From an optimization exercise on the open Yosys and OpenROAD flow, aimed at small area and a short achievable clock period; shortcuts taken in it are not production practice. RTL that was checked went through simulation tests only; none was proved equivalent to the original. Some runs may be left out. An edit can pass the tests and still lose a function that they never use. The RTL of runs 2 to 5, 9 and 10 was laid out without a check of its function. Power is estimated from default activity; no workload was simulated.

**Run 1: I/O pins on the die edge**

Drawn at 2 px/µm. Pins as bars across the die edge, other pins in grey.
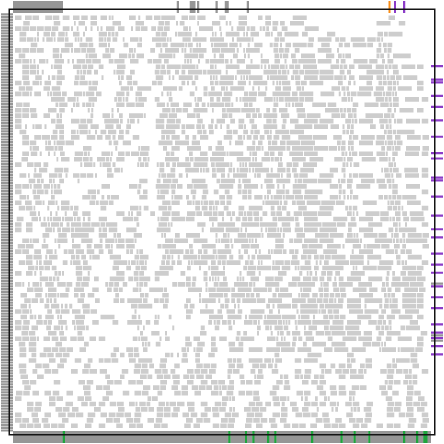
**Run 1: track usage over the die**

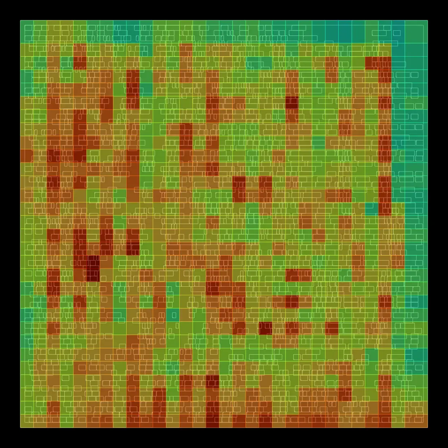
**Run 1: sequential cells grouped by signal name**

Drawn at 2 px/µm. Other sequential cells in the stronger grey, the rest of the logic in the fainter grey.
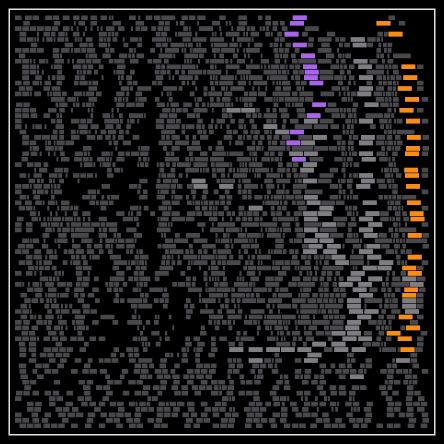
File: design/flow/config.mk
export PLATFORM = sky130hd
export DESIGN_NAME = pwl
export DESIGN_NICKNAME = pwl
export VERILOG_FILES = /design/flow/design.v
export SDC_FILE = /design/flow/constraint.sdc
export NUM_CORES = 4
export LEC_CHECK = 0
export CAP_MARGIN = 20
export CORE_MARGIN = 2
export CORE_UTILIZATION = 40
export SLEW_MARGIN = 20
File: design/flow/constraint.sdc
create_clock -name core_clock -period 9.0 [get_ports {clk}]
set_input_delay 1.8000 -clock core_clock [delete_from_list [all_inputs] [get_ports {clk}]]
set_output_delay 1.8000 -clock core_clock [all_outputs]
set_load 0.01 [all_outputs]
File: design/flow/design.v
module pwl(
  input signed [13:0] x,   
  input signed [13:0] x0,  
  input signed [13:0] x1,
  input signed [13:0] x2,
  input signed [13:0] x3,
  input signed [13:0] x4,
  input signed [13:0] x5,
  input signed [13:0] x6,
  input signed [13:0] x7,
  input signed [13:0] x8,
  input signed [13:0] k0,   
  input signed [13:0] k1,
  input signed [13:0] k2,
  input signed [13:0] k3,
  input signed [13:0] k4,
  input signed [13:0] k5,
  input signed [13:0] k6,
  input signed [13:0] k7,
  input signed [13:0] k8,
  input signed [13:0] k9,
  input signed [13:0] b0,   
  input signed [13:0] b1,
  input signed [13:0] b2,
  input signed [13:0] b3,
  input signed [13:0] b4,
  input signed [13:0] b5,
  input signed [13:0] b6,
  input signed [13:0] b7,
  input signed [13:0] b8,
  input signed [13:0] b9,
  input clk,
  output reg signed [27:0] out
);
wire [8:0] z;
assign z[0] = ((x-x0) < 0);
assign z[1] = ((x-x1) < 0);
assign z[2] = ((x-x2) < 0);
assign z[3] = ((x-x3) < 0);
assign z[4] = ((x-x4) < 0);
assign z[5] = ((x-x5) < 0);
assign z[6] = ((x-x6) < 0);
assign z[7] = ((x-x7) < 0);
assign z[8] = ((x-x8) < 0);
reg [13:0] kx, bx;
always @(*) begin
    case(z)
        9'b111111111: begin
            kx = k0; 
            bx = b0;
        end
        9'b011111111: begin
            kx = k1; 
            bx = b1;
        end
        9'b001111111: begin
            kx = k2; 
            bx = b2;
        end
        9'b000111111: begin
            kx = k3; 
            bx = b3;
        end
        9'b000011111: begin
            kx = k4; 
            bx = b4;
        end
        9'b000001111: begin
            kx = k5; 
            bx = b5;
        end
        9'b000000111: begin
            kx = k6; 
            bx = b6;
        end
        9'b000000011: begin
            kx = k7; 
            bx = b7;
        end
        9'b000000001: begin
            kx = k8; 
            bx = b8;
        end
        9'b000000000: begin
            kx = k9; 
            bx = b9;
        end
        default: begin
            kx = 14'd0;
            bx = 14'd0;
        end
    endcase
end
  reg signed [27:0] mul_out;
  reg signed [13:0] P_reg1_high, P_reg2_high;
  reg signed [13:0] P_reg2_low;
  reg [13:0] P_reg1_low;
  always @(posedge clk) begin
    P_reg1_high <= $signed(kx[13:7]) * $signed(x[13:7]);
    P_reg1_low <= kx[6:0] * x[6:0];
    P_reg2_high <= $signed(kx[13:7]) * $signed({1'b0, x[6:0]});
    P_reg2_low <= $signed({1'b0, kx[6:0]}) * $signed(x[13:7]);
  end
  always @(posedge clk) begin
    mul_out <= $signed({14'd0, P_reg1_low}) + (P_reg1_high <<< 14) + (P_reg2_high <<< 7) + (P_reg2_low <<< 7);
  end
reg signed [13:0] bx1,bx2;
always @(posedge clk) begin
    bx1 <= bx;
    bx2 <= bx1;
end
always @(posedge clk) begin
    out <= (mul_out+bx2);
end
endmodule
File: design/flow/run.sh
#!/bin/bash
# synth_recipe.tcl (not shown) runs the flow's synth.tcl, then flattens the netlist and writes it again
# the make line also repeats each setting of config.mk as NAME=value (left out here)
make -C /OpenROAD-flow-scripts/flow DESIGN_CONFIG=/design/flow/config.mk WORK_HOME=/design/flow/orfs CLKGATE_MAP_FILE= SYNTH_SCRIPT=/design/flow/synth_recipe.tcl finish
==> key figures, run 1 <==
Power and ir drop
  – Pwr/cell area: 112.5 nW/µm²
  – Clock power share: 25.9%
  – Cell leakage power: 12.44 nW
  – Overall power of the completed layout: 0.002822 W
  – Register share of total power: 27.8%

Cells and area
  – Post-route cell area: 25080 µm²
  – Clock buffers: 19
  – Area taken by multi-input logic gates: 13330 µm²
  – Largest contributor to cell area by class: multi-input gates
  – Total of plain and repair buffers excluding clock buffers: 676
  – Commonest cells after routing, fill and taps aside: 443 x sky130_fd_sc_hd__clkdlybuf4s50_1, 323 x sky130_fd_sc_hd__inv_1, 286 x sky130_fd_sc_hd__ha_1
  – Multi-Input Combinational: 1417
  – Fraction of area in multi-input gates: 53.14%
  – Final net count: 3428
  – Post-layout instance count excluding filler cells: 3175

Global route
  – Vias in the first global route: 16720
  – Wire length of the first global-routing pass: 92.85 mm

Synth
  – Post-Synth XOR/XNOR Area: 4.455%
  – Complex-gate fraction of the synthesized area: 15.22%
  – Post-synthesis share of cell area spent on full adders, half adders and majority gates: 36.96%
  – Top cells by area, synth: sky130_fd_sc_hd__ha_1 21%, sky130_fd_sc_hd__dfxtp_1 16%, sky130_fd_sc_hd__fa_1 16%
  – Mapped Area: 17300 µm²
  – Async SR Flop Fraction: 0%

Floorplanning
  – Tap cell count: 585
  – Area of the placeable core: 42890 µm²
  – Die Area: 44930 µm²

Run status
  – Run status: no timing/DRC/antenna violations

CTS
  – Clock slew at the register clock pins of the worst setup and hold paths: 60 ps

Placed design
  – Placed inst area: 24000 µm²

Hold path
  – Startpoint of the lowest-slack hold path: P_reg1_low[1]

Timing
  – Number of pins exceeding their max-slew limit in the final report: 0
  – Smallest setup slack after layout: 234.6 ps

Worst setup path
  – CP Data Required Time: 9310 ps
  – End of the worst register-to-register path: mul_out[26]
  – Cell seen most often among critical-path stages: sky130_fd_sc_hd__fa_1

Routing
  – Routed met2 length: 30.02 mm
  – Routed length on met1: 26.28 mm
## Picture notes: 'I/O pins on the die edge'
legend:
  `b1`:
    colour: green
    pins: 14
    direction: input
    edge: bottom
  `clk`:
    colour: orange
    pins: 1
    direction: input
    edge: top
  `out`:
    colour: purple
    pins: 28
    direction: output
    edge: 26 right, 2 top
all pins by edge: 227 bottom, 154 left, 39 top, 29 right

## Picture notes: 'track usage over the die'
grt met1 use: 34.06%
met3 global-route usage: 3.456%

## Picture notes: 'sequential cells grouped by signal name'
legend:
  `P_reg1_high`:
    colour: purple
    placed_flops: 14
  `out`:
    colour: orange
    placed_flops: 28
Core Util, Final: 58.49%
fraction of area in registers: 11.17%
power in sequential cells: 0.000785 W
register area: 2803 µm²

## Run 2: files that changed since run 1, shown whole
==> design/flow/design.v <==
module pwl(
  input signed [13:0] x,
  input signed [13:0] x0,
  input signed [13:0] x1,
  input signed [13:0] x2,
  input signed [13:0] x3,
  input signed [13:0] x4,
  input signed [13:0] x5,
  input signed [13:0] x6,
  input signed [13:0] x7,
  input signed [13:0] x8,
  input signed [13:0] k0,
  input signed [13:0] k1,
  input signed [13:0] k2,
  input signed [13:0] k3,
  input signed [13:0] k4,
  input signed [13:0] k5,
  input signed [13:0] k6,
  input signed [13:0] k7,
  input signed [13:0] k8,
  input signed [13:0] k9,
  input signed [13:0] b0,
  input signed [13:0] b1,
  input signed [13:0] b2,
  input signed [13:0] b3,
  input signed [13:0] b4,
  input signed [13:0] b5,
  input signed [13:0] b6,
  input signed [13:0] b7,
  input signed [13:0] b8,
  input signed [13:0] b9,
  input clk,
  output reg signed [27:0] out
);
wire [8:0] ge;
assign ge[0] = (x >= x0);
assign ge[1] = (x >= x1);
assign ge[2] = (x >= x2);
assign ge[3] = (x >= x3);
assign ge[4] = (x >= x4);
assign ge[5] = (x >= x5);
assign ge[6] = (x >= x6);
assign ge[7] = (x >= x7);
assign ge[8] = (x >= x8);
wire [9:0] sel;
assign sel[0] = ~ge[8];
assign sel[1] = ge[8] & ~ge[7];
assign sel[2] = ge[7] & ~ge[6];
assign sel[3] = ge[6] & ~ge[5];
assign sel[4] = ge[5] & ~ge[4];
assign sel[5] = ge[4] & ~ge[3];
assign sel[6] = ge[3] & ~ge[2];
assign sel[7] = ge[2] & ~ge[1];
assign sel[8] = ge[1] & ~ge[0];
assign sel[9] = ge[0];
wire [13:0] k_sel = ({14{sel[0]}} & k0) | ({14{sel[1]}} & k1) | ({14{sel[2]}} & k2) | ({14{sel[3]}} & k3) | ({14{sel[4]}} & k4) | ({14{sel[5]}} & k5) | ({14{sel[6]}} & k6) | ({14{sel[7]}} & k7) | ({14{sel[8]}} & k8) | ({14{sel[9]}} & k9);
wire [13:0] b_sel = ({14{sel[0]}} & b0) | ({14{sel[1]}} & b1) | ({14{sel[2]}} & b2) | ({14{sel[3]}} & b3) | ({14{sel[4]}} & b4) | ({14{sel[5]}} & b5) | ({14{sel[6]}} & b6) | ({14{sel[7]}} & b7) | ({14{sel[8]}} & b8) | ({14{sel[9]}} & b9);
reg [13:0] k_r, b_r;
reg [13:0] x_r;
always @(posedge clk) begin
  k_r <= k_sel; b_r <= b_sel; x_r <= x;
end
wire [14:0] xe = {x_r, 1'b0};
wire [6:0] one, two, neg;
genvar g;
generate for (g = 0; g < 7; g = g + 1) begin : enc
  assign one[g] = xe[2*g+1] ^ xe[2*g];
  assign two[g] = (xe[2*g+2] & ~xe[2*g+1] & ~xe[2*g]) | (~xe[2*g+2] & xe[2*g+1] & xe[2*g]);
  assign neg[g] = xe[2*g+2];
end endgenerate
wire [14:0] ks1 = {k_r[13], k_r};
wire [14:0] ks2 = {k_r, 1'b0};
wire [14:0] pp0 = (({15{one[0]}} & ks1) | ({15{two[0]}} & ks2)) ^ {15{neg[0]}};
wire [14:0] pp1 = (({15{one[1]}} & ks1) | ({15{two[1]}} & ks2)) ^ {15{neg[1]}};
wire [14:0] pp2 = (({15{one[2]}} & ks1) | ({15{two[2]}} & ks2)) ^ {15{neg[2]}};
wire [14:0] pp3 = (({15{one[3]}} & ks1) | ({15{two[3]}} & ks2)) ^ {15{neg[3]}};
wire [14:0] pp4 = (({15{one[4]}} & ks1) | ({15{two[4]}} & ks2)) ^ {15{neg[4]}};
wire [14:0] pp5 = (({15{one[5]}} & ks1) | ({15{two[5]}} & ks2)) ^ {15{neg[5]}};
wire [14:0] pp6 = (({15{one[6]}} & ks1) | ({15{two[6]}} & ks2)) ^ {15{neg[6]}};
wire s1;
wire c2;
wire s3;
wire c4;
wire s5;
wire c6;
wire s7;
wire c8;
wire s9;
wire c10;
wire s11;
wire c12;
wire s13;
wire c14;
wire s15;
wire c16;
wire s17;
wire c18;
wire s19;
wire c20;
wire s21;
wire c22;
wire s23;
wire c24;
wire s25;
wire c26;
wire s27;
wire c28;
wire s29;
wire c30;
wire s31;
wire c32;
wire s33;
wire c34;
wire s35;
wire c36;
wire s37;
wire c38;
wire s39;
wire c40;
wire s41;
wire c42;
wire s43;
wire c44;
wire s45;
wire c46;
wire s47;
wire c48;
wire s49;
wire c50;
wire s51;
wire c52;
wire s53;
wire c54;
wire s55;
wire c56;
wire s57;
wire c58;
wire s59;
wire c60;
wire s61;
wire c62;
wire s63;
wire c64;
wire s65;
wire c66;
wire s67;
wire c68;
wire s69;
wire c70;
wire s71;
wire c72;
wire s73;
wire c74;
wire s75;
wire c76;
wire s77;
wire c78;
wire s79;
wire c80;
wire s81;
wire c82;
wire s83;
wire c84;
wire s85;
wire c86;
wire s87;
wire c88;
wire s89;
wire c90;
wire s91;
wire c92;
wire s93;
wire c94;
wire s95;
wire c96;
wire s97;
wire c98;
wire s99;
wire c100;
wire s101;
wire c102;
wire s103;
wire c104;
wire s105;
wire c106;
wire s107;
wire c108;
wire s109;
wire c110;
wire s111;
wire c112;
wire s113;
wire c114;
wire s115;
wire c116;
wire s117;
wire c118;
wire s119;
wire c120;
wire s121;
wire c122;
wire s123;
wire c124;
wire s125;
wire c126;
wire s127;
wire c128;
wire s129;
wire c130;
wire s131;
wire c132;
wire s133;
wire c134;
wire s135;
wire c136;
wire s137;
wire c138;
wire s139;
wire c140;
wire s141;
wire c142;
wire s143;
wire c144;
wire s145;
wire c146;
wire s147;
wire c148;
wire s149;
wire c150;
wire s151;
wire c152;
wire s153;
wire c154;
wire s155;
wire c156;
wire s157;
wire c158;
wire s159;
wire c160;
wire s161;
wire c162;
wire s163;
wire c164;
wire s165;
wire c166;
wire s167;
wire c168;
wire s169;
wire c170;
wire s171;
wire c172;
wire s173;
wire c174;
wire s175;
wire c176;
wire s177;
wire c178;
wire s179;
wire c180;
wire s181;
wire c182;
wire s183;
wire c184;
wire s185;
wire c186;
wire s187;
wire c188;
wire s189;
wire c190;
wire s191;
wire c192;
wire s193;
wire c194;
wire s195;
wire c196;
assign s1 = pp0[8] ^ pp1[6];
assign c2 = pp0[8] & pp1[6];
assign s3 = pp0[9] ^ pp1[7];
assign c4 = pp0[9] & pp1[7];
assign s5 = pp0[10] ^ pp1[8] ^ pp2[6];
assign c6 = (pp0[10] & pp1[8]) | (pp0[10] & pp2[6]) | (pp1[8] & pp2[6]);
assign s7 = pp3[4] ^ pp4[2];
assign c8 = pp3[4] & pp4[2];
assign s9 = pp0[11] ^ pp1[9] ^ pp2[7];
assign c10 = (pp0[11] & pp1[9]) | (pp0[11] & pp2[7]) | (pp1[9] & pp2[7]);
assign s11 = pp3[5] ^ pp4[3];
assign c12 = pp3[5] & pp4[3];
assign s13 = pp0[12] ^ pp1[10] ^ pp2[8];
assign c14 = (pp0[12] & pp1[10]) | (pp0[12] & pp2[8]) | (pp1[10] & pp2[8]);
assign s15 = pp3[6] ^ pp4[4] ^ pp5[2];
assign c16 = (pp3[6] & pp4[4]) | (pp3[6] & pp5[2]) | (pp4[4] & pp5[2]);
assign s17 = pp6[0] ^ neg[6];
assign c18 = pp6[0] & neg[6];
assign s19 = pp0[13] ^ pp1[11] ^ pp2[9];
assign c20 = (pp0[13] & pp1[11]) | (pp0[13] & pp2[9]) | (pp1[11] & pp2[9]);
assign s21 = pp3[7] ^ pp4[5] ^ pp5[3];
assign c22 = (pp3[7] & pp4[5]) | (pp3[7] & pp5[3]) | (pp4[5] & pp5[3]);
assign s23 = pp6[1] ^ ~b_r[13] ^ 1'b1;
assign c24 = (pp6[1] & ~b_r[13]) | (pp6[1] & 1'b1) | (~b_r[13] & 1'b1);
assign s25 = ~pp0[14] ^ pp1[12] ^ pp2[10];
assign c26 = (~pp0[14] & pp1[12]) | (~pp0[14] & pp2[10]) | (pp1[12] & pp2[10]);
assign s27 = pp3[8] ^ pp4[6] ^ pp5[4];
assign c28 = (pp3[8] & pp4[6]) | (pp3[8] & pp5[4]) | (pp4[6] & pp5[4]);
assign s29 = pp1[13] ^ pp2[11] ^ pp3[9];
assign c30 = (pp1[13] & pp2[11]) | (pp1[13] & pp3[9]) | (pp2[11] & pp3[9]);
assign s31 = pp4[7] ^ pp5[5];
assign c32 = pp4[7] & pp5[5];
assign s33 = ~pp1[14] ^ pp2[12] ^ pp3[10];
assign c34 = (~pp1[14] & pp2[12]) | (~pp1[14] & pp3[10]) | (pp2[12] & pp3[10]);
assign s35 = pp2[13] ^ pp3[11];
assign c36 = pp2[13] & pp3[11];
assign s37 = pp0[4] ^ pp1[2];
assign c38 = pp0[4] & pp1[2];
assign s39 = pp0[5] ^ pp1[3];
assign c40 = pp0[5] & pp1[3];
assign s41 = pp0[6] ^ pp1[4] ^ pp2[2];
assign c42 = (pp0[6] & pp1[4]) | (pp0[6] & pp2[2]) | (pp1[4] & pp2[2]);
assign s43 = pp3[0] ^ neg[3];
assign c44 = pp3[0] & neg[3];
assign s45 = pp0[7] ^ pp1[5] ^ pp2[3];
assign c46 = (pp0[7] & pp1[5]) | (pp0[7] & pp2[3]) | (pp1[5] & pp2[3]);
assign s47 = pp3[1] ^ b_r[7];
assign c48 = pp3[1] & b_r[7];
assign s49 = s1 ^ pp2[4] ^ pp3[2];
assign c50 = (s1 & pp2[4]) | (s1 & pp3[2]) | (pp2[4] & pp3[2]);
assign s51 = pp4[0] ^ neg[4] ^ b_r[8];
assign c52 = (pp4[0] & neg[4]) | (pp4[0] & b_r[8]) | (neg[4] & b_r[8]);
assign s53 = c2 ^ s3 ^ pp2[5];
assign c54 = (c2 & s3) | (c2 & pp2[5]) | (s3 & pp2[5]);
assign s55 = pp3[3] ^ pp4[1] ^ b_r[9];
assign c56 = (pp3[3] & pp4[1]) | (pp3[3] & b_r[9]) | (pp4[1] & b_r[9]);
assign s57 = c4 ^ s5 ^ s7;
assign c58 = (c4 & s5) | (c4 & s7) | (s5 & s7);
assign s59 = pp5[0] ^ neg[5] ^ b_r[10];
assign c60 = (pp5[0] & neg[5]) | (pp5[0] & b_r[10]) | (neg[5] & b_r[10]);
assign s61 = c6 ^ c8 ^ s9;
assign c62 = (c6 & c8) | (c6 & s9) | (c8 & s9);
assign s63 = s11 ^ pp5[1] ^ b_r[11];
assign c64 = (s11 & pp5[1]) | (s11 & b_r[11]) | (pp5[1] & b_r[11]);
assign s65 = c10 ^ c12 ^ s13;
assign c66 = (c10 & c12) | (c10 & s13) | (c12 & s13);
assign s67 = s15 ^ s17 ^ b_r[12];
assign c68 = (s15 & s17) | (s15 & b_r[12]) | (s17 & b_r[12]);
assign s69 = c14 ^ c16 ^ c18;
assign c70 = (c14 & c16) | (c14 & c18) | (c16 & c18);
assign s71 = s19 ^ s21 ^ s23;
assign c72 = (s19 & s21) | (s19 & s23) | (s21 & s23);
assign s73 = c20 ^ c22 ^ c24;
assign c74 = (c20 & c22) | (c20 & c24) | (c22 & c24);
assign s75 = s25 ^ s27 ^ pp6[2];
assign c76 = (s25 & s27) | (s25 & pp6[2]) | (s27 & pp6[2]);
assign s77 = c26 ^ c28 ^ s29;
assign c78 = (c26 & c28) | (c26 & s29) | (c28 & s29);
assign s79 = s31 ^ pp6[3] ^ 1'b1;
assign c80 = (s31 & pp6[3]) | (s31 & 1'b1) | (pp6[3] & 1'b1);
assign s81 = c30 ^ c32 ^ s33;
assign c82 = (c30 & c32) | (c30 & s33) | (c32 & s33);
assign s83 = pp4[8] ^ pp5[6] ^ pp6[4];
assign c84 = (pp4[8] & pp5[6]) | (pp4[8] & pp6[4]) | (pp5[6] & pp6[4]);
assign s85 = c34 ^ s35 ^ pp4[9];
assign c86 = (c34 & s35) | (c34 & pp4[9]) | (s35 & pp4[9]);
assign s87 = pp5[7] ^ pp6[5] ^ 1'b1;
assign c88 = (pp5[7] & pp6[5]) | (pp5[7] & 1'b1) | (pp6[5] & 1'b1);
assign s89 = c36 ^ ~pp2[14] ^ pp3[12];
assign c90 = (c36 & ~pp2[14]) | (c36 & pp3[12]) | (~pp2[14] & pp3[12]);
assign s91 = pp4[10] ^ pp5[8] ^ pp6[6];
assign c92 = (pp4[10] & pp5[8]) | (pp4[10] & pp6[6]) | (pp5[8] & pp6[6]);
assign s93 = pp3[13] ^ pp4[11] ^ pp5[9];
assign c94 = (pp3[13] & pp4[11]) | (pp3[13] & pp5[9]) | (pp4[11] & pp5[9]);
assign s95 = pp6[7] ^ 1'b1;
assign c96 = pp6[7] & 1'b1;
assign s97 = ~pp3[14] ^ pp4[12] ^ pp5[10];
assign c98 = (~pp3[14] & pp4[12]) | (~pp3[14] & pp5[10]) | (pp4[12] & pp5[10]);
assign s99 = pp4[13] ^ pp5[11];
assign c100 = pp4[13] & pp5[11];
assign s101 = pp0[2] ^ pp1[0];
assign c102 = pp0[2] & pp1[0];
assign s103 = pp0[3] ^ pp1[1];
assign c104 = pp0[3] & pp1[1];
assign s105 = s37 ^ pp2[0] ^ neg[2];
assign c106 = (s37 & pp2[0]) | (s37 & neg[2]) | (pp2[0] & neg[2]);
assign s107 = c38 ^ s39 ^ pp2[1];
assign c108 = (c38 & s39) | (c38 & pp2[1]) | (s39 & pp2[1]);
assign s109 = c40 ^ s41 ^ s43;
assign c110 = (c40 & s41) | (c40 & s43) | (s41 & s43);
assign s111 = c42 ^ c44 ^ s45;
assign c112 = (c42 & c44) | (c42 & s45) | (c44 & s45);
assign s113 = c46 ^ c48 ^ s49;
assign c114 = (c46 & c48) | (c46 & s49) | (c48 & s49);
assign s115 = c50 ^ c52 ^ s53;
assign c116 = (c50 & c52) | (c50 & s53) | (c52 & s53);
assign s117 = c54 ^ c56 ^ s57;
assign c118 = (c54 & c56) | (c54 & s57) | (c56 & s57);
assign s119 = c58 ^ c60 ^ s61;
assign c120 = (c58 & c60) | (c58 & s61) | (c60 & s61);
assign s121 = c62 ^ c64 ^ s65;
assign c122 = (c62 & c64) | (c62 & s65) | (c64 & s65);
assign s123 = c66 ^ c68 ^ s69;
assign c124 = (c66 & c68) | (c66 & s69) | (c68 & s69);
assign s125 = c70 ^ c72 ^ s73;
assign c126 = (c70 & c72) | (c70 & s73) | (c72 & s73);
assign s127 = c74 ^ c76 ^ s77;
assign c128 = (c74 & c76) | (c74 & s77) | (c76 & s77);
assign s129 = c78 ^ c80 ^ s81;
assign c130 = (c78 & c80) | (c78 & s81) | (c80 & s81);
assign s131 = c82 ^ c84 ^ s85;
assign c132 = (c82 & c84) | (c82 & s85) | (c84 & s85);
assign s133 = c86 ^ c88 ^ s89;
assign c134 = (c86 & c88) | (c86 & s89) | (c88 & s89);
assign s135 = c90 ^ c92 ^ s93;
assign c136 = (c90 & c92) | (c90 & s93) | (c92 & s93);
assign s137 = c94 ^ c96 ^ s97;
assign c138 = (c94 & c96) | (c94 & s97) | (c96 & s97);
assign s139 = c98 ^ s99 ^ pp6[9];
assign c140 = (c98 & s99) | (c98 & pp6[9]) | (s99 & pp6[9]);
assign s141 = c100 ^ ~pp4[14] ^ pp5[12];
assign c142 = (c100 & ~pp4[14]) | (c100 & pp5[12]) | (~pp4[14] & pp5[12]);
assign s143 = pp5[13] ^ pp6[11];
assign c144 = pp5[13] & pp6[11];
assign s145 = pp0[0] ^ neg[0];
assign c146 = pp0[0] & neg[0];
assign s147 = pp0[1] ^ b_r[1];
assign c148 = pp0[1] & b_r[1];
assign s149 = s101 ^ neg[1] ^ b_r[2];
assign c150 = (s101 & neg[1]) | (s101 & b_r[2]) | (neg[1] & b_r[2]);
assign s151 = c102 ^ s103 ^ b_r[3];
assign c152 = (c102 & s103) | (c102 & b_r[3]) | (s103 & b_r[3]);
assign s153 = c104 ^ s105 ^ b_r[4];
assign c154 = (c104 & s105) | (c104 & b_r[4]) | (s105 & b_r[4]);
assign s155 = c106 ^ s107 ^ b_r[5];
assign c156 = (c106 & s107) | (c106 & b_r[5]) | (s107 & b_r[5]);
assign s157 = c108 ^ s109 ^ b_r[6];
assign c158 = (c108 & s109) | (c108 & b_r[6]) | (s109 & b_r[6]);
assign s159 = c110 ^ s111 ^ s47;
assign c160 = (c110 & s111) | (c110 & s47) | (s111 & s47);
assign s161 = c112 ^ s113 ^ s51;
assign c162 = (c112 & s113) | (c112 & s51) | (s113 & s51);
assign s163 = c114 ^ s115 ^ s55;
assign c164 = (c114 & s115) | (c114 & s55) | (s115 & s55);
assign s165 = c116 ^ s117 ^ s59;
assign c166 = (c116 & s117) | (c116 & s59) | (s117 & s59);
assign s167 = c118 ^ s119 ^ s63;
assign c168 = (c118 & s119) | (c118 & s63) | (s119 & s63);
assign s169 = c120 ^ s121 ^ s67;
assign c170 = (c120 & s121) | (c120 & s67) | (s121 & s67);
assign s171 = c122 ^ s123 ^ s71;
assign c172 = (c122 & s123) | (c122 & s71) | (s123 & s71);
assign s173 = c124 ^ s125 ^ s75;
assign c174 = (c124 & s125) | (c124 & s75) | (s125 & s75);
assign s175 = c126 ^ s127 ^ s79;
assign c176 = (c126 & s127) | (c126 & s79) | (s127 & s79);
assign s177 = c128 ^ s129 ^ s83;
assign c178 = (c128 & s129) | (c128 & s83) | (s129 & s83);
assign s179 = c130 ^ s131 ^ s87;
assign c180 = (c130 & s131) | (c130 & s87) | (s131 & s87);
assign s181 = c132 ^ s133 ^ s91;
assign c182 = (c132 & s133) | (c132 & s91) | (s133 & s91);
assign s183 = c134 ^ s135 ^ s95;
assign c184 = (c134 & s135) | (c134 & s95) | (s135 & s95);
assign s185 = c136 ^ s137 ^ pp6[8];
assign c186 = (c136 & s137) | (c136 & pp6[8]) | (s137 & pp6[8]);
assign s187 = c138 ^ s139 ^ 1'b1;
assign c188 = (c138 & s139) | (c138 & 1'b1) | (s139 & 1'b1);
assign s189 = c140 ^ s141 ^ pp6[10];
assign c190 = (c140 & s141) | (c140 & pp6[10]) | (s141 & pp6[10]);
assign s191 = c142 ^ s143 ^ 1'b1;
assign c192 = (c142 & s143) | (c142 & 1'b1) | (s143 & 1'b1);
assign s193 = c144 ^ ~pp5[14] ^ pp6[12];
assign c194 = (c144 & ~pp5[14]) | (c144 & pp6[12]) | (~pp5[14] & pp6[12]);
assign s195 = pp6[13] ^ 1'b1;
assign c196 = pp6[13] & 1'b1;
wire [27:0] ra = {1'b1, c196, c194, c192, c190, c188, c186, c184, c182, c180, c178, c176, c174, c172, c170, c168, c166, c164, c162, c160, c158, c156, c154, c152, c150, c148, c146, s145};
wire [27:0] rb = {1'b0, ~pp6[14], s195, s193, s191, s189, s187, s185, s183, s181, s179, s177, s175, s173, s171, s169, s167, s165, s163, s161, s159, s157, s155, s153, s151, s149, s147, b_r[0]};
reg [27:0] sa_r, sb_r;
always @(posedge clk) begin sa_r <= ra; sb_r <= rb; end
always @(posedge clk) out <= sa_r + sb_r;
endmodule
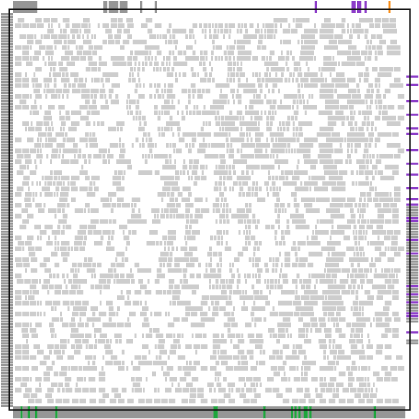
**Above:** run 2 (I/O pins on the die edge).
Drawn at 2 px/µm. Pins as bars across the die edge, other pins in grey.
legend:
  `out`:
    colour: purple
    pins: 28
    direction: output
    edge: 22 right, 6 top
  `clk`:
    colour: orange
    pins: 1
    direction: input
    edge: top
  `b1`:
    colour: green
    pins: 14
    direction: input
    edge: bottom
all pins by edge: 213 bottom, 145 left, 58 right, 33 top

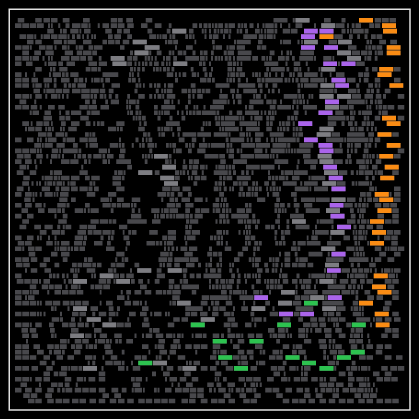
**Above:** run 2 (sequential cells grouped by signal name).
Drawn at 2 px/µm. Other sequential cells in the stronger grey, the rest of the logic in the fainter grey.
legend:
  `out`:
    colour: orange
    placed_flops: 28
  `b_r`:
    colour: green
    placed_flops: 14
  `sb_r`:
    colour: purple
    placed_flops: 27
not coloured: 55

==> key figures, run 2 <==
Power and ir drop
  – Register share of total power: 18.6% (-9.2 points)
  – Power in sequential cells: 0.000904 W (+15%)
  – Cell leakage power: 8.939 nW (-28%)
  – Clock power share: 14.6% (-11 points)
  – Pwr/cell area: 234.6 nW/µm² (+110%)
  – Overall power of the completed layout: 0.004867 W (+72%)
  – NetSw: 0.002222 W

Cells and area
  – Post-route cell area: 20740 µm² (-17%)
  – Final net count: 3062 (-11%)
  – Post-layout instance count excluding filler cells: 2921 (-8.0%)
  – Commonest cells after routing, fill and taps aside: 448 x sky130_fd_sc_hd__clkdlybuf4s50_1, 269 x sky130_fd_sc_hd__inv_1, 186 x sky130_fd_sc_hd__nand2_1
  – Fraction of area in multi-input gates: 53.86% (+0.72 points)
  – Invs w/o clock: 270
  – Largest contributor to cell area by class: multi-input gates
  – Multi-Input Combinational: 1487 (+4.9%)
  – Area taken by multi-input logic gates: 11170 µm² (-16%)
  – Total of plain and repair buffers excluding clock buffers: 494 (-27%)
  – Relative area of non-clock buffer cells in the final design: 23.28%
  – Core Util, Final: 55.07% (-3.4 points)
  – Fraction of area in registers: 11.97% (+0.80 points)
  – Clock buffers: 18 (-1)
  – Register area: 2484 µm² (-11%)

Global route
  – Number of antenna violations at the first check in global routing: 5
  – Vias in the first global route: 16390 (-1.9%)
  – Wire length of the first global-routing pass: 103.1 mm (+11%)
  – Grt met1 use: 47.09% (+13 points)

Timing
  – Smallest setup slack after layout: 3965 ps (+3731 ps)
  – Final Hold Violating Endpoints: 0
  – Number of pins exceeding their max-slew limit in the final report: 0 (unchanged)

Worst setup path
  – Cells traversed along the worst timing path: clkdlybuf4s50_1 -> inv_1 -> buf_4 -> ha_1 -> nand2b_1 -> a2111oi_0 -> o21ai_1 -> a22o_1 -> buf_4 -> and4bb_2 -> a222oi_1 -> nand4_1
  – CP Data Required Time: 9360 ps (+50 ps)
  – End of the worst register-to-register path: sb_r[16]
  – Cell seen most often among critical-path stages: sky130_fd_sc_hd__buf_4
  – Reg-to-Reg Start: x_r[4]

Hold path
  – Startpoint of the lowest-slack hold path: b_r[0]

Synth
  – Async SR Flop Fraction: 0% (unchanged)
  – Mapped Area: 15300 µm² (-12%)
  – Complex-gate fraction of the synthesized area: 27.18% (+12 points)
  – Post-Synth XOR/XNOR Area: 2.575% (-1.9 points)
  – Count of synthesis-stage warnings from yosys: 1
  – FF+latch count, synth: 124
  – Top cells by area, synth: sky130_fd_sc_hd__dfxtp_1 16%, sky130_fd_sc_hd__ha_1 14%, sky130_fd_sc_hd__fa_1 9.4%
  – Post-synthesis share of cell area spent on full adders, half adders and majority gates: 24.57% (-12 points)

Floorplanning
  – Die Area: 39840 µm² (-11%)
  – Tap cell count: 511 (-13%)

Routing
  – Routed met2 length: 31.50 mm (+4.9%)
  – Routed length on met1: 29.67 mm (+13%)

Placed design
  – Placed inst area: 20140 µm² (-16%)

Run status
  – Run status: no timing/DRC/antenna violations

CTS
  – Clock latency on the worst-skew pair: 440 ps
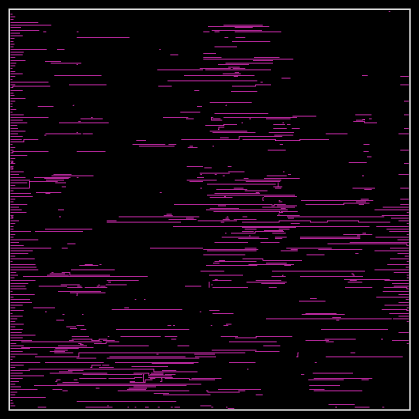
**Above:** run 2 (the metal 3 layer).
Drawn at 2 px/µm.
wire length on this layer: 6460 µm
main direction: horizontal
nets with wire on the layer: 462
share of all routed wire: 9.2%
longest straight run: 98.0 µm
Via Count: 17090
met3 global-route usage: 5.924%

==> run 3: changes to the inputs <==
--- a/design/flow/design.v
+++ b/design/flow/design.v
@@ -33,15 +33,15 @@
   output reg signed [27:0] out
 );
 wire [8:0] ge;
-assign ge[0] = (x >= x0);
-assign ge[1] = (x >= x1);
-assign ge[2] = (x >= x2);
-assign ge[3] = (x >= x3);
-assign ge[4] = (x >= x4);
-assign ge[5] = (x >= x5);
-assign ge[6] = (x >= x6);
-assign ge[7] = (x >= x7);
-assign ge[8] = (x >= x8);
+ge14 u_ge0(.a(x), .b(x0), .y(ge[0]));
+ge14 u_ge1(.a(x), .b(x1), .y(ge[1]));
+ge14 u_ge2(.a(x), .b(x2), .y(ge[2]));
+ge14 u_ge3(.a(x), .b(x3), .y(ge[3]));
+ge14 u_ge4(.a(x), .b(x4), .y(ge[4]));
+ge14 u_ge5(.a(x), .b(x5), .y(ge[5]));
+ge14 u_ge6(.a(x), .b(x6), .y(ge[6]));
+ge14 u_ge7(.a(x), .b(x7), .y(ge[7]));
+ge14 u_ge8(.a(x), .b(x8), .y(ge[8]));
 wire [9:0] sel;
 assign sel[0] = ~ge[8];
 assign sel[1] = ge[8] & ~ge[7];
@@ -473,5 +473,125 @@
 wire [27:0] rb = {1'b0, ~pp6[14], s195, s193, s191, s189, s187, s185, s183, s181, s179, s177, s175, s173, s171, s169, s167, s165, s163, s161, s159, s157, s155, s153, s151, s149, s147, b_r[0]};
 reg [27:0] sa_r, sb_r;
 always @(posedge clk) begin sa_r <= ra; sb_r <= rb; end
-always @(posedge clk) out <= sa_r + sb_r;
+wire [27:0] bsum;
+wire [3:0] bco;
+wire [7:0] rc0;
+assign rc0[0] = 1'b0;
+assign bsum[0] = sa_r[0] ^ sb_r[0] ^ rc0[0];
+assign rc0[1] = (sa_r[0] & sb_r[0]) | (sa_r[0] & rc0[0]) | (sb_r[0] & rc0[0]);
+assign bsum[1] = sa_r[1] ^ sb_r[1] ^ rc0[1];
+assign rc0[2] = (sa_r[1] & sb_r[1]) | (sa_r[1] & rc0[1]) | (sb_r[1] & rc0[1]);
+assign bsum[2] = sa_r[2] ^ sb_r[2] ^ rc0[2];
+assign rc0[3] = (sa_r[2] & sb_r[2]) | (sa_r[2] & rc0[2]) | (sb_r[2] & rc0[2]);
+assign bsum[3] = sa_r[3] ^ sb_r[3] ^ rc0[3];
+assign rc0[4] = (sa_r[3] & sb_r[3]) | (sa_r[3] & rc0[3]) | (sb_r[3] & rc0[3]);
+assign bsum[4] = sa_r[4] ^ sb_r[4] ^ rc0[4];
+assign rc0[5] = (sa_r[4] & sb_r[4]) | (sa_r[4] & rc0[4]) | (sb_r[4] & rc0[4]);
+assign bsum[5] = sa_r[5] ^ sb_r[5] ^ rc0[5];
+assign rc0[6] = (sa_r[5] & sb_r[5]) | (sa_r[5] & rc0[5]) | (sb_r[5] & rc0[5]);
+assign bsum[6] = sa_r[6] ^ sb_r[6] ^ rc0[6];
+assign rc0[7] = (sa_r[6] & sb_r[6]) | (sa_r[6] & rc0[6]) | (sb_r[6] & rc0[6]);
+assign bco[0] = rc0[7];
+wire [7:0] rc1;
+assign rc1[0] = 1'b0;
+assign bsum[7] = sa_r[7] ^ sb_r[7] ^ rc1[0];
+assign rc1[1] = (sa_r[7] & sb_r[7]) | (sa_r[7] & rc1[0]) | (sb_r[7] & rc1[0]);
+assign bsum[8] = sa_r[8] ^ sb_r[8] ^ rc1[1];
+assign rc1[2] = (sa_r[8] & sb_r[8]) | (sa_r[8] & rc1[1]) | (sb_r[8] & rc1[1]);
+assign bsum[9] = sa_r[9] ^ sb_r[9] ^ rc1[2];
+assign rc1[3] = (sa_r[9] & sb_r[9]) | (sa_r[9] & rc1[2]) | (sb_r[9] & rc1[2]);
+assign bsum[10] = sa_r[10] ^ sb_r[10] ^ rc1[3];
+assign rc1[4] = (sa_r[10] & sb_r[10]) | (sa_r[10] & rc1[3]) | (sb_r[10] & rc1[3]);
+assign bsum[11] = sa_r[11] ^ sb_r[11] ^ rc1[4];
+assign rc1[5] = (sa_r[11] & sb_r[11]) | (sa_r[11] & rc1[4]) | (sb_r[11] & rc1[4]);
+assign bsum[12] = sa_r[12] ^ sb_r[12] ^ rc1[5];
+assign rc1[6] = (sa_r[12] & sb_r[12]) | (sa_r[12] & rc1[5]) | (sb_r[12] & rc1[5]);
+assign bsum[13] = sa_r[13] ^ sb_r[13] ^ rc1[6];
+assign rc1[7] = (sa_r[13] & sb_r[13]) | (sa_r[13] & rc1[6]) | (sb_r[13] & rc1[6]);
+assign bco[1] = rc1[7];
+wire [7:0] rc2;
+assign rc2[0] = 1'b0;
+assign bsum[14] = sa_r[14] ^ sb_r[14] ^ rc2[0];
+assign rc2[1] = (sa_r[14] & sb_r[14]) | (sa_r[14] & rc2[0]) | (sb_r[14] & rc2[0]);
+assign bsum[15] = sa_r[15] ^ sb_r[15] ^ rc2[1];
+assign rc2[2] = (sa_r[15] & sb_r[15]) | (sa_r[15] & rc2[1]) | (sb_r[15] & rc2[1]);
+assign bsum[16] = sa_r[16] ^ sb_r[16] ^ rc2[2];
+assign rc2[3] = (sa_r[16] & sb_r[16]) | (sa_r[16] & rc2[2]) | (sb_r[16] & rc2[2]);
+assign bsum[17] = sa_r[17] ^ sb_r[17] ^ rc2[3];
+assign rc2[4] = (sa_r[17] & sb_r[17]) | (sa_r[17] & rc2[3]) | (sb_r[17] & rc2[3]);
+assign bsum[18] = sa_r[18] ^ sb_r[18] ^ rc2[4];
+assign rc2[5] = (sa_r[18] & sb_r[18]) | (sa_r[18] & rc2[4]) | (sb_r[18] & rc2[4]);
+assign bsum[19] = sa_r[19] ^ sb_r[19] ^ rc2[5];
+assign rc2[6] = (sa_r[19] & sb_r[19]) | (sa_r[19] & rc2[5]) | (sb_r[19] & rc2[5]);
+assign bsum[20] = sa_r[20] ^ sb_r[20] ^ rc2[6];
+assign rc2[7] = (sa_r[20] & sb_r[20]) | (sa_r[20] & rc2[6]) | (sb_r[20] & rc2[6]);
+assign bco[2] = rc2[7];
+wire [7:0] rc3;
+assign rc3[0] = 1'b0;
+assign bsum[21] = sa_r[21] ^ sb_r[21] ^ rc3[0];
+assign rc3[1] = (sa_r[21] & sb_r[21]) | (sa_r[21] & rc3[0]) | (sb_r[21] & rc3[0]);
+assign bsum[22] = sa_r[22] ^ sb_r[22] ^ rc3[1];
+assign rc3[2] = (sa_r[22] & sb_r[22]) | (sa_r[22] & rc3[1]) | (sb_r[22] & rc3[1]);
+assign bsum[23] = sa_r[23] ^ sb_r[23] ^ rc3[2];
+assign rc3[3] = (sa_r[23] & sb_r[23]) | (sa_r[23] & rc3[2]) | (sb_r[23] & rc3[2]);
+assign bsum[24] = sa_r[24] ^ sb_r[24] ^ rc3[3];
+assign rc3[4] = (sa_r[24] & sb_r[24]) | (sa_r[24] & rc3[3]) | (sb_r[24] & rc3[3]);
+assign bsum[25] = sa_r[25] ^ sb_r[25] ^ rc3[4];
+assign rc3[5] = (sa_r[25] & sb_r[25]) | (sa_r[25] & rc3[4]) | (sb_r[25] & rc3[4]);
+assign bsum[26] = sa_r[26] ^ sb_r[26] ^ rc3[5];
+assign rc3[6] = (sa_r[26] & sb_r[26]) | (sa_r[26] & rc3[5]) | (sb_r[26] & rc3[5]);
+assign bsum[27] = sa_r[27] ^ sb_r[27] ^ rc3[6];
+assign rc3[7] = (sa_r[27] & sb_r[27]) | (sa_r[27] & rc3[6]) | (sb_r[27] & rc3[6]);
+assign bco[3] = rc3[7];
+reg [27:0] s_r;
+reg [2:0] co_r;
+always @(posedge clk) begin s_r <= bsum; co_r <= bco[2:0]; end
+wire [3:0] cin;
+assign cin[0] = 1'b0;
+assign cin[1] = co_r[0];
+assign cin[2] = co_r[1] | ((&s_r[13:7]) & cin[1]);
+assign cin[3] = co_r[2] | ((&s_r[20:14]) & cin[2]);
+wire [27:0] res;
+assign res[6:0] = s_r[6:0];
+assign res[7] = s_r[7] ^ cin[1];
+assign res[8] = s_r[8] ^ (cin[1] & (&s_r[7:7]));
+assign res[9] = s_r[9] ^ (cin[1] & (&s_r[8:7]));
+assign res[10] = s_r[10] ^ (cin[1] & (&s_r[9:7]));
+assign res[11] = s_r[11] ^ (cin[1] & (&s_r[10:7]));
+assign res[12] = s_r[12] ^ (cin[1] & (&s_r[11:7]));
+assign res[13] = s_r[13] ^ (cin[1] & (&s_r[12:7]));
+assign res[14] = s_r[14] ^ cin[2];
+assign res[15] = s_r[15] ^ (cin[2] & (&s_r[14:14]));
+assign res[16] = s_r[16] ^ (cin[2] & (&s_r[15:14]));
+assign res[17] = s_r[17] ^ (cin[2] & (&s_r[16:14]));
+assign res[18] = s_r[18] ^ (cin[2] & (&s_r[17:14]));
+assign res[19] = s_r[19] ^ (cin[2] & (&s_r[18:14]));
+assign res[20] = s_r[20] ^ (cin[2] & (&s_r[19:14]));
+assign res[21] = s_r[21] ^ cin[3];
+assign res[22] = s_r[22] ^ (cin[3] & (&s_r[21:21]));
+assign res[23] = s_r[23] ^ (cin[3] & (&s_r[22:21]));
+assign res[24] = s_r[24] ^ (cin[3] & (&s_r[23:21]));
+assign res[25] = s_r[25] ^ (cin[3] & (&s_r[24:21]));
+assign res[26] = s_r[26] ^ (cin[3] & (&s_r[25:21]));
+assign res[27] = s_r[27] ^ (cin[3] & (&s_r[26:21]));
+always @(*) out = res;
+endmodule
+module ge14(input [13:0] a, input [13:0] b, output y);
+  wire [13:0] ua = {~a[13], a[12:0]};
+  wire [13:0] ub = {~b[13], b[12:0]};
+  wire [13:0] g = ua & ~ub;
+  wire [13:0] p = ua | ~ub;
+  wire g10 = g[1] | (p[1] & p[0]);
+  wire g32 = g[3] | (p[3] & g[2]);  wire p32 = p[3] & p[2];
+  wire g54 = g[5] | (p[5] & g[4]);  wire p54 = p[5] & p[4];
+  wire g76 = g[7] | (p[7] & g[6]);  wire p76 = p[7] & p[6];
+  wire g98 = g[9] | (p[9] & g[8]);  wire p98 = p[9] & p[8];
+  wire gba = g[11] | (p[11] & g[10]); wire pba = p[11] & p[10];
+  wire gdc = g[13] | (p[13] & g[12]); wire pdc = p[13] & p[12];
+  wire g3_0 = g32 | (p32 & g10);
+  wire g7_4 = g76 | (p76 & g54); wire p7_4 = p76 & p54;
+  wire gb_8 = gba | (pba & g98); wire pb_8 = pba & p98;
+  wire g7_0 = g7_4 | (p7_4 & g3_0);
+  wire gd_8 = gdc | (pdc & gb_8); wire pd_8 = pdc & pb_8;
+  assign y = gd_8 | (pd_8 & g7_0);
 endmodule
==> design/flow/flow/run.sh (new file) <==
#!/bin/bash
# Standard ORFS layout, but the port buffers use the smallest buffer cell
# (sky130_fd_sc_hd__buf_1) instead of the resizer's default choice.
set -euo pipefail
echo 'export BUFFER_PORTS_ARGS = -buffer_cell sky130_fd_sc_hd__buf_1' >> config.mk
bash standard.sh > standard_flow.log 2>&1
==> design/flow/standard.sh (new file) <==
#!/bin/bash
# synth_recipe.tcl (not shown) runs the flow's synth.tcl, then flattens the netlist and writes it again
# the make line also repeats each setting of config.mk as NAME=value (left out here)
make -C /OpenROAD-flow-scripts/flow DESIGN_CONFIG=/design/flow/config.mk WORK_HOME=/design/flow/orfs CLKGATE_MAP_FILE= SYNTH_SCRIPT=/design/flow/synth_recipe.tcl "${@:-finish}"
--- a/design/flow/config.mk
+++ b/design/flow/config.mk
@@ -7,5 +7,8 @@
 export LEC_CHECK = 0
 export CAP_MARGIN = 20
 export CORE_MARGIN = 2
-export CORE_UTILIZATION = 40
+export CORE_UTILIZATION = 50
+export PLACE_DENSITY = 0.65
+export SETUP_SLACK_MARGIN = 5
 export SLEW_MARGIN = 20
+export BUFFER_PORTS_ARGS = -buffer_cell sky130_fd_sc_hd__buf_1
removed: design/flow/run.sh
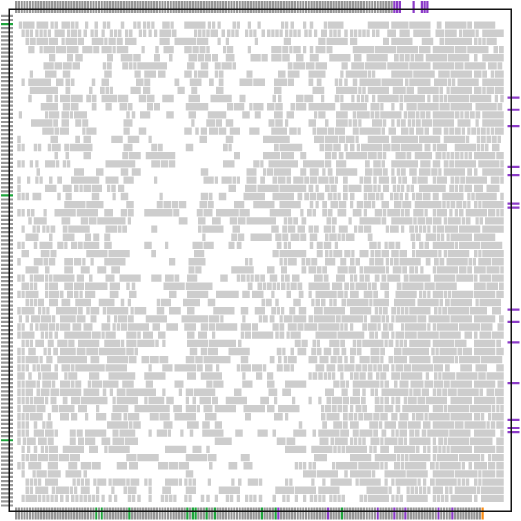
**Above:** run 3 (I/O pins on the die edge).
Drawn at 3 px/µm. Pins as bars across the die edge, other pins in grey.
legend:
  `out`:
    colour: purple
    pins: 28
    direction: output
    edge: 14 right, 7 bottom, 7 top
  `b1`:
    colour: green
    pins: 14
    direction: input
    edge: 11 bottom, 3 left
  `clk`:
    colour: orange
    pins: 1
    direction: input
    edge: bottom
all pins by edge: 170 bottom, 144 top, 121 left, 14 right
PortBufs: 448
vertical die dimension: 166.9 µm
Die W: 166.9 µm

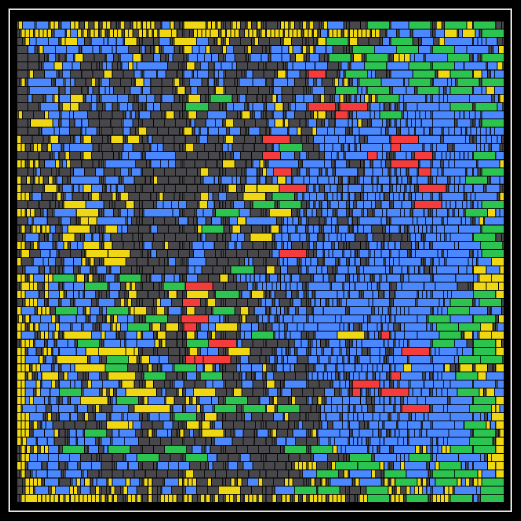
**Above:** run 3 (cell classes on the final placement).
Drawn at 3 px/µm. Fill, decap, tap and diode cells in grey.
legend:
  clock drivers and dummy loads:
    colour: red
    cells: 32
    share_of_their_area: 3.5%
  remaining buffers and delay cells:
    colour: yellow
    cells: 593
    share_of_their_area: 20%
  registers:
    colour: green
    cells: 127
    share_of_their_area: 15%
  remaining logic cells:
    colour: blue
    cells: 1387
    share_of_their_area: 62%
num rows: 59
post-route cell area: 17790 µm²

==> key figures, run 3 <==
Placed design
  – Placed inst area: 14980 µm² (-26%)

Synth
  – Async SR Flop Fraction: 0% (unchanged)
  – Post-synthesis share of cell area spent on full adders, half adders and majority gates: 22.17% (-2.4 points)
  – Top cells by area, synth: sky130_fd_sc_hd__dfxtp_1 19%, sky130_fd_sc_hd__fa_1 14%, sky130_fd_sc_hd__inv_1 4.4%
  – Complex-gate fraction of the synthesized area: 29.82% (+2.6 points)
  – FF+latch count, synth: 127 (+2.4%)
  – Mapped Area: 13260 µm² (-13%)
  – Count of synthesis-stage warnings from yosys: 1 (unchanged)
  – Post-Synth XOR/XNOR Area: 2.905% (+0.33 points)

Cells and area
  – Fraction of area in registers: 14.36% (+2.4 points)
  – Post-layout instance count excluding filler cells: 2496 (-15%)
  – Largest contributor to cell area by class: multi-input gates
  – Relative area of non-clock buffer cells in the final design: 19.17% (-4.1 points)
  – Clock buffers: 17 (-1)
  – Total of plain and repair buffers excluding clock buffers: 593 (+20%)
  – Fraction of area in multi-input gates: 56.64% (+2.8 points)
  – Commonest cells after routing, fill and taps aside: 420 x sky130_fd_sc_hd__buf_1, 151 x sky130_fd_sc_hd__inv_1, 117 x sky130_fd_sc_hd__dfxtp_1
  – Invs w/o clock: 166 (-39%)
  – Area taken by multi-input logic gates: 10080 µm² (-9.8%)

Worst setup path
  – CP Data Required Time: 7200 ps (-2160 ps)
  – Cells traversed along the worst timing path: nand4_1 -> buf_4 -> buf_4 -> buf_4 -> buf_4 -> buf_4 -> buf_4 -> buf_4 -> buf_4 -> buf_6 -> buf_6 -> buf_6 -> buf_6 -> xnor2_2 -> buf_2
  – Cell seen most often among critical-path stages: sky130_fd_sc_hd__buf_4
  – Reg-to-Reg Start: x_r[3]

Global route
  – Grt met1 use: 57.36% (+10 points)
  – Vias in the first global route: 15330 (-6.5%)
  – Number of antenna violations at the first check in global routing: 22 (+17)

Power and ir drop
  – NetSw: 0.001941 W (-13%)
  – Cell leakage power: 7.069 nW (-21%)
  – Overall power of the completed layout: 0.004222 W (-13%)
  – Clock power share: 17.1% (+2.5 points)

Routing
  – Routed length on met1: 24.72 mm (-17%)
  – Routed met2 length: 31.72 mm (+0.69%)

Run status
  – Run status: no timing/DRC/antenna violations

Timing
  – Number of pins exceeding their max-slew limit in the final report: 0 (unchanged)
  – Smallest setup slack after layout: 4487 ps (+521.4 ps)
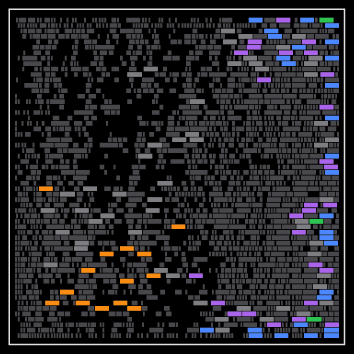
**Above:** run 3 (sequential cells grouped by signal name).
Drawn at 2 px/µm. Other sequential cells in the stronger grey, the rest of the logic in the fainter grey.
legend:
  `s_r`:
    colour: blue
    placed_flops: 28
  `sb_r`:
    colour: purple
    placed_flops: 27
  `b_r`:
    colour: orange
    placed_flops: 14
  `co_r`:
    colour: green
    placed_flops: 3
not coloured: 55
power in sequential cells: 0.00100 W
register area: 2555 µm²
Core Util, Final: 68.27%

==> run 4: too many edits to list; what changed since run 3 <==
design/flow/design.v: 597 -> 633 lines; modules unchanged: 0
  pwl: edited, 578 -> 582 lines
  pwl_ge14: new, 19 lines
  pwl_sel10: new, 3 lines
  pwl_bpp: new, 3 lines
  pwl_bpp0: new, 3 lines
  pwl_bppn: new, 3 lines
  pwl_fa: new, 4 lines
  pwl_ha: new, 4 lines
  pwl_ha1: new, 4 lines
  pwl_ha_nn: new, 4 lines
  pwl_ha_pn: new, 4 lines
  removed: ge14
==> module pwl_fa as of run 4 <==
module pwl_fa(input a, input b, input c, output s, output co);
  assign s = a ^ b ^ c;
  assign co = (a & b) | (a & c) | (b & c);
endmodule
==> module pwl_ha as of run 4 <==
module pwl_ha(input a, input b, output s, output co);
  assign s = a ^ b;
  assign co = a & b;
endmodule
==> module pwl_bppn as of run 4 <==
module pwl_bppn(input k1, input k0, input one, input two, input neg, output y);
  assign y = ~(((one & k1) | (two & k0)) ^ neg);
endmodule
==> module pwl_ha_nn as of run 4 <==
module pwl_ha_nn(input a, input b, output s, output co);
  assign s = a ^ b;
  assign co = ~(a | b);
endmodule
==> module pwl_bpp as of run 4 <==
module pwl_bpp(input k1, input k0, input one, input two, input neg, output y);
  assign y = ((one & k1) | (two & k0)) ^ neg;
endmodule
==> module pwl_sel10 as of run 4 <==
module pwl_sel10(input [9:0] s, input [9:0] d, output y);
  assign y = |(s & d);
endmodule
==> module pwl_ha_pn as of run 4 <==
module pwl_ha_pn(input a, input b, output s, output co);
  assign s = a ^ b;
  assign co = a & ~b;
endmodule
==> module pwl_ha1 as of run 4 <==
module pwl_ha1(input a, input b, output s, output co);
  assign s = ~(a ^ b);
  assign co = a | b;
endmodule
==> module pwl_ge14 as of run 4 <==
module pwl_ge14(input [13:0] a, input [13:0] b, output y);
  wire [13:0] ua = {~a[13], a[12:0]};
  wire [13:0] ub = {~b[13], b[12:0]};
  wire [13:0] g = ua & ~ub;
  wire [13:0] p = ua | ~ub;
  wire g10 = g[1] | (p[1] & p[0]);
  wire g32 = g[3] | (p[3] & g[2]);  wire p32 = p[3] & p[2];
  wire g54 = g[5] | (p[5] & g[4]);  wire p54 = p[5] & p[4];
  wire g76 = g[7] | (p[7] & g[6]);  wire p76 = p[7] & p[6];
  wire g98 = g[9] | (p[9] & g[8]);  wire p98 = p[9] & p[8];
  wire gba = g[11] | (p[11] & g[10]); wire pba = p[11] & p[10];
  wire gdc = g[13] | (p[13] & g[12]); wire pdc = p[13] & p[12];
  wire g3_0 = g32 | (p32 & g10);
  wire g7_4 = g76 | (p76 & g54); wire p7_4 = p76 & p54;
  wire gb_8 = gba | (pba & g98); wire pb_8 = pba & p98;
  wire g7_0 = g7_4 | (p7_4 & g3_0);
  wire gd_8 = gdc | (pdc & gb_8); wire pd_8 = pdc & pb_8;
  assign y = gd_8 | (pd_8 & g7_0);
endmodule
==> module pwl_bpp0 as of run 4 <==
module pwl_bpp0(input k1, input one, input neg, output y);
  assign y = (one & k1) ^ neg;
endmodule
--- a/design/flow/config.mk
+++ b/design/flow/config.mk
@@ -8,7 +8,7 @@
 export CAP_MARGIN = 20
 export CORE_MARGIN = 2
-export CORE_UTILIZATION = 50
-export PLACE_DENSITY = 0.65
-export SETUP_SLACK_MARGIN = 5
+export CORE_UTILIZATION = 40
+export CTS_BUF_LIST = sky130_fd_sc_hd__clkbuf_4 sky130_fd_sc_hd__clkbuf_8
 export SLEW_MARGIN = 20
+export SYNTH_HIERARCHICAL = 1
 export BUFFER_PORTS_ARGS = -buffer_cell sky130_fd_sc_hd__buf_1
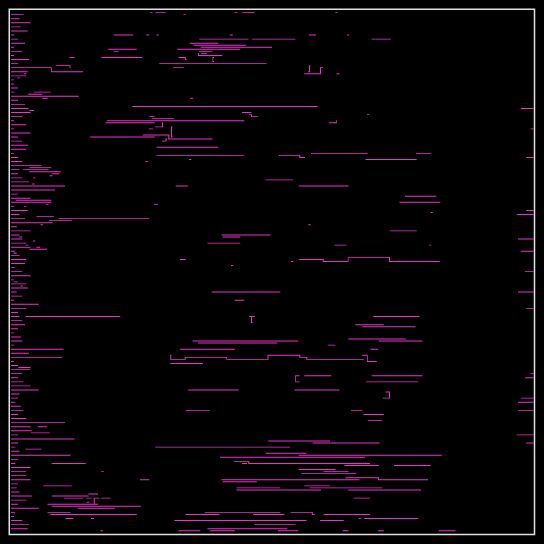
**Above:** run 4 (the metal 3 layer).
Drawn at 3 px/µm.
share of all routed wire: 5.7%
nets with wire on the layer: 272
wire length on this layer: 2720 µm
main direction: horizontal

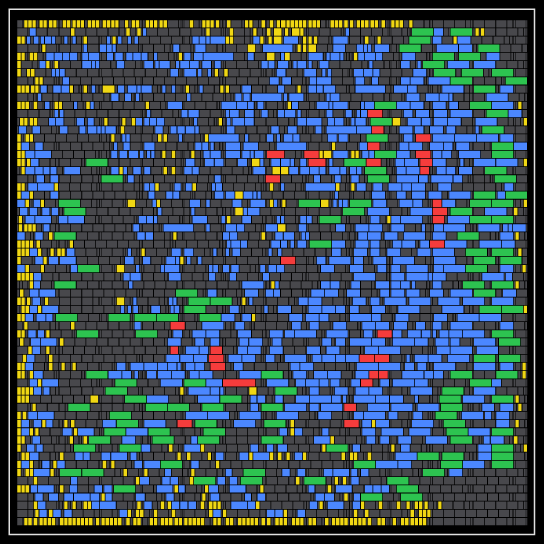
**Above:** run 4 (cell classes on the final placement).
Drawn at 3 px/µm. Fill, decap, tap and diode cells in grey.
legend:
  remaining buffers and delay cells:
    colour: yellow
    cells: 469
    share_of_their_area: 13%
  remaining logic cells:
    colour: blue
    cells: 916
    share_of_their_area: 65%
  registers:
    colour: green
    cells: 132
    share_of_their_area: 19%
  clock drivers and dummy loads:
    colour: red
    cells: 32
    share_of_their_area: 3.0%

==> key figures, run 4 <==
Run status
  – Run status: no timing/DRC/antenna violations

Global route
  – Vias in the first global route: 11210 (-27%)
  – Number of antenna violations at the first check in global routing: 10 (-55%)
  – Grt met1 use: 41.69% (-16 points)

Power and ir drop
  – NetSw: 0.001683 W (-13%)
  – Power in sequential cells: 0.00110 W (+10%)
  – Clock power share: 14.2% (-2.9 points)
  – Overall power of the completed layout: 0.003824 W (-9.4%)

Worst setup path
  – Cells traversed along the worst timing path: ha_1 -> fa_1 -> fa_1 -> fa_1 -> fa_1 -> fa_1 -> fa_1 -> nand4_1 -> o21bai_2 -> a21o_1 -> ha_1 -> ha_1 -> ha_1 -> ha_1 -> ha_1 -> ha_1 -> xor2_1 -> xnor2_1
  – CP Data Required Time: 9370 ps (+2170 ps)
  – Cell seen most often among critical-path stages: sky130_fd_sc_hd__ha_1
  – Reg-to-Reg Start: r2[0]

Cells and area
  – Invs w/o clock: 98 (-41%)
  – Largest contributor to cell area by class: multi-input gates
  – Fraction of area in multi-input gates: 59.98% (+3.3 points)
  – Commonest cells after routing, fill and taps aside: 446 x sky130_fd_sc_hd__buf_1, 132 x sky130_fd_sc_hd__dfxtp_1, 102 x sky130_fd_sc_hd__a22oi_1
  – Register area: 2643 µm² (+3.4%)
  – Area taken by multi-input logic gates: 8665 µm² (-14%)
  – Clock buffers: 17 (unchanged)
  – Post-route cell area: 14450 µm² (-19%)
  – Fraction of area in registers: 18.29% (+3.9 points)

Floorplanning
  – Num rows: 62 (+5.1%)

Synth
  – Count of synthesis-stage warnings from yosys: 7 (+6)
  – Post-Synth XOR/XNOR Area: 8.651% (+5.7 points)
  – Top cells by area, synth: sky130_fd_sc_hd__dfxtp_1 23%, sky130_fd_sc_hd__fa_1 17%, sky130_fd_sc_hd__a22oi_2 11%
  – Async SR Flop Fraction: 0% (unchanged)
  – Mapped Area: 11640 µm² (-12%)
  – Post-synthesis share of cell area spent on full adders, half adders and majority gates: 25.05% (+2.9 points)
  – Complex-gate fraction of the synthesized area: 31.08% (+1.3 points)

Routing
  – Routed length on met1: 20.78 mm (-16%)

Placed design
  – PortBufs: 448 (unchanged)
  – Placed inst area: 14000 µm² (-6.5%)

Timing
  – Pin slew with the least headroom to its limit: 1063 ps
  – Largest clock skew in the final design: 18.70 ps
  – Smallest setup slack after layout: 4029 ps (-457.7 ps)
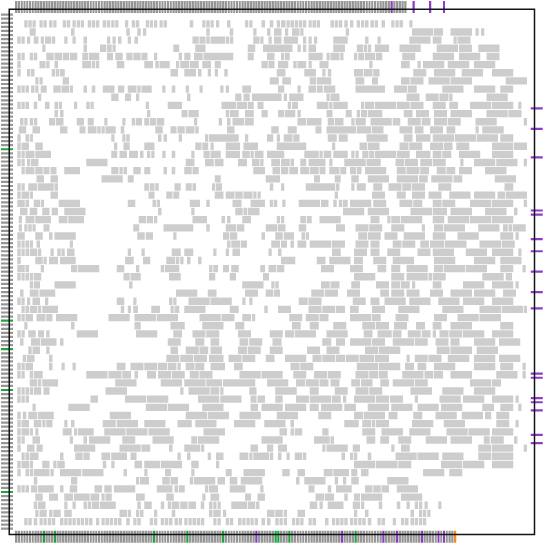
**Above:** run 4 (I/O pins on the die edge).
Drawn at 3 px/µm. Pins as bars across the die edge, other pins in grey.
legend:
  `clk`:
    colour: orange
    pins: 1
    direction: input
    edge: bottom
  `b1`:
    colour: green
    pins: 14
    direction: input
    edge: 9 bottom, 5 left
  `out`:
    colour: purple
    pins: 28
    direction: output
    edge: 17 right, 7 bottom, 4 top
all pins by edge: 160 bottom, 145 top, 127 left, 17 right
Die W: 174.6 µm
vertical die dimension: 174.6 µm

==> run 5: changes to the inputs <==
--- a/design/flow/config.mk
+++ b/design/flow/config.mk
@@ -9,6 +9,7 @@
 export CORE_MARGIN = 2
 export CORE_UTILIZATION = 40
 export CTS_BUF_LIST = sky130_fd_sc_hd__clkbuf_4 sky130_fd_sc_hd__clkbuf_8
+export SETUP_SLACK_MARGIN = 5
 export SLEW_MARGIN = 20
 export SYNTH_HIERARCHICAL = 1
 export BUFFER_PORTS_ARGS = -buffer_cell sky130_fd_sc_hd__buf_1
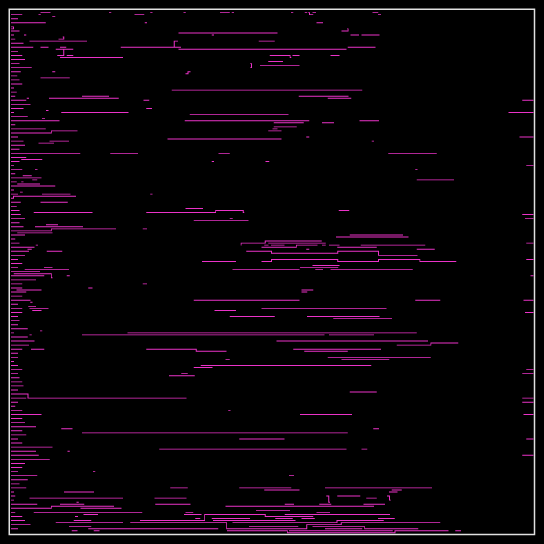
**Above:** run 5 (the metal 3 layer).
Drawn at 3 px/µm.
routed wire length: 44.57 mm
Via Count: 11030
met3 global-route usage: 7.746%

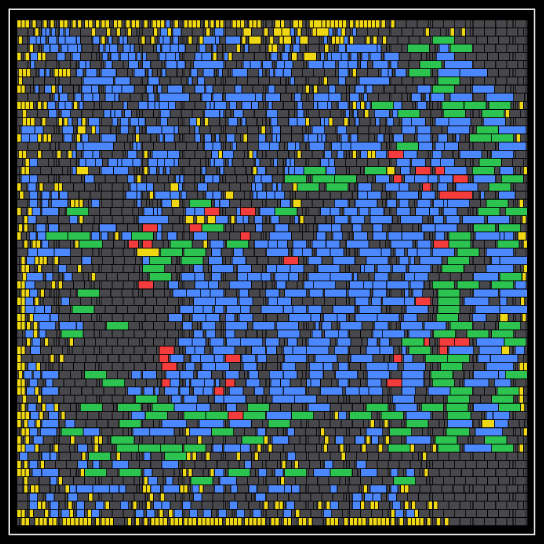
**Above:** run 5 (cell classes on the final placement).
Drawn at 3 px/µm. Fill, decap, tap and diode cells in grey.
legend:
  remaining buffers and delay cells:
    colour: yellow
    cells: 469
    share_of_their_area: 13%
  clock drivers and dummy loads:
    colour: red
    cells: 32
    share_of_their_area: 2.7%
  registers:
    colour: green
    cells: 132
    share_of_their_area: 19%
  remaining logic cells:
    colour: blue
    cells: 916
    share_of_their_area: 65%

==> key figures, run 5 <==
Run status
  – Run status: no timing/DRC/antenna violations

Worst setup path
  – Cell seen most often among critical-path stages: sky130_fd_sc_hd__fa_2
  – CP Data Required Time: 9350 ps (-20 ps)
  – Kind of start point of the critical path: register
  – Depth of the most critical reg-to-reg path: 18
  – End of the worst register-to-register path: out[27]
  – Cells traversed along the worst timing path: ha_2 -> fa_2 -> fa_2 -> fa_2 -> fa_2 -> fa_2 -> fa_2 -> nand4_1 -> o21bai_2 -> a21o_1 -> ha_2 -> ha_4 -> ha_4 -> ha_4 -> ha_4 -> ha_4 -> xor2_2 -> xnor2_1
  – Reg-to-Reg Start: r2[0]

CTS
  – CTS Buf Count: 17

Power and ir drop
  – Power in sequential cells: 0.00112 W (about the same)
  – Overall power of the completed layout: 0.004097 W (+7.1%)
  – Clock power share: 12.0% (-2.2 points)
  – NetSw: 0.001764 W (+4.8%)

Cells and area
  – Largest contributor to cell area by class: multi-input gates
  – Commonest cells after routing, fill and taps aside: 441 x sky130_fd_sc_hd__buf_1, 127 x sky130_fd_sc_hd__dfxtp_1, 101 x sky130_fd_sc_hd__a22oi_1
  – Invs w/o clock: 98 (unchanged)
  – Fraction of area in multi-input gates: 60.61% (+0.63 points)
  – Fraction of area in registers: 18.00% (-0.29 points)
  – Area taken by multi-input logic gates: 8920 µm² (+2.9%)
  – Clock buffers: 20 (+3)
  – Post-route cell area: 14720 µm² (+1.9%)
  – Register area: 2649 µm² (+0.24%)

Timing
  – Largest clock skew in the final design: 14.45 ps (-4.250 ps)
  – RSZ-0062 raised after global routing: yes
  – Smallest setup slack after layout: 4572 ps (+543.4 ps)
  – Pin slew with the least headroom to its limit: 1050 ps (-12.88 ps)

Synth
  – Top cells by area, synth: sky130_fd_sc_hd__dfxtp_1 23%, sky130_fd_sc_hd__fa_1 17%, sky130_fd_sc_hd__a22oi_2 11%
  – Count of synthesis-stage warnings from yosys: 7 (unchanged)
  – Mapped Area: 11640 µm² (unchanged)
  – Async SR Flop Fraction: 0% (unchanged)
  – Post-Synth XOR/XNOR Area: 8.651% (unchanged)
  – Post-synthesis share of cell area spent on full adders, half adders and majority gates: 25.05% (unchanged)
  – Gate count after technology mapping: 1048

Floorplanning
  – Num rows: 62 (unchanged)
  – Area of the placeable core: 28700 µm²
  – Vertical die dimension: 174.6 µm (unchanged)

Placed design
  – PortBufs: 448 (unchanged)

Hold path
  – Capture endpoint of the worst hold path: r2[1]

Global route
  – Grt met1 use: 38.27% (-3.4 points)
  – Vias in the first global route: 11170 (-0.38%)
  – Number of antenna violations at the first check in global routing: 13 (+3)

Routing
  – Routed length on met1: 19.10 mm (-8.1%)
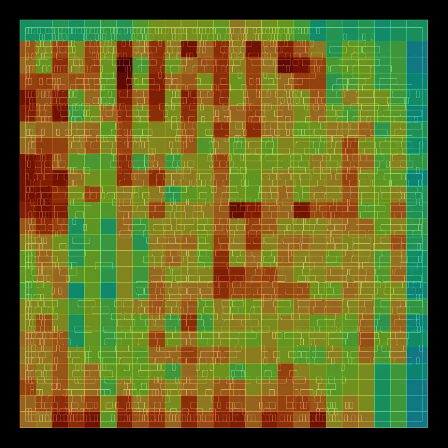
**Above:** run 5 (track usage over the die).
Core Util, Final: 51.28%
met2 track demand over resource: 43.98%
Total Routing Usage GR: 28.81%
GR peak layer: met2
wire length per cell after detailed routing: 22.89 µm

==> run 6: changes to the inputs <==
--- a/design/flow/design.v
+++ b/design/flow/design.v
@@ -33,15 +33,16 @@
   output reg signed [27:0] out
 );
 wire [8:0] ge;
-pwl_ge14 u_ge0(.a(x), .b(x0), .y(ge[0]));
-pwl_ge14 u_ge1(.a(x), .b(x1), .y(ge[1]));
-pwl_ge14 u_ge2(.a(x), .b(x2), .y(ge[2]));
-pwl_ge14 u_ge3(.a(x), .b(x3), .y(ge[3]));
-pwl_ge14 u_ge4(.a(x), .b(x4), .y(ge[4]));
-pwl_ge14 u_ge5(.a(x), .b(x5), .y(ge[5]));
-pwl_ge14 u_ge6(.a(x), .b(x6), .y(ge[6]));
-pwl_ge14 u_ge7(.a(x), .b(x7), .y(ge[7]));
-pwl_ge14 u_ge8(.a(x), .b(x8), .y(ge[8]));
+wire [13:0] nx = ~x;
+pwl_ge14 u_ge0(.nx(nx), .b(x0), .y(ge[0]));
+pwl_ge14 u_ge1(.nx(nx), .b(x1), .y(ge[1]));
+pwl_ge14 u_ge2(.nx(nx), .b(x2), .y(ge[2]));
+pwl_ge14 u_ge3(.nx(nx), .b(x3), .y(ge[3]));
+pwl_ge14 u_ge4(.nx(nx), .b(x4), .y(ge[4]));
+pwl_ge14 u_ge5(.nx(nx), .b(x5), .y(ge[5]));
+pwl_ge14 u_ge6(.nx(nx), .b(x6), .y(ge[6]));
+pwl_ge14 u_ge7(.nx(nx), .b(x7), .y(ge[7]));
+pwl_ge14 u_ge8(.nx(nx), .b(x8), .y(ge[8]));
 wire [9:0] sel;
 assign sel[0] = ~ge[8];
 assign sel[1] = ge[8] & ~ge[7];
@@ -526,65 +527,68 @@
 wire cs226, cc227;
 pwl_fa u_cs226(.a(r2[8]), .b(r2[9]), .c(cc225), .s(cs226), .co(cc227));
 wire cs228, cc229;
-pwl_fa u_cs228(.a(r2[10]), .b(r2[11]), .c(cc227), .s(cs228), .co(cc229));
+pwl_ha u_cs228(.a(r2[10]), .b(r2[11]), .s(cs228), .co(cc229));
 wire cs230, cc231;
 pwl_fa u_cs230(.a(r2[12]), .b(r2[13]), .c(cc229), .s(cs230), .co(cc231));
 wire cs232, cc233;
-pwl_ha u_cs232(.a(r2[14]), .b(r2[15]), .s(cs232), .co(cc233));
+pwl_fa u_cs232(.a(r2[14]), .b(r2[15]), .c(cc231), .s(cs232), .co(cc233));
 wire cs234, cc235;
 pwl_fa u_cs234(.a(r2[16]), .b(r2[17]), .c(cc233), .s(cs234), .co(cc235));
 wire cs236, cc237;
 pwl_fa u_cs236(.a(r2[18]), .b(r2[19]), .c(cc235), .s(cs236), .co(cc237));
 wire cs238, cc239;
 pwl_fa u_cs238(.a(r2[20]), .b(r2[21]), .c(cc237), .s(cs238), .co(cc239));
-wire cs240, cc241;
-pwl_fa u_cs240(.a(r2[22]), .b(r2[23]), .c(cc239), .s(cs240), .co(cc241));
+wire cin240 = cc227;
+wire cin241 = cc239 | ((cs228 & cs230 & cs232 & cs234 & cs236 & cs238) & cin240);
 wire cs242, cc243;
-pwl_fa u_cs242(.a(r2[24]), .b(r2[25]), .c(cc241), .s(cs242), .co(cc243));
+pwl_ha u_cs242(.a(r2[22]), .b(r2[23]), .s(cs242), .co(cc243));
 wire cs244, cc245;
-pwl_fa u_cs244(.a(r2[26]), .b(r2[27]), .c(cc243), .s(cs244), .co(cc245));
-wire cin246 = cc231;
-wire cin247 = cc245 | ((cs232 & cs234 & cs236 & cs238 & cs240 & cs242 & cs244) & cin246);
+pwl_fa u_cs244(.a(r2[24]), .b(r2[25]), .c(cc243), .s(cs244), .co(cc245));
+wire cs246, cc247;
+pwl_fa u_cs246(.a(r2[26]), .b(r2[27]), .c(cc245), .s(cs246), .co(cc247));
 wire cs248, cc249;
-pwl_ha u_cs248(.a(r2[28]), .b(r2[29]), .s(cs248), .co(cc249));
+pwl_fa u_cs248(.a(r2[28]), .b(r2[29]), .c(cc247), .s(cs248), .co(cc249));
 wire cs250, cc251;
 pwl_fa u_cs250(.a(r2[30]), .b(r2[31]), .c(cc249), .s(cs250), .co(cc251));
 wire cs252, cc253;
 pwl_fa u_cs252(.a(r2[32]), .b(r2[33]), .c(cc251), .s(cs252), .co(cc253));
-wire cs254, cc255;
-pwl_fa u_cs254(.a(r2[34]), .b(r2[35]), .c(cc253), .s(cs254), .co(cc255));
+wire cin254 = cin241;
+wire cin255 = cc253 | ((cs242 & cs244 & cs246 & cs248 & cs250 & cs252) & cin254);
 wire cs256, cc257;
-pwl_fa u_cs256(.a(r2[36]), .b(r2[37]), .c(cc255), .s(cs256), .co(cc257));
+pwl_ha u_cs256(.a(r2[34]), .b(r2[35]), .s(cs256), .co(cc257));
 wire cs258, cc259;
-pwl_fa u_cs258(.a(r2[38]), .b(r2[39]), .c(cc257), .s(cs258), .co(cc259));
+pwl_fa u_cs258(.a(r2[36]), .b(r2[37]), .c(cc257), .s(cs258), .co(cc259));
 wire cs260, cc261;
-pwl_fa u_cs260(.a(r2[40]), .b(r2[41]), .c(cc259), .s(cs260), .co(cc261));
-wire cin262 = cin247;
-wire cin263 = cc261 | ((cs248 & cs250 & cs252 & cs254 & cs256 & cs258 & cs260) & cin262);
+pwl_fa u_cs260(.a(r2[38]), .b(r2[39]), .c(cc259), .s(cs260), .co(cc261));
+wire cs262, cc263;
+pwl_fa u_cs262(.a(r2[40]), .b(r2[41]), .c(cc261), .s(cs262), .co(cc263));
 wire cs264, cc265;
-pwl_ha u_cs264(.a(r2[42]), .b(r2[43]), .s(cs264), .co(cc265));
+pwl_fa u_cs264(.a(r2[42]), .b(r2[43]), .c(cc263), .s(cs264), .co(cc265));
 wire cs266, cc267;
 pwl_fa u_cs266(.a(r2[44]), .b(r2[45]), .c(cc265), .s(cs266), .co(cc267));
-wire cs268, cc269;
-pwl_fa u_cs268(.a(r2[46]), .b(r2[47]), .c(cc267), .s(cs268), .co(cc269));
+wire cin268 = cin255;
+wire cin269 = cc267 | ((cs256 & cs258 & cs260 & cs262 & cs264 & cs266) & cin268);
 wire cs270, cc271;
-pwl_fa u_cs270(.a(r2[48]), .b(r2[49]), .c(cc269), .s(cs270), .co(cc271));
+pwl_ha u_cs270(.a(r2[46]), .b(r2[47]), .s(cs270), .co(cc271));
 wire cs272, cc273;
-pwl_fa u_cs272(.a(r2[50]), .b(r2[51]), .c(cc271), .s(cs272), .co(cc273));
+pwl_fa u_cs272(.a(r2[48]), .b(r2[49]), .c(cc271), .s(cs272), .co(cc273));
 wire cs274, cc275;
-pwl_fa u_cs274(.a(r2[52]), .b(r2[53]), .c(cc273), .s(cs274), .co(cc275));
-wire cs276;
-assign cs276 = ~(r2[54] ^ cc275);
-wire cin278 = cin263;
-wire cin279 = 1'b0 | ((cs264 & cs266 & cs268 & cs270 & cs272 & cs274 & cs276) & cin278);
-wire [27:0] res = {(cs276 ^ (cin278 & cs264 & cs266 & cs268 & cs270 & cs272 & cs274)), (cs274 ^ (cin278 & cs264 & cs266 & cs268 & cs270 & cs272)), (cs272 ^ (cin278 & cs264 & cs266 & cs268 & cs270)), (cs270 ^ (cin278 & cs264 & cs266 & cs268)), (cs268 ^ (cin278 & cs264 & cs266)), (cs266 ^ (cin278 & cs264)), (cs264 ^ (cin278)), (cs260 ^ (cin262 & cs248 & cs250 & cs252 & cs254 & cs256 & cs258)), (cs258 ^ (cin262 & cs248 & cs250 & cs252 & cs254 & cs256)), (cs256 ^ (cin262 & cs248 & cs250 & cs252 & cs254)), (cs254 ^ (cin262 & cs248 & cs250 & cs252)), (cs252 ^ (cin262 & cs248 & cs250)), (cs250 ^ (cin262 & cs248)), (cs248 ^ (cin262)), (cs244 ^ (cin246 & cs232 & cs234 & cs236 & cs238 & cs240 & cs242)), (cs242 ^ (cin246 & cs232 & cs234 & cs236 & cs238 & cs240)), (cs240 ^ (cin246 & cs232 & cs234 & cs236 & cs238)), (cs238 ^ (cin246 & cs232 & cs234 & cs236)), (cs236 ^ (cin246 & cs232 & cs234)), (cs234 ^ (cin246 & cs232)), (cs232 ^ (cin246)), cs230, cs228, cs226, cs224, cs222, cs220, cs218};
+pwl_fa u_cs274(.a(r2[50]), .b(r2[51]), .c(cc273), .s(cs274), .co(cc275));
+wire cs276, cc277;
+pwl_fa u_cs276(.a(r2[52]), .b(r2[53]), .c(cc275), .s(cs276), .co(cc277));
+wire cs278;
+assign cs278 = ~(r2[54] ^ cc277);
+wire cin280 = cin269;
+wire cin281 = 1'b0 | ((cs270 & cs272 & cs274 & cs276 & cs278) & cin280);
+wire [27:0] res = {(cs278 ^ (cin280 & cs270 & cs272 & cs274 & cs276)), (cs276 ^ (cin280 & cs270 & cs272 & cs274)), (cs274 ^ (cin280 & cs270 & cs272)), (cs272 ^ (cin280 & cs270)), (cs270 ^ (cin280)), (cs266 ^ (cin268 & cs256 & cs258 & cs260 & cs262 & cs264)), (cs264 ^ (cin268 & cs256 & cs258 & cs260 & cs262)), (cs262 ^ (cin268 & cs256 & cs258 & cs260)), (cs260 ^ (cin268 & cs256 & cs258)), (cs258 ^ (cin268 & cs256)), (cs256 ^ (cin268)), (cs252 ^ (cin254 & cs242 & cs244 & cs246 & cs248 & cs250)), (cs250 ^ (cin254 & cs242 & cs244 & cs246 & cs248)), (cs248 ^ (cin254 & cs242 & cs244 & cs246)), (cs246 ^ (cin254 & cs242 & cs244)), (cs244 ^ (cin254 & cs242)), (cs242 ^ (cin254)), (cs238 ^ (cin240 & cs228 & cs230 & cs232 & cs234 & cs236)), (cs236 ^ (cin240 & cs228 & cs230 & cs232 & cs234)), (cs234 ^ (cin240 & cs228 & cs230 & cs232)), (cs232 ^ (cin240 & cs228 & cs230)), (cs230 ^ (cin240 & cs228)), (cs228 ^ (cin240)), cs226, cs224, cs222, cs220, cs218};
 always @(posedge clk) out <= res;
 endmodule
-module pwl_ge14(input [13:0] a, input [13:0] b, output y);
-  wire [13:0] ua = {~a[13], a[12:0]};
-  wire [13:0] ub = {~b[13], b[12:0]};
-  wire [13:0] g = ua & ~ub;
-  wire [13:0] p = ua | ~ub;
+module pwl_ge14(input [13:0] nx, input [13:0] b, output y);
+  wire [13:0] g, p;
+  assign g[12:0] = ~(nx[12:0] | b[12:0]);
+  assign p[12:0] = ~(nx[12:0] & b[12:0]);
+  assign g[13] = nx[13] & b[13];
+  assign p[13] = nx[13] | b[13];
   wire g10 = g[1] | (p[1] & p[0]);
   wire g32 = g[3] | (p[3] & g[2]);  wire p32 = p[3] & p[2];
   wire g54 = g[5] | (p[5] & g[4]);  wire p54 = p[5] & p[4];
==> design/flow/flow/run.sh (replaced) <==
#!/bin/bash
# Standard ORFS layout (standard.sh) with three changes:
#  - port buffers use sky130_fd_sc_hd__buf_1 instead of the resizer's default choice;
#  - buffers left by synthesis are removed at floorplan (repair_design re-buffers as needed);
#  - before floorplan every combinational cell is swapped for the smallest-area cell of the
#    same function (flow/downsize.tcl); later timing/design repair upsizes where needed.
set -euo pipefail
here=$(pwd)
cat >> config.mk <<EOC
export BUFFER_PORTS_ARGS = -buffer_cell sky130_fd_sc_hd__buf_1
export REMOVE_ABC_BUFFERS = 1
export PRE_FLOORPLAN_TCL = $here/flow/downsize.tcl
EOC
bash standard.sh > standard_flow.log 2>&1
==> design/flow/flow/downsize.tcl (new file) <==
# Replace each combinational cell with the smallest-area cell of the same function
# (same name stem, other drive strength). Registers, adders and tie cells are kept.
set n 0
set saved 0.0
foreach inst [get_cells *] {
  set cell [get_lib_cells -of_objects $inst]
  set ref [get_name $cell]
  if {![regexp {^(sky130_fd_sc_hd__[a-z0-9]+)_([0-9]+)$} $ref -> stem drive]} { continue }
  if {[regexp {__(df|dl|sdf|edf|fa|ha|conb|tap|clk|fill|decap|diode)} $stem]} { continue }
  set best $ref
  set best_area [get_property $cell area]
  foreach cand [get_lib_cells ${stem}_*] {
    set cname [get_name $cand]
    if {![regexp "^${stem}_\[0-9\]+\$" $cname]} { continue }
    set a [get_property $cand area]
    if {$a < $best_area - 1e-6} { set best $cname; set best_area $a }
  }
  if {$best ne $ref} {
    set saved [expr {$saved + [get_property $cell area] - $best_area}]
    replace_cell $inst $best
    incr n
  }
}
puts "downsize: replaced $n cells, saved [format %.1f $saved] um2"
--- a/design/flow/config.mk
+++ b/design/flow/config.mk
@@ -13,3 +13,5 @@
 export SLEW_MARGIN = 20
 export SYNTH_HIERARCHICAL = 1
 export BUFFER_PORTS_ARGS = -buffer_cell sky130_fd_sc_hd__buf_1
+export REMOVE_ABC_BUFFERS = 1
+export PRE_FLOORPLAN_TCL = /design/flow/flow/downsize.tcl
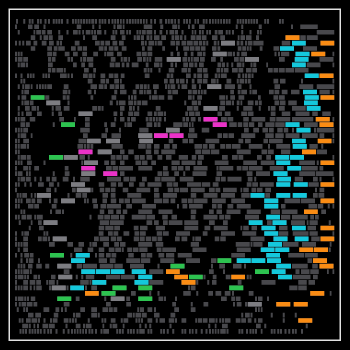
**Above:** run 6 (sequential cells grouped by signal name).
Drawn at 2 px/µm. Other sequential cells in the stronger grey, the rest of the logic in the fainter grey.
legend:
  `r2`:
    colour: cyan
    placed_flops: 55
  `b_r`:
    colour: green
    placed_flops: 14
  `one_r`:
    colour: magenta
    placed_flops: 7
  `out`:
    colour: orange
    placed_flops: 28

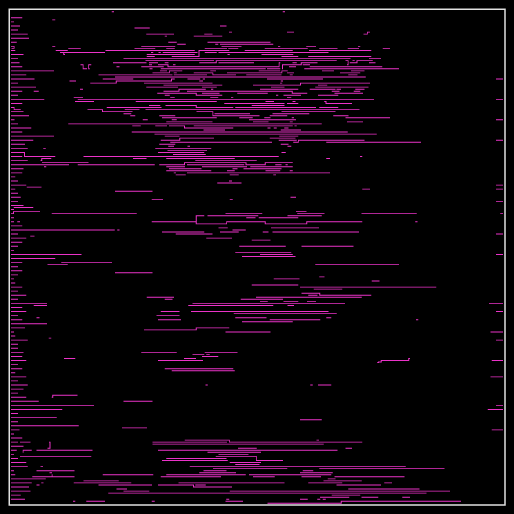
**Above:** run 6 (the metal 3 layer).
Drawn at 3 px/µm.
wire length on this layer: 5530 µm
main direction: horizontal
nets with wire on the layer: 387

==> key figures, run 6 <==
Run status
  – Run status: no timing/DRC/antenna violations

Cells and area
  – Register area: 2644 µm² (-0.19%)
  – Commonest cells after routing, fill and taps aside: 441 x sky130_fd_sc_hd__buf_1, 209 x sky130_fd_sc_hd__a22oi_1, 131 x sky130_fd_sc_hd__dfxtp_1
  – Fraction of area in multi-input gates: 57.35% (-3.3 points)
  – Clock buffers: 17 (-15%)
  – Invs w/o clock: 32 (-67%)
  – Area taken by multi-input logic gates: 7796 µm² (-13%)
  – Post-route cell area: 13590 µm² (-7.6%)

Worst setup path
  – Reg-to-Reg Start: r2[10]
  – Kind of start point of the critical path: input pin
  – End of the worst register-to-register path: out[27]
  – Cells traversed along the worst timing path: buf_1 -> clkinvlp_4 -> buf_4 -> buf_4 -> a22oi_1 -> a211oi_1 -> nor2_1 -> o21a_1 -> nor2b_4 -> buf_4 -> a22oi_1 -> nand4_1
  – CP Data Required Time: 9340 ps (about the same)

Global route
  – Vias in the first global route: 10930 (-2.1%)
  – Number of antenna violations at the first check in global routing: 4 (-9)
  – Met2 track demand over resource: 52.30% (+8.3 points)
  – Met3 global-route usage: 10.22% (+2.5 points)

Power and ir drop
  – Clock power share: 12.5% (+0.5 points)
  – Overall power of the completed layout: 0.004129 W (+0.80%)
  – NetSw: 0.001827 W (+3.5%)
  – Power in sequential cells: 0.00108 W (-4%)

Placed design
  – PortBufs: 448 (unchanged)

Timing
  – Largest clock skew in the final design: 19.89 ps (+5.445 ps)
  – Smallest setup slack after layout: 5033 ps (+460.2 ps)
  – Pin slew with the least headroom to its limit: 1101 ps (+51.50 ps)

Routing
  – Routed length on met1: 20.95 mm (+9.7%)
  – Wire length per cell after detailed routing: 26.27 µm (+15%)
  – Via Count: 11880 (+7.7%)
  – Routed wire length: 49.73 mm (+12%)

Hold path
  – Capture endpoint of the worst hold path: r2[1]

Floorplanning
  – Area of the placeable core: 25250 µm² (-12%)

CTS
  – CTS Buf Count: 17 (unchanged)
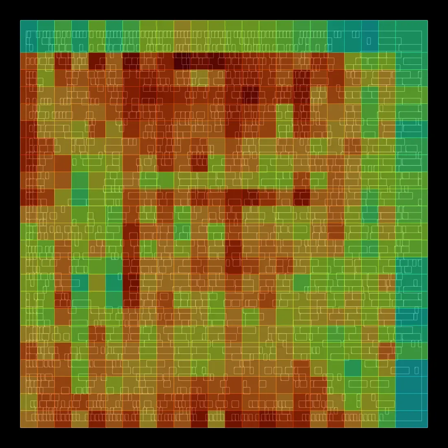
**Above:** run 6 (track usage over the die).
Total Routing Usage GR: 35.46%
Core Util, Final: 53.83%
grt met1 use: 50.32%

==> run 7: changes to the inputs <==
--- a/design/flow/design.v
+++ b/design/flow/design.v
@@ -604,7 +604,15 @@
   assign y = gd_8 | (pd_8 & g7_0);
 endmodule
 module pwl_sel10(input [9:0] s, input [9:0] d, output y);
-  assign y = |(s & d);
+  wire n0, n1, n2, n3;
+  pwl_aoi222 u0(.s(s[2:0]), .d(d[2:0]), .yn(n0));
+  pwl_aoi222 u1(.s(s[5:3]), .d(d[5:3]), .yn(n1));
+  pwl_aoi222 u2(.s(s[8:6]), .d(d[8:6]), .yn(n2));
+  assign n3 = ~(s[9] & d[9]);
+  assign y = ~(n0 & n1 & n2 & n3);
+endmodule
+module pwl_aoi222(input [2:0] s, input [2:0] d, output yn);
+  assign yn = ~((s[0] & d[0]) | (s[1] & d[1]) | (s[2] & d[2]));
 endmodule
 module pwl_bpp(input k1, input k0, input one, input two, input neg, output y);
   assign y = ((one & k1) | (two & k0)) ^ neg;
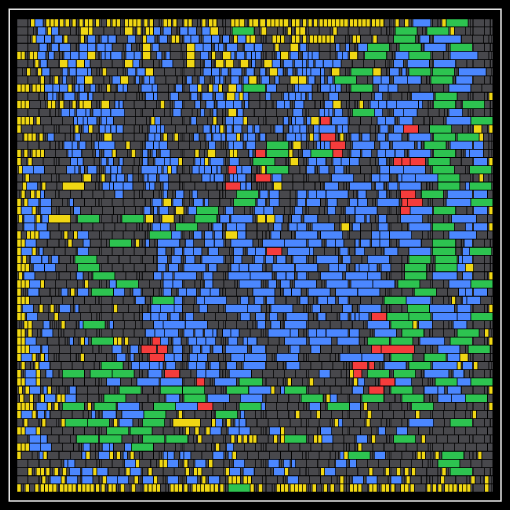
**Above:** run 7 (cell classes on the final placement).
Drawn at 3 px/µm. Fill, decap, tap and diode cells in grey.
legend:
  remaining logic cells:
    colour: blue
    cells: 861
    share_of_their_area: 60%
  remaining buffers and delay cells:
    colour: yellow
    cells: 504
    share_of_their_area: 17%
  clock drivers and dummy loads:
    colour: red
    cells: 32
    share_of_their_area: 2.9%
  registers:
    colour: green
    cells: 132
    share_of_their_area: 20%
fraction of area in registers: 19.76%
area of the placeable core: 25040 µm²

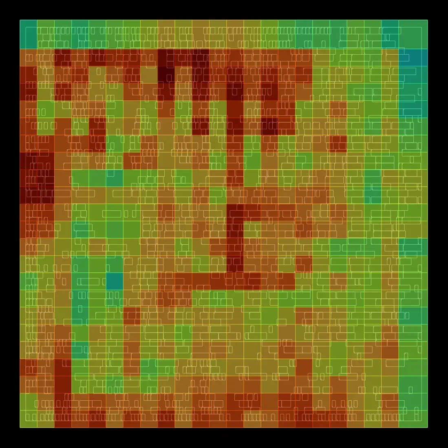
**Above:** run 7 (track usage over the die).
grt met1 use: 47.09%
met3 global-route usage: 8.888%
met2 track demand over resource: 50.96%

==> key figures, run 7 <==
Global route
  – Number of antenna violations at the first check in global routing: 5 (+1)
  – Vias in the first global route: 10850 (-0.78%)
  – Total Routing Usage GR: 34.06% (-1.4 points)

Power and ir drop
  – NetSw: 0.001751 W (-4.2%)
  – Clock power share: 12.1% (-0.4 points)
  – Overall power of the completed layout: 0.003983 W (-3.5%)

Cells and area
  – Commonest cells after routing, fill and taps aside: 440 x sky130_fd_sc_hd__buf_1, 129 x sky130_fd_sc_hd__dfxtp_1, 125 x sky130_fd_sc_hd__a22oi_1
  – Post-route cell area: 13390 µm² (-1.5%)
  – Area taken by multi-input logic gates: 7601 µm² (-2.5%)
  – Fraction of area in multi-input gates: 56.77% (-0.58 points)
  – Register area: 2646 µm² (about the same)
  – Invs w/o clock: 31 (-3.1%)

Timing
  – Largest clock skew in the final design: 16.57 ps (-3.322 ps)
  – Pin slew with the least headroom to its limit: 1051 ps (-50.25 ps)
  – Smallest setup slack after layout: 4957 ps (-76.13 ps)

Placed design
  – PortBufs: 448 (unchanged)

Worst setup path
  – End of the worst register-to-register path: out[27]
  – Cells traversed along the worst timing path: ha_4 -> fa_2 -> fa_2 -> fa_2 -> fa_2 -> fa_1 -> nand4_1 -> buf_4 -> nor2_2 -> a31o_1 -> ha_2 -> ha_4 -> ha_4 -> ha_4 -> xor2_2 -> xnor2_1
  – CP Data Required Time: 9340 ps (about the same)
  – Reg-to-Reg Start: r2[34]
  – Kind of start point of the critical path: register

Hold path
  – Capture endpoint of the worst hold path: r2[1]

Routing
  – Routed length on met1: 19.33 mm (-7.7%)
  – Via Count: 11580 (-2.5%)
  – Wire length per cell after detailed routing: 25.16 µm (-4.2%)

Synth
  – Count of synthesis-stage warnings from yosys: 7

CTS
  – CTS Buf Count: 17 (unchanged)

Run status
  – Run status: no timing/DRC/antenna violations
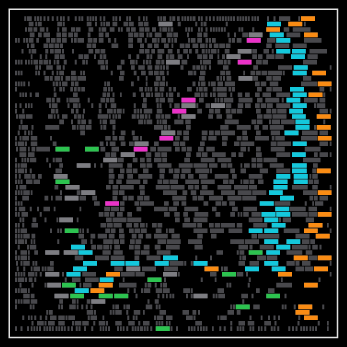
**Above:** run 7 (sequential cells grouped by signal name).
Drawn at 2 px/µm. Other sequential cells in the stronger grey, the rest of the logic in the fainter grey.
legend:
  `b_r`:
    colour: green
    placed_flops: 14
  `one_r`:
    colour: magenta
    placed_flops: 7
  `out`:
    colour: orange
    placed_flops: 28
  `r2`:
    colour: cyan
    placed_flops: 55
    where: all over the die
not coloured: 28
power in sequential cells: 0.00108 W
Core Util, Final: 53.48%

==> run 8: changes to the inputs <==
==> design/flow/flow/run.sh (replaced) <==
#!/bin/bash
# Standard ORFS layout (standard.sh) with these changes:
#  - port buffers use sky130_fd_sc_hd__buf_1 instead of the resizer's default choice;
#  - buffers left by synthesis are removed at floorplan (repair_design re-buffers as needed);
#  - before floorplan every combinational cell is swapped for the smallest-area cell of the
#    same function (flow/downsize.tcl); later timing/design repair upsizes where needed;
#  - clock tree synthesis adds no dummy loads.
set -euo pipefail
here=$(pwd)
cat >> config.mk <<EOC
export BUFFER_PORTS_ARGS = -buffer_cell sky130_fd_sc_hd__buf_1
export REMOVE_ABC_BUFFERS = 1
export CTS_ARGS = -sink_clustering_enable -repair_clock_nets -dont_use_dummy_load -buf_list "sky130_fd_sc_hd__clkbuf_4 sky130_fd_sc_hd__clkbuf_8"
export PRE_FLOORPLAN_TCL = $here/flow/downsize.tcl
EOC
bash standard.sh > standard_flow.log 2>&1
--- a/design/flow/config.mk
+++ b/design/flow/config.mk
@@ -14,4 +14,5 @@
 export SYNTH_HIERARCHICAL = 1
 export BUFFER_PORTS_ARGS = -buffer_cell sky130_fd_sc_hd__buf_1
 export REMOVE_ABC_BUFFERS = 1
+export CTS_ARGS = -sink_clustering_enable -repair_clock_nets -dont_use_dummy_load -buf_list "sky130_fd_sc_hd__clkbuf_4 sky130_fd_sc_hd__clkbuf_8"
 export PRE_FLOORPLAN_TCL = /design/flow/flow/downsize.tcl
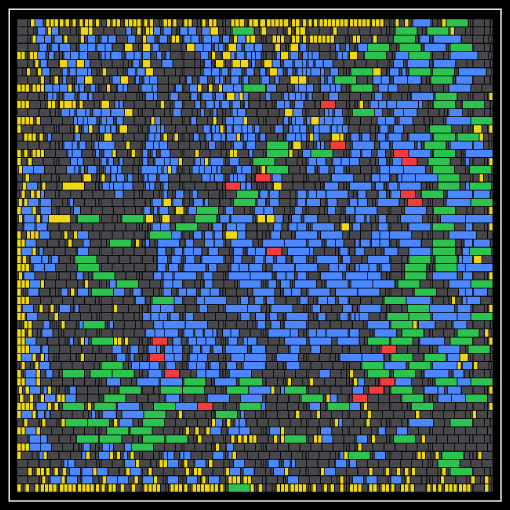
**Above:** run 8 (cell classes on the final placement).
Drawn at 3 px/µm. Fill, decap, tap and diode cells in grey.
legend:
  remaining buffers and delay cells:
    colour: yellow
    cells: 497
    share_of_their_area: 16%
  clock-net drivers:
    colour: red
    cells: 17
    share_of_their_area: 1.8%
  registers:
    colour: green
    cells: 132
    share_of_their_area: 21%
  remaining logic cells:
    colour: blue
    cells: 863
    share_of_their_area: 61%
post-route cell area: 13230 µm²
fraction of area in registers: 20.01%
num rows: 58

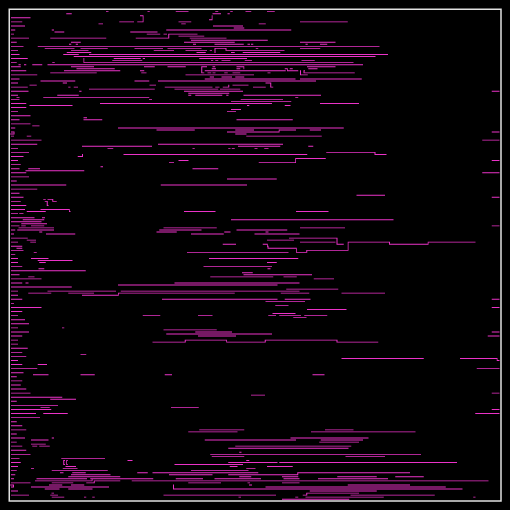
**Above:** run 8 (the metal 3 layer).
Drawn at 3 px/µm.
Via Count: 11510
met3 global-route usage: 8.964%
routed wire length: 46.65 mm

==> key figures, run 8 <==
Power and ir drop
  – P_clk: 0.000373 W
  – NetSw: 0.001713 W (-2.1%)
  – Clock power share: 9.5% (-2.6 points)
  – Dominant power group: combinational logic
  – Overall power of the completed layout: 0.003914 W (-1.7%)

Floorplanning
  – IO Count: 449
  – Tap cell count: 330
  – Vertical die dimension: 163.4 µm
  – Die Area: 26700 µm²
  – Area of the placeable core: 25040 µm² (unchanged)

Worst setup path
  – Crit path buf inv count: 3
  – CP Data Required Time: 9290 ps (-50 ps)
  – Kind of start point of the critical path: input pin
  – Reg-to-Reg Start: r2[34]
  – Crit path depth: 10
  – Cells traversed along the worst timing path: buf_1 -> clkinvlp_4 -> a22oi_1 -> a211oi_1 -> nor2_1 -> o21a_1 -> nor2b_2 -> buf_4 -> a222oi_1 -> nand4_1
  – End of the worst register-to-register path: out[27]

Global route
  – Vias in the first global route: 10800 (-0.43%)
  – Number of antenna violations at the first check in global routing: 4 (-1)
  – Total Routing Usage GR: 33.99% (-0.063 points)
  – Grt met1 use: 47.03% (-0.063 points)
  – Met2 track demand over resource: 51.07% (+0.12 points)

CTS
  – Buffer type at the clock tree root: sky130_fd_sc_hd__clkbuf_8
  – Number of buffers inserted to repair setup after CTS: 17
  – Clock tree sinks: 132
  – CTS Buf Count: 17 (unchanged)

Synth
  – Gate count after technology mapping: 986
  – Count of synthesis-stage warnings from yosys: 7 (unchanged)

Cells and area
  – Max FFs per register: 55
  – Fraction of area in multi-input gates: 57.69% (+0.92 points)
  – Commonest cells after routing, fill and taps aside: 439 x sky130_fd_sc_hd__buf_1, 129 x sky130_fd_sc_hd__dfxtp_1, 125 x sky130_fd_sc_hd__a22oi_1
  – Invs w/o clock: 33 (+6.5%)
  – Final net count: 2083
  – Clock buffers: 17

Routing
  – Initial detailed-routing violation count: 1770
  – Detail-routed via count per cell: 6.230
  – Wire length per cell after detailed routing: 25.26 µm (+0.37%)
  – Total DRC errors in the routed layout: 0
  – Number of antenna-violating nets in the routed design: 0
  – Routed length on met1: 19.13 mm (-1.0%)

Timing
  – Shortest clock period the worst path allows after layout: 4040 ps
  – Largest clock skew in the final design: 25.01 ps (+8.435 ps)
  – Sum Neg Setup Slack: 0 ps
  – Pin slew with the least headroom to its limit: 1055 ps (+3.717 ps)
  – Final setup violation count: 0
  – Smallest setup slack after layout: 4960 ps (+3.610 ps)

Run status
  – Run status: no timing/DRC/antenna violations

Hold path
  – Capture endpoint of the worst hold path: r2[1]

Placed design
  – PortBufs: 448 (unchanged)
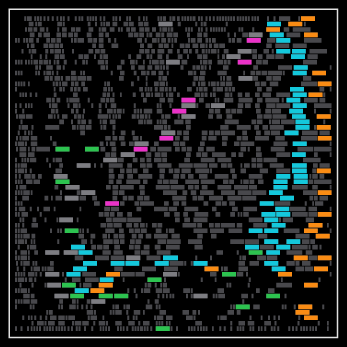
**Above:** run 8 (sequential cells grouped by signal name).
Drawn at 2 px/µm. Other sequential cells in the stronger grey, the rest of the logic in the fainter grey.
legend:
  `b_r`:
    colour: green
    placed_flops: 14
  `one_r`:
    colour: magenta
    placed_flops: 7
  `r2`:
    colour: cyan
    placed_flops: 55
    where: all over the die
  `out`:
    colour: orange
    placed_flops: 28
not coloured: 28
power in sequential cells: 0.00109 W
register area: 2646 µm²
Core Util, Final: 52.83%

==> run 9: changes to the inputs <==
--- a/design/flow/design.v
+++ b/design/flow/design.v
@@ -65,19 +65,17 @@
   end
   pwl_sel10 u_sel(.s(sel), .d(d), .y(kb_sel[g]));
 end endgenerate
-wire [14:0] xe = {x, 1'b0};
-wire [6:0] one_d, two_d, neg_d;
-generate for (g = 0; g < 7; g = g + 1) begin : enc
-  assign one_d[g] = xe[2*g+1] ^ xe[2*g];
-  assign two_d[g] = (xe[2*g+2] & ~xe[2*g+1] & ~xe[2*g]) | (~xe[2*g+2] & xe[2*g+1] & xe[2*g]);
-  assign neg_d[g] = xe[2*g+2];
-end endgenerate
-reg [13:0] k_r, b_r;
-reg [6:0] one_r, two_r, neg_r;
+reg [13:0] k_r, b_r, x_r;
 always @(posedge clk) begin
-  k_r <= kb_sel[13:0]; b_r <= kb_sel[27:14];
-  one_r <= one_d; two_r <= two_d; neg_r <= neg_d;
+  k_r <= kb_sel[13:0]; b_r <= kb_sel[27:14]; x_r <= x;
 end
+wire [14:0] xe = {x_r, 1'b0};
+wire [6:0] one_r, two_r, neg_r;
+generate for (g = 0; g < 7; g = g + 1) begin : enc
+  assign one_r[g] = xe[2*g+1] ^ xe[2*g];
+  assign two_r[g] = (xe[2*g+2] & ~xe[2*g+1] & ~xe[2*g]) | (~xe[2*g+2] & xe[2*g+1] & xe[2*g]);
+  assign neg_r[g] = xe[2*g+2];
+end endgenerate
 wire pp0_0;
 wire pp0_1;
 wire pp0_2;
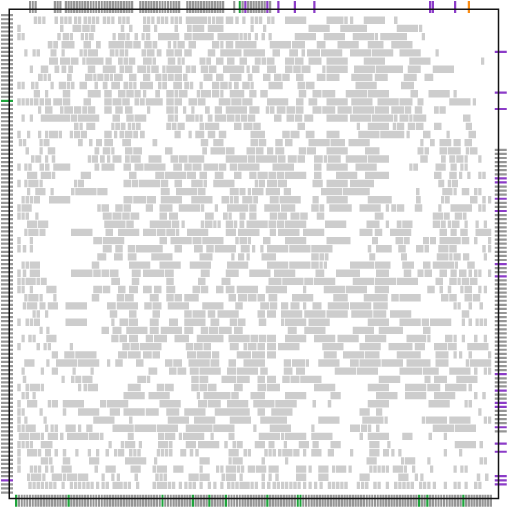
**Above:** run 9 (I/O pins on the die edge).
Drawn at 3 px/µm. Pins as bars across the die edge, other pins in grey.
legend:
  `b1`:
    colour: green
    pins: 14
    direction: input
    edge: 12 bottom, 1 left, 1 top
  `clk`:
    colour: orange
    pins: 1
    direction: input
    edge: top
  `out`:
    colour: purple
    pins: 28
    direction: output
    edge: 19 right, 8 top, 1 left
all pins by edge: 173 bottom, 118 left, 80 top, 78 right
vertical die dimension: 162.5 µm
Die W: 162.5 µm

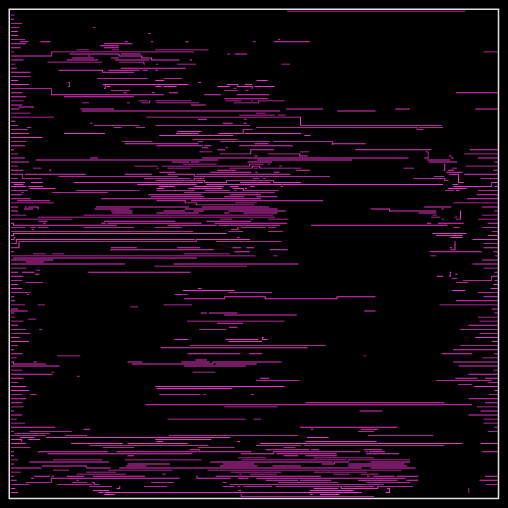
**Above:** run 9 (the metal 3 layer).
Drawn at 3 px/µm.
main direction: horizontal
wire length on this layer: 7460 µm

==> key figures, run 9 <==
Hold path
  – Type of the tightest min-delay check: reg -> reg
  – Capture endpoint of the worst hold path: r2[1]

Worst setup path
  – Cells traversed along the worst timing path: buf_8 -> clkinvlp_4 -> a222oi_1 -> o21ai_1 -> nor2_2 -> o21a_2 -> nor2_4 -> buf_12 -> a222oi_1 -> nand4_1
  – CP Data Required Time: 9270 ps (-20 ps)
  – End of the worst register-to-register path: out[27]
  – Kind of start point of the critical path: input pin
  – Crit path depth: 10 (unchanged)
  – Reg-to-Reg Start: r2[34]

Power and ir drop
  – Power in sequential cells: 0.00102 W (-6%)
  – NetSw: 0.001816 W (+6.0%)
  – P_clk: 0.000376 W (about the same)
  – Dominant power group: combinational logic

Routing
  – Routed length on met1: 21.20 mm (+11%)
  – Routed wire length: 53.29 mm (+14%)
  – Number of antenna-violating nets in the routed design: 0 (unchanged)
  – Initial detailed-routing violation count: 2141 (+21%)
  – Via Count: 12180 (+5.8%)
  – Detail-routed via count per cell: 6.419 (+3.0%)

Floorplanning
  – Area of the placeable core: 24960 µm² (-0.29%)
  – Num rows: 58 (unchanged)
  – Tap cell count: 330 (unchanged)
  – IO Count: 449 (unchanged)
  – Die Area: 26420 µm² (-1.1%)

Cells and area
  – Invs w/o clock: 34 (+3.0%)
  – Fraction of area in registers: 18.06% (-1.9 points)
  – Core Util, Final: 55.55% (+2.7 points)
  – Commonest cells after routing, fill and taps aside: 441 x sky130_fd_sc_hd__buf_1, 125 x sky130_fd_sc_hd__a22oi_1, 123 x sky130_fd_sc_hd__dfxtp_1
  – Max FFs per register: 55 (unchanged)
  – Most common cell after layout, fill and taps aside: sky130_fd_sc_hd__buf_1
  – Fraction of area in multi-input gates: 56.19% (-1.5 points)
  – Final net count: 2130 (+2.3%)
  – Register area: 2505 µm² (-5.3%)
  – Post-route cell area: 13870 µm² (+4.8%)

Timing
  – Number of pins exceeding their max-slew limit in the final report: 0
  – Sum Neg Setup Slack: 0 ps (unchanged)
  – Smallest setup slack after layout: 4793 ps (-167.3 ps)
  – Final setup violation count: 0 (unchanged)
  – Pin slew with the least headroom to its limit: 947.0 ps (-107.7 ps)
  – Largest clock skew in the final design: 31.66 ps (+6.652 ps)
  – Shortest clock period the worst path allows after layout: 4207 ps (+167.3 ps)

CTS
  – Clock tree sinks: 125 (-5.3%)
  – CTS Buf Count: 17 (unchanged)
  – Number of buffers inserted to repair setup after CTS: 34 (+17)

Global route
  – Total Routing Usage GR: 38.29% (+4.3 points)
  – Vias in the first global route: 11560 (+7.0%)

Synth
  – Count of synthesis-stage warnings from yosys: 7 (unchanged)

Run status
  – Run status: no timing/DRC/antenna violations

Placed design
  – PortBufs: 448 (unchanged)
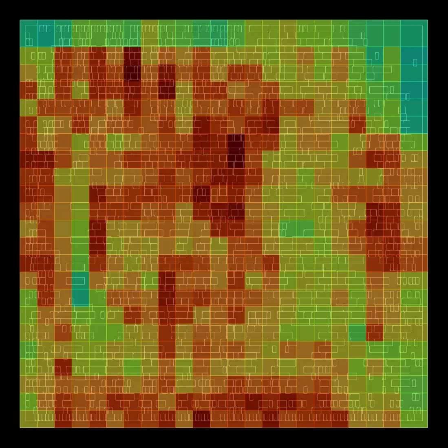
**Above:** run 9 (track usage over the die).
met2 track demand over resource: 55.98%
wire length per cell after detailed routing: 28.09 µm
met3 global-route usage: 14.13%
grt met1 use: 51.95%

==> run 10: changes to the inputs <==
--- a/design/flow/design.v
+++ b/design/flow/design.v
@@ -43,17 +43,9 @@
 pwl_ge14 u_ge6(.nx(nx), .b(x6), .y(ge[6]));
 pwl_ge14 u_ge7(.nx(nx), .b(x7), .y(ge[7]));
 pwl_ge14 u_ge8(.nx(nx), .b(x8), .y(ge[8]));
-wire [9:0] sel;
-assign sel[0] = ~ge[8];
-assign sel[1] = ge[8] & ~ge[7];
-assign sel[2] = ge[7] & ~ge[6];
-assign sel[3] = ge[6] & ~ge[5];
-assign sel[4] = ge[5] & ~ge[4];
-assign sel[5] = ge[4] & ~ge[3];
-assign sel[6] = ge[3] & ~ge[2];
-assign sel[7] = ge[2] & ~ge[1];
-assign sel[8] = ge[1] & ~ge[0];
-assign sel[9] = ge[0];
+wire [9:0] sel_k, sel_b;
+pwl_dec u_dec_k(.ge(ge), .sel(sel_k));
+pwl_dec u_dec_b(.ge(ge), .sel(sel_b));
 wire [27:0] kb_sel;
 genvar g;
 generate for (g = 0; g < 28; g = g + 1) begin : selb
@@ -63,19 +55,21 @@
   end else begin : bb
     assign d = {b9[g-14], b8[g-14], b7[g-14], b6[g-14], b5[g-14], b4[g-14], b3[g-14], b2[g-14], b1[g-14], b0[g-14]};
   end
-  pwl_sel10 u_sel(.s(sel), .d(d), .y(kb_sel[g]));
+  pwl_sel10 u_sel(.s(g < 14 ? sel_k : sel_b), .d(d), .y(kb_sel[g]));
 end endgenerate
-reg [13:0] k_r, b_r, x_r;
-always @(posedge clk) begin
-  k_r <= kb_sel[13:0]; b_r <= kb_sel[27:14]; x_r <= x;
-end
-wire [14:0] xe = {x_r, 1'b0};
-wire [6:0] one_r, two_r, neg_r;
+wire [14:0] xe = {x, 1'b0};
+wire [6:0] one_d, two_d, neg_d;
 generate for (g = 0; g < 7; g = g + 1) begin : enc
-  assign one_r[g] = xe[2*g+1] ^ xe[2*g];
-  assign two_r[g] = (xe[2*g+2] & ~xe[2*g+1] & ~xe[2*g]) | (~xe[2*g+2] & xe[2*g+1] & xe[2*g]);
-  assign neg_r[g] = xe[2*g+2];
+  assign one_d[g] = xe[2*g+1] ^ xe[2*g];
+  assign two_d[g] = (xe[2*g+2] & ~xe[2*g+1] & ~xe[2*g]) | (~xe[2*g+2] & xe[2*g+1] & xe[2*g]);
+  assign neg_d[g] = xe[2*g+2];
 end endgenerate
+reg [13:0] k_r, b_r;
+reg [6:0] one_r, two_r, neg_r;
+always @(posedge clk) begin
+  k_r <= kb_sel[13:0]; b_r <= kb_sel[27:14];
+  one_r <= one_d; two_r <= two_d; neg_r <= neg_d;
+end
 wire pp0_0;
 wire pp0_1;
 wire pp0_2;
@@ -583,23 +577,47 @@
 endmodule
 module pwl_ge14(input [13:0] nx, input [13:0] b, output y);
   wire [13:0] g, p;
-  assign g[12:0] = ~(nx[12:0] | b[12:0]);
-  assign p[12:0] = ~(nx[12:0] & b[12:0]);
-  assign g[13] = nx[13] & b[13];
-  assign p[13] = nx[13] | b[13];
-  wire g10 = g[1] | (p[1] & p[0]);
-  wire g32 = g[3] | (p[3] & g[2]);  wire p32 = p[3] & p[2];
-  wire g54 = g[5] | (p[5] & g[4]);  wire p54 = p[5] & p[4];
-  wire g76 = g[7] | (p[7] & g[6]);  wire p76 = p[7] & p[6];
-  wire g98 = g[9] | (p[9] & g[8]);  wire p98 = p[9] & p[8];
-  wire gba = g[11] | (p[11] & g[10]); wire pba = p[11] & p[10];
-  wire gdc = g[13] | (p[13] & g[12]); wire pdc = p[13] & p[12];
-  wire g3_0 = g32 | (p32 & g10);
-  wire g7_4 = g76 | (p76 & g54); wire p7_4 = p76 & p54;
-  wire gb_8 = gba | (pba & g98); wire pb_8 = pba & p98;
-  wire g7_0 = g7_4 | (p7_4 & g3_0);
-  wire gd_8 = gdc | (pdc & gb_8); wire pd_8 = pdc & pb_8;
-  assign y = gd_8 | (pd_8 & g7_0);
+  genvar i;
+  generate for (i = 0; i < 13; i = i + 1) begin : bl
+    pwl_nor2 ug(.a(nx[i]), .b(b[i]), .y(g[i]));
+    pwl_nand2 up(.a(nx[i]), .b(b[i]), .y(p[i]));
+  end endgenerate
+  pwl_and2 ug13(.a(nx[13]), .b(b[13]), .y(g[13]));
+  pwl_or2 up13(.a(nx[13]), .b(b[13]), .y(p[13]));
+  wire [6:0] gn1, pn1;
+  pwl_a21oi l1g0(.a1(p[1]), .a2(p[0]), .b1(g[1]), .y(gn1[0]));
+  generate for (i = 1; i < 7; i = i + 1) begin : l1
+    pwl_a21oi ug(.a1(p[2*i+1]), .a2(g[2*i]), .b1(g[2*i+1]), .y(gn1[i]));
+    pwl_nand2 up(.a(p[2*i+1]), .b(p[2*i]), .y(pn1[i]));
+  end endgenerate
+  wire [3:0] g2, p2;
+  pwl_o21ai l2g0(.a1(pn1[1]), .a2(gn1[0]), .b1(gn1[1]), .y(g2[0]));
+  pwl_o21ai l2g1(.a1(pn1[3]), .a2(gn1[2]), .b1(gn1[3]), .y(g2[1]));
+  pwl_nor2  l2p1(.a(pn1[3]), .b(pn1[2]), .y(p2[1]));
+  pwl_o21ai l2g2(.a1(pn1[5]), .a2(gn1[4]), .b1(gn1[5]), .y(g2[2]));
+  pwl_nor2  l2p2(.a(pn1[5]), .b(pn1[4]), .y(p2[2]));
+  pwl_inv   l2g3(.a(gn1[6]), .y(g2[3]));
+  pwl_inv   l2p3(.a(pn1[6]), .y(p2[3]));
+  wire gn3_0, gn3_1, pn3_1;
+  pwl_a21oi l3g0(.a1(p2[1]), .a2(g2[0]), .b1(g2[1]), .y(gn3_0));
+  pwl_a21oi l3g1(.a1(p2[3]), .a2(g2[2]), .b1(g2[3]), .y(gn3_1));
+  pwl_nand2 l3p1(.a(p2[3]), .b(p2[2]), .y(pn3_1));
+  pwl_o21ai l4(.a1(pn3_1), .a2(gn3_0), .b1(gn3_1), .y(y));
+endmodule
+module pwl_nor2(input a, input b, output y); assign y = ~(a | b); endmodule
+module pwl_nand2(input a, input b, output y); assign y = ~(a & b); endmodule
+module pwl_and2(input a, input b, output y); assign y = a & b; endmodule
+module pwl_or2(input a, input b, output y); assign y = a | b; endmodule
+module pwl_inv(input a, output y); assign y = ~a; endmodule
+module pwl_a21oi(input a1, input a2, input b1, output y); assign y = ~((a1 & a2) | b1); endmodule
+module pwl_o21ai(input a1, input a2, input b1, output y); assign y = ~((a1 | a2) & b1); endmodule
+module pwl_dec(input [8:0] ge, output [9:0] sel);
+  assign sel[0] = ~ge[8];
+  genvar j;
+  generate for (j = 1; j < 9; j = j + 1) begin : d
+    assign sel[j] = ge[9-j] & ~ge[8-j];
+  end endgenerate
+  assign sel[9] = ge[0];
 endmodule
 module pwl_sel10(input [9:0] s, input [9:0] d, output y);
   wire n0, n1, n2, n3;
--- a/design/flow/flow/run.sh
+++ b/design/flow/flow/run.sh
@@ -4,13 +4,15 @@
 #  - buffers left by synthesis are removed at floorplan (repair_design re-buffers as needed);
 #  - before floorplan every combinational cell is swapped for the smallest-area cell of the
 #    same function (flow/downsize.tcl); later timing/design repair upsizes where needed;
-#  - clock tree synthesis adds no dummy loads.
+#  - clock tree synthesis adds no dummy loads;
+#  - timing repair aims at a setup slack of 5.0 ns against the 9 ns clock.
 set -euo pipefail
 here=$(pwd)
 cat >> config.mk <<EOC
 export BUFFER_PORTS_ARGS = -buffer_cell sky130_fd_sc_hd__buf_1
 export REMOVE_ABC_BUFFERS = 1
 export CTS_ARGS = -sink_clustering_enable -repair_clock_nets -dont_use_dummy_load -buf_list "sky130_fd_sc_hd__clkbuf_4 sky130_fd_sc_hd__clkbuf_8"
+export SETUP_SLACK_MARGIN = 5.0
 export PRE_FLOORPLAN_TCL = $here/flow/downsize.tcl
 EOC
 bash standard.sh > standard_flow.log 2>&1
--- a/design/flow/config.mk
+++ b/design/flow/config.mk
@@ -9,10 +9,10 @@
 export CORE_MARGIN = 2
 export CORE_UTILIZATION = 40
 export CTS_BUF_LIST = sky130_fd_sc_hd__clkbuf_4 sky130_fd_sc_hd__clkbuf_8
-export SETUP_SLACK_MARGIN = 5
 export SLEW_MARGIN = 20
 export SYNTH_HIERARCHICAL = 1
 export BUFFER_PORTS_ARGS = -buffer_cell sky130_fd_sc_hd__buf_1
 export REMOVE_ABC_BUFFERS = 1
 export CTS_ARGS = -sink_clustering_enable -repair_clock_nets -dont_use_dummy_load -buf_list "sky130_fd_sc_hd__clkbuf_4 sky130_fd_sc_hd__clkbuf_8"
+export SETUP_SLACK_MARGIN = 5.0
 export PRE_FLOORPLAN_TCL = /design/flow/flow/downsize.tcl
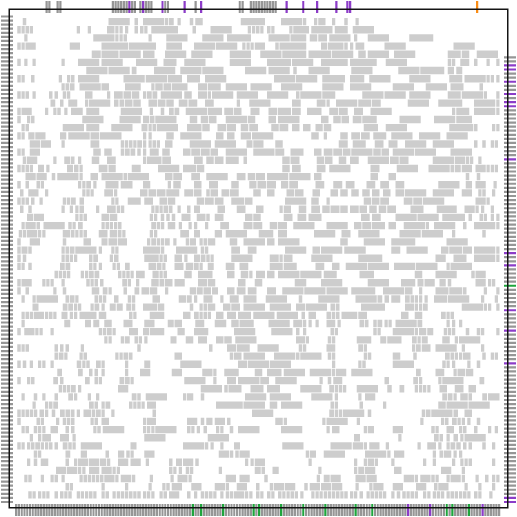
**Above:** run 10 (I/O pins on the die edge).
Drawn at 3 px/µm. Pins as bars across the die edge, other pins in grey.
legend:
  `out`:
    colour: purple
    pins: 28
    direction: output
    edge: 14 right, 11 top, 3 bottom
  `clk`:
    colour: orange
    pins: 1
    direction: input
    edge: top
  `b1`:
    colour: green
    pins: 14
    direction: input
    edge: 13 bottom, 1 right

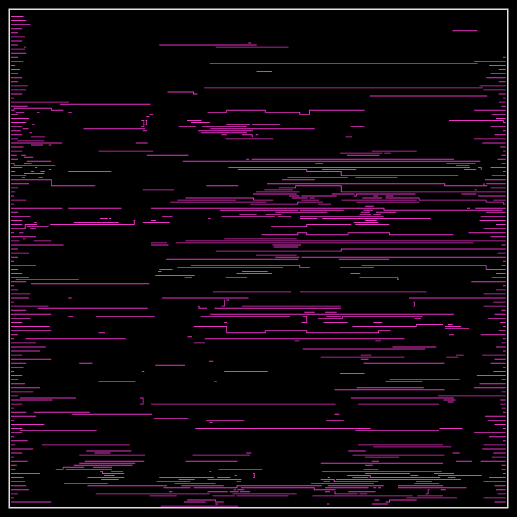
**Above:** run 10 (the metal 3 layer).
Drawn at 3 px/µm.
longest straight run: 107 µm
main direction: horizontal
routed wire length: 50.79 mm
met3 global-route usage: 11.09%
Via Count: 12130

==> key figures, run 10 <==
Floorplanning
  – Area of the placeable core: 25840 µm² (+3.5%)
  – Die W: 165.7 µm (+1.9%)
  – IO Count: 449 (unchanged)
  – Tap cell count: 335 (+1.5%)
  – Num rows: 59 (+1.7%)

Run status
  – Run status: no timing/DRC/antenna violations

Cells and area
  – Final net count: 2290 (+7.5%)
  – Fraction of area in multi-input gates: 57.29% (+1.1 points)
  – Commonest cells after routing, fill and taps aside: 436 x sky130_fd_sc_hd__buf_1, 222 x sky130_fd_sc_hd__nand2_1, 129 x sky130_fd_sc_hd__dfxtp_1
  – Most common cell after layout, fill and taps aside: sky130_fd_sc_hd__buf_1
  – Post-route cell area: 13960 µm² (+0.65%)
  – Max FFs per register: 55 (unchanged)

Power and ir drop
  – Dominant power group: combinational logic
  – NetSw: 0.001700 W (-6.4%)
  – P_clk: 0.000383 W (+2%)
  – Power in sequential cells: 0.00109 W (+7%)

Routing
  – Wire length per cell after detailed routing: 24.68 µm (-12%)
  – Initial detailed-routing violation count: 1803 (-16%)

Timing
  – Smallest setup slack after layout: 4939 ps (+145.9 ps)
  – Largest clock skew in the final design: 32.64 ps (+0.9870 ps)

CTS
  – CTS Buf Count: 17 (unchanged)

Hold path
  – Capture endpoint of the worst hold path: r2[1]
  – Type of the tightest min-delay check: reg -> reg

Worst setup path
  – Reg-to-Reg Start: r2[35]
  – Kind of start point of the critical path: input pin
  – End of the worst register-to-register path: out[27]

Synth
  – Count of synthesis-stage warnings from yosys: 7 (unchanged)

Placed design
  – PortBufs: 448 (unchanged)
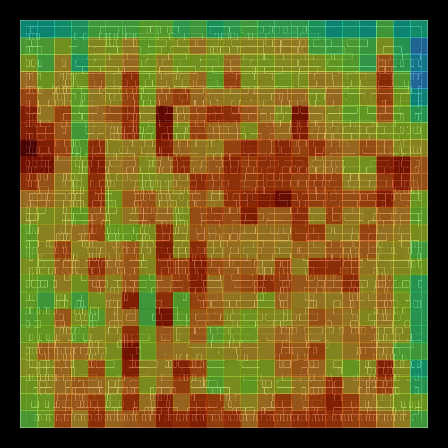
**Above:** run 10 (track usage over the die).
grt met1 use: 48.64%
Total Routing Usage GR: 35.48%


## Gallery

I/O pins on the die edge.
Drawn at 3 px/µm. Pins as bars across the die edge, other pins in grey.
(a)
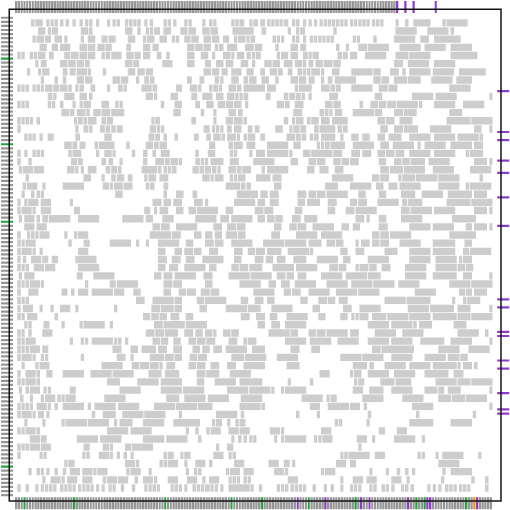
(b)
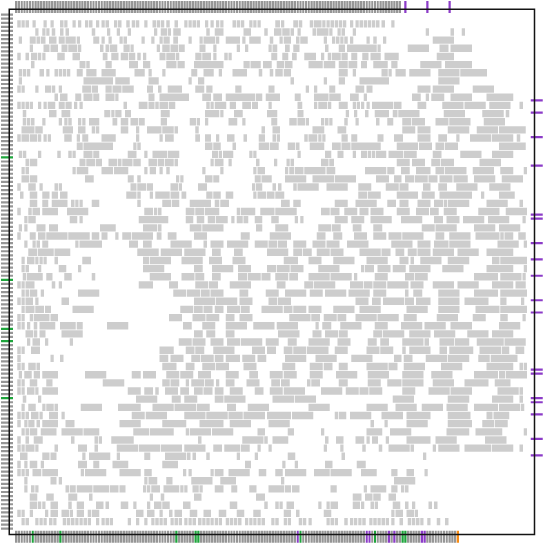
(a) -> run 7
(b) -> run 5


==> notes/layouts.md <==
Pictures saved along the way, in no particular order.

Cell classes on the final placement.
Plate I
Drawn at 2 px/µm. Fill, decap, tap and diode cells in grey.
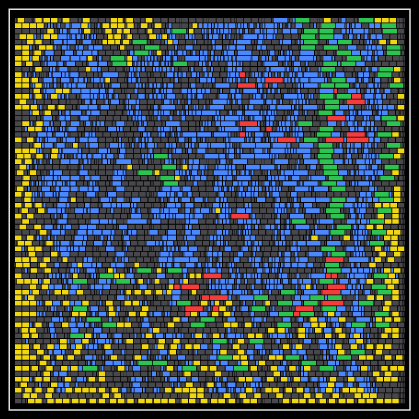
Plate II
Drawn at 2 px/µm. Fill, decap, tap and diode cells in grey.
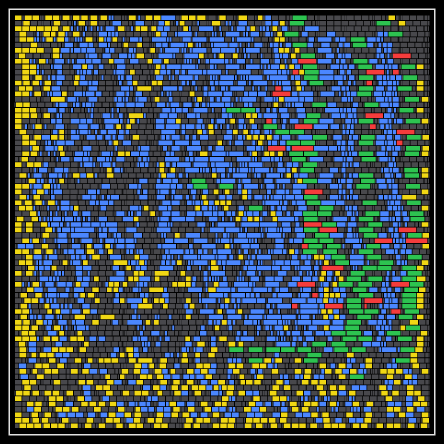
Plate III
Drawn at 3 px/µm. Fill, decap, tap and diode cells in grey.
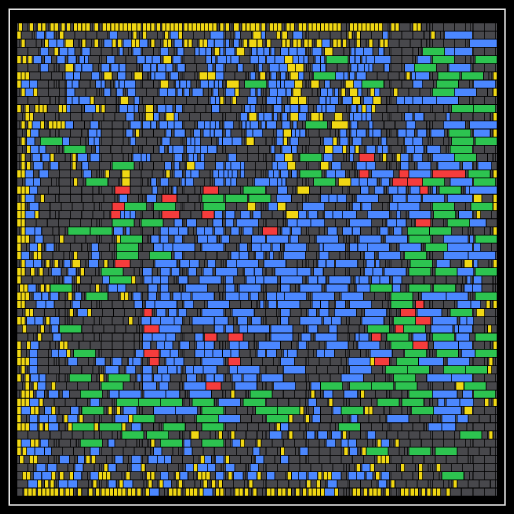
Plate IV
Drawn at 3 px/µm. Fill, decap, tap and diode cells in grey.
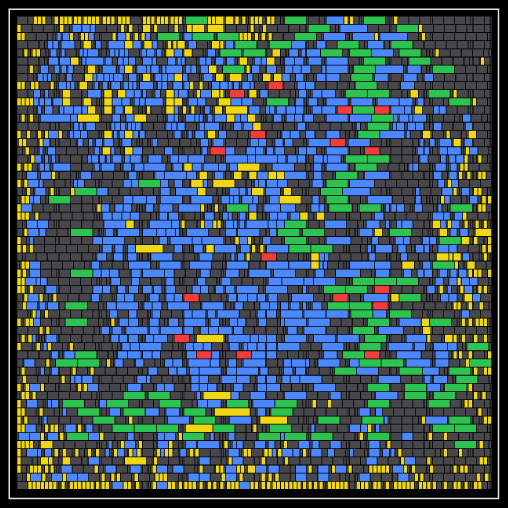
Plate V
Drawn at 3 px/µm. Fill, decap, tap and diode cells in grey.
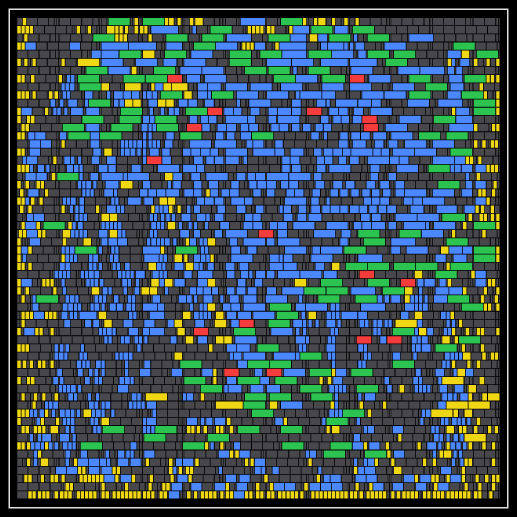
For run 2, see Plate I.
For run 10, see Plate V.
For run 9, see Plate IV.
For run 1, see Plate II.
For run 6, see Plate III.

## re-timing with driven ports
How much do the figures lean on ideal ports? The routed layouts below were timed once more, with nothing changed but the port constraints.
Step 1 (the two cells are an assumption about what drives the block):
set clk [get_ports {clk}]
set_driving_cell -lib_cell sky130_fd_sc_hd__clkbuf_16 $clk
set_driving_cell -lib_cell sky130_fd_sc_hd__buf_2 [delete_from_list [all_inputs] $clk]
Step 2 moves the port delays by t, midway between the first and last clock arrival at a register: inputs arrive t later, outputs are due t later. That takes back most of the time a late clock gives input paths.
Three values: no drivers, after step 1, after step 2; two values: the first two.
| run | shift t [ns] | slack for setup (ns) | hold slack, ns | worst slew at a driven data input, ns |
|---|---|---|---|---|
| run 1 | 0.470 | 0.235 / 0.254 / -0.216 | 0.325 / 0.325 / 0.325 | 0.09 |
| run 2 | 0.482 | 3.965 / 3.986 / 3.504 | 0.445 / 0.445 / 0.445 | 0.11 |
| run 3 | 0.489 | 4.487 / 4.434 / 4.303 | 0.364 / 0.364 / 0.364 | 0.17 |
| run 4 | 0.508 | 4.029 / 4.029 / 4.029 | 0.353 / 0.353 / 0.353 | 0.11 |
| run 5 | 0.499 | 4.572 / 4.572 / 4.572 | 0.342 / 0.342 / 0.342 | 0.13 |
| run 6 | 0.508 | 5.033 / 5.009 / 4.501 | 0.337 / 0.337 / 0.337 | 0.17 |
| run 7 | 0.490 | 4.957 / 4.957 / 4.517 | 0.338 / 0.338 / 0.338 | 0.14 |
| run 8 | 0.484 | 4.960 / 4.968 / 4.494 | 0.338 / 0.338 / 0.338 | 0.15 |
| run 9 | 0.484 | 4.793 / 4.778 / 4.294 | 0.318 / 0.318 / 0.318 | 0.19 |
| run 10 | 0.498 | 4.939 / 4.955 / 4.457 | 0.331 / 0.331 / 0.331 | 0.16 |
Met with ideal ports but missed after step 2: setup timing in run 1. For run 6, which loses most, drivers alone change the setup slack by -0.024 ns; drivers and shift together by -0.532 ns.
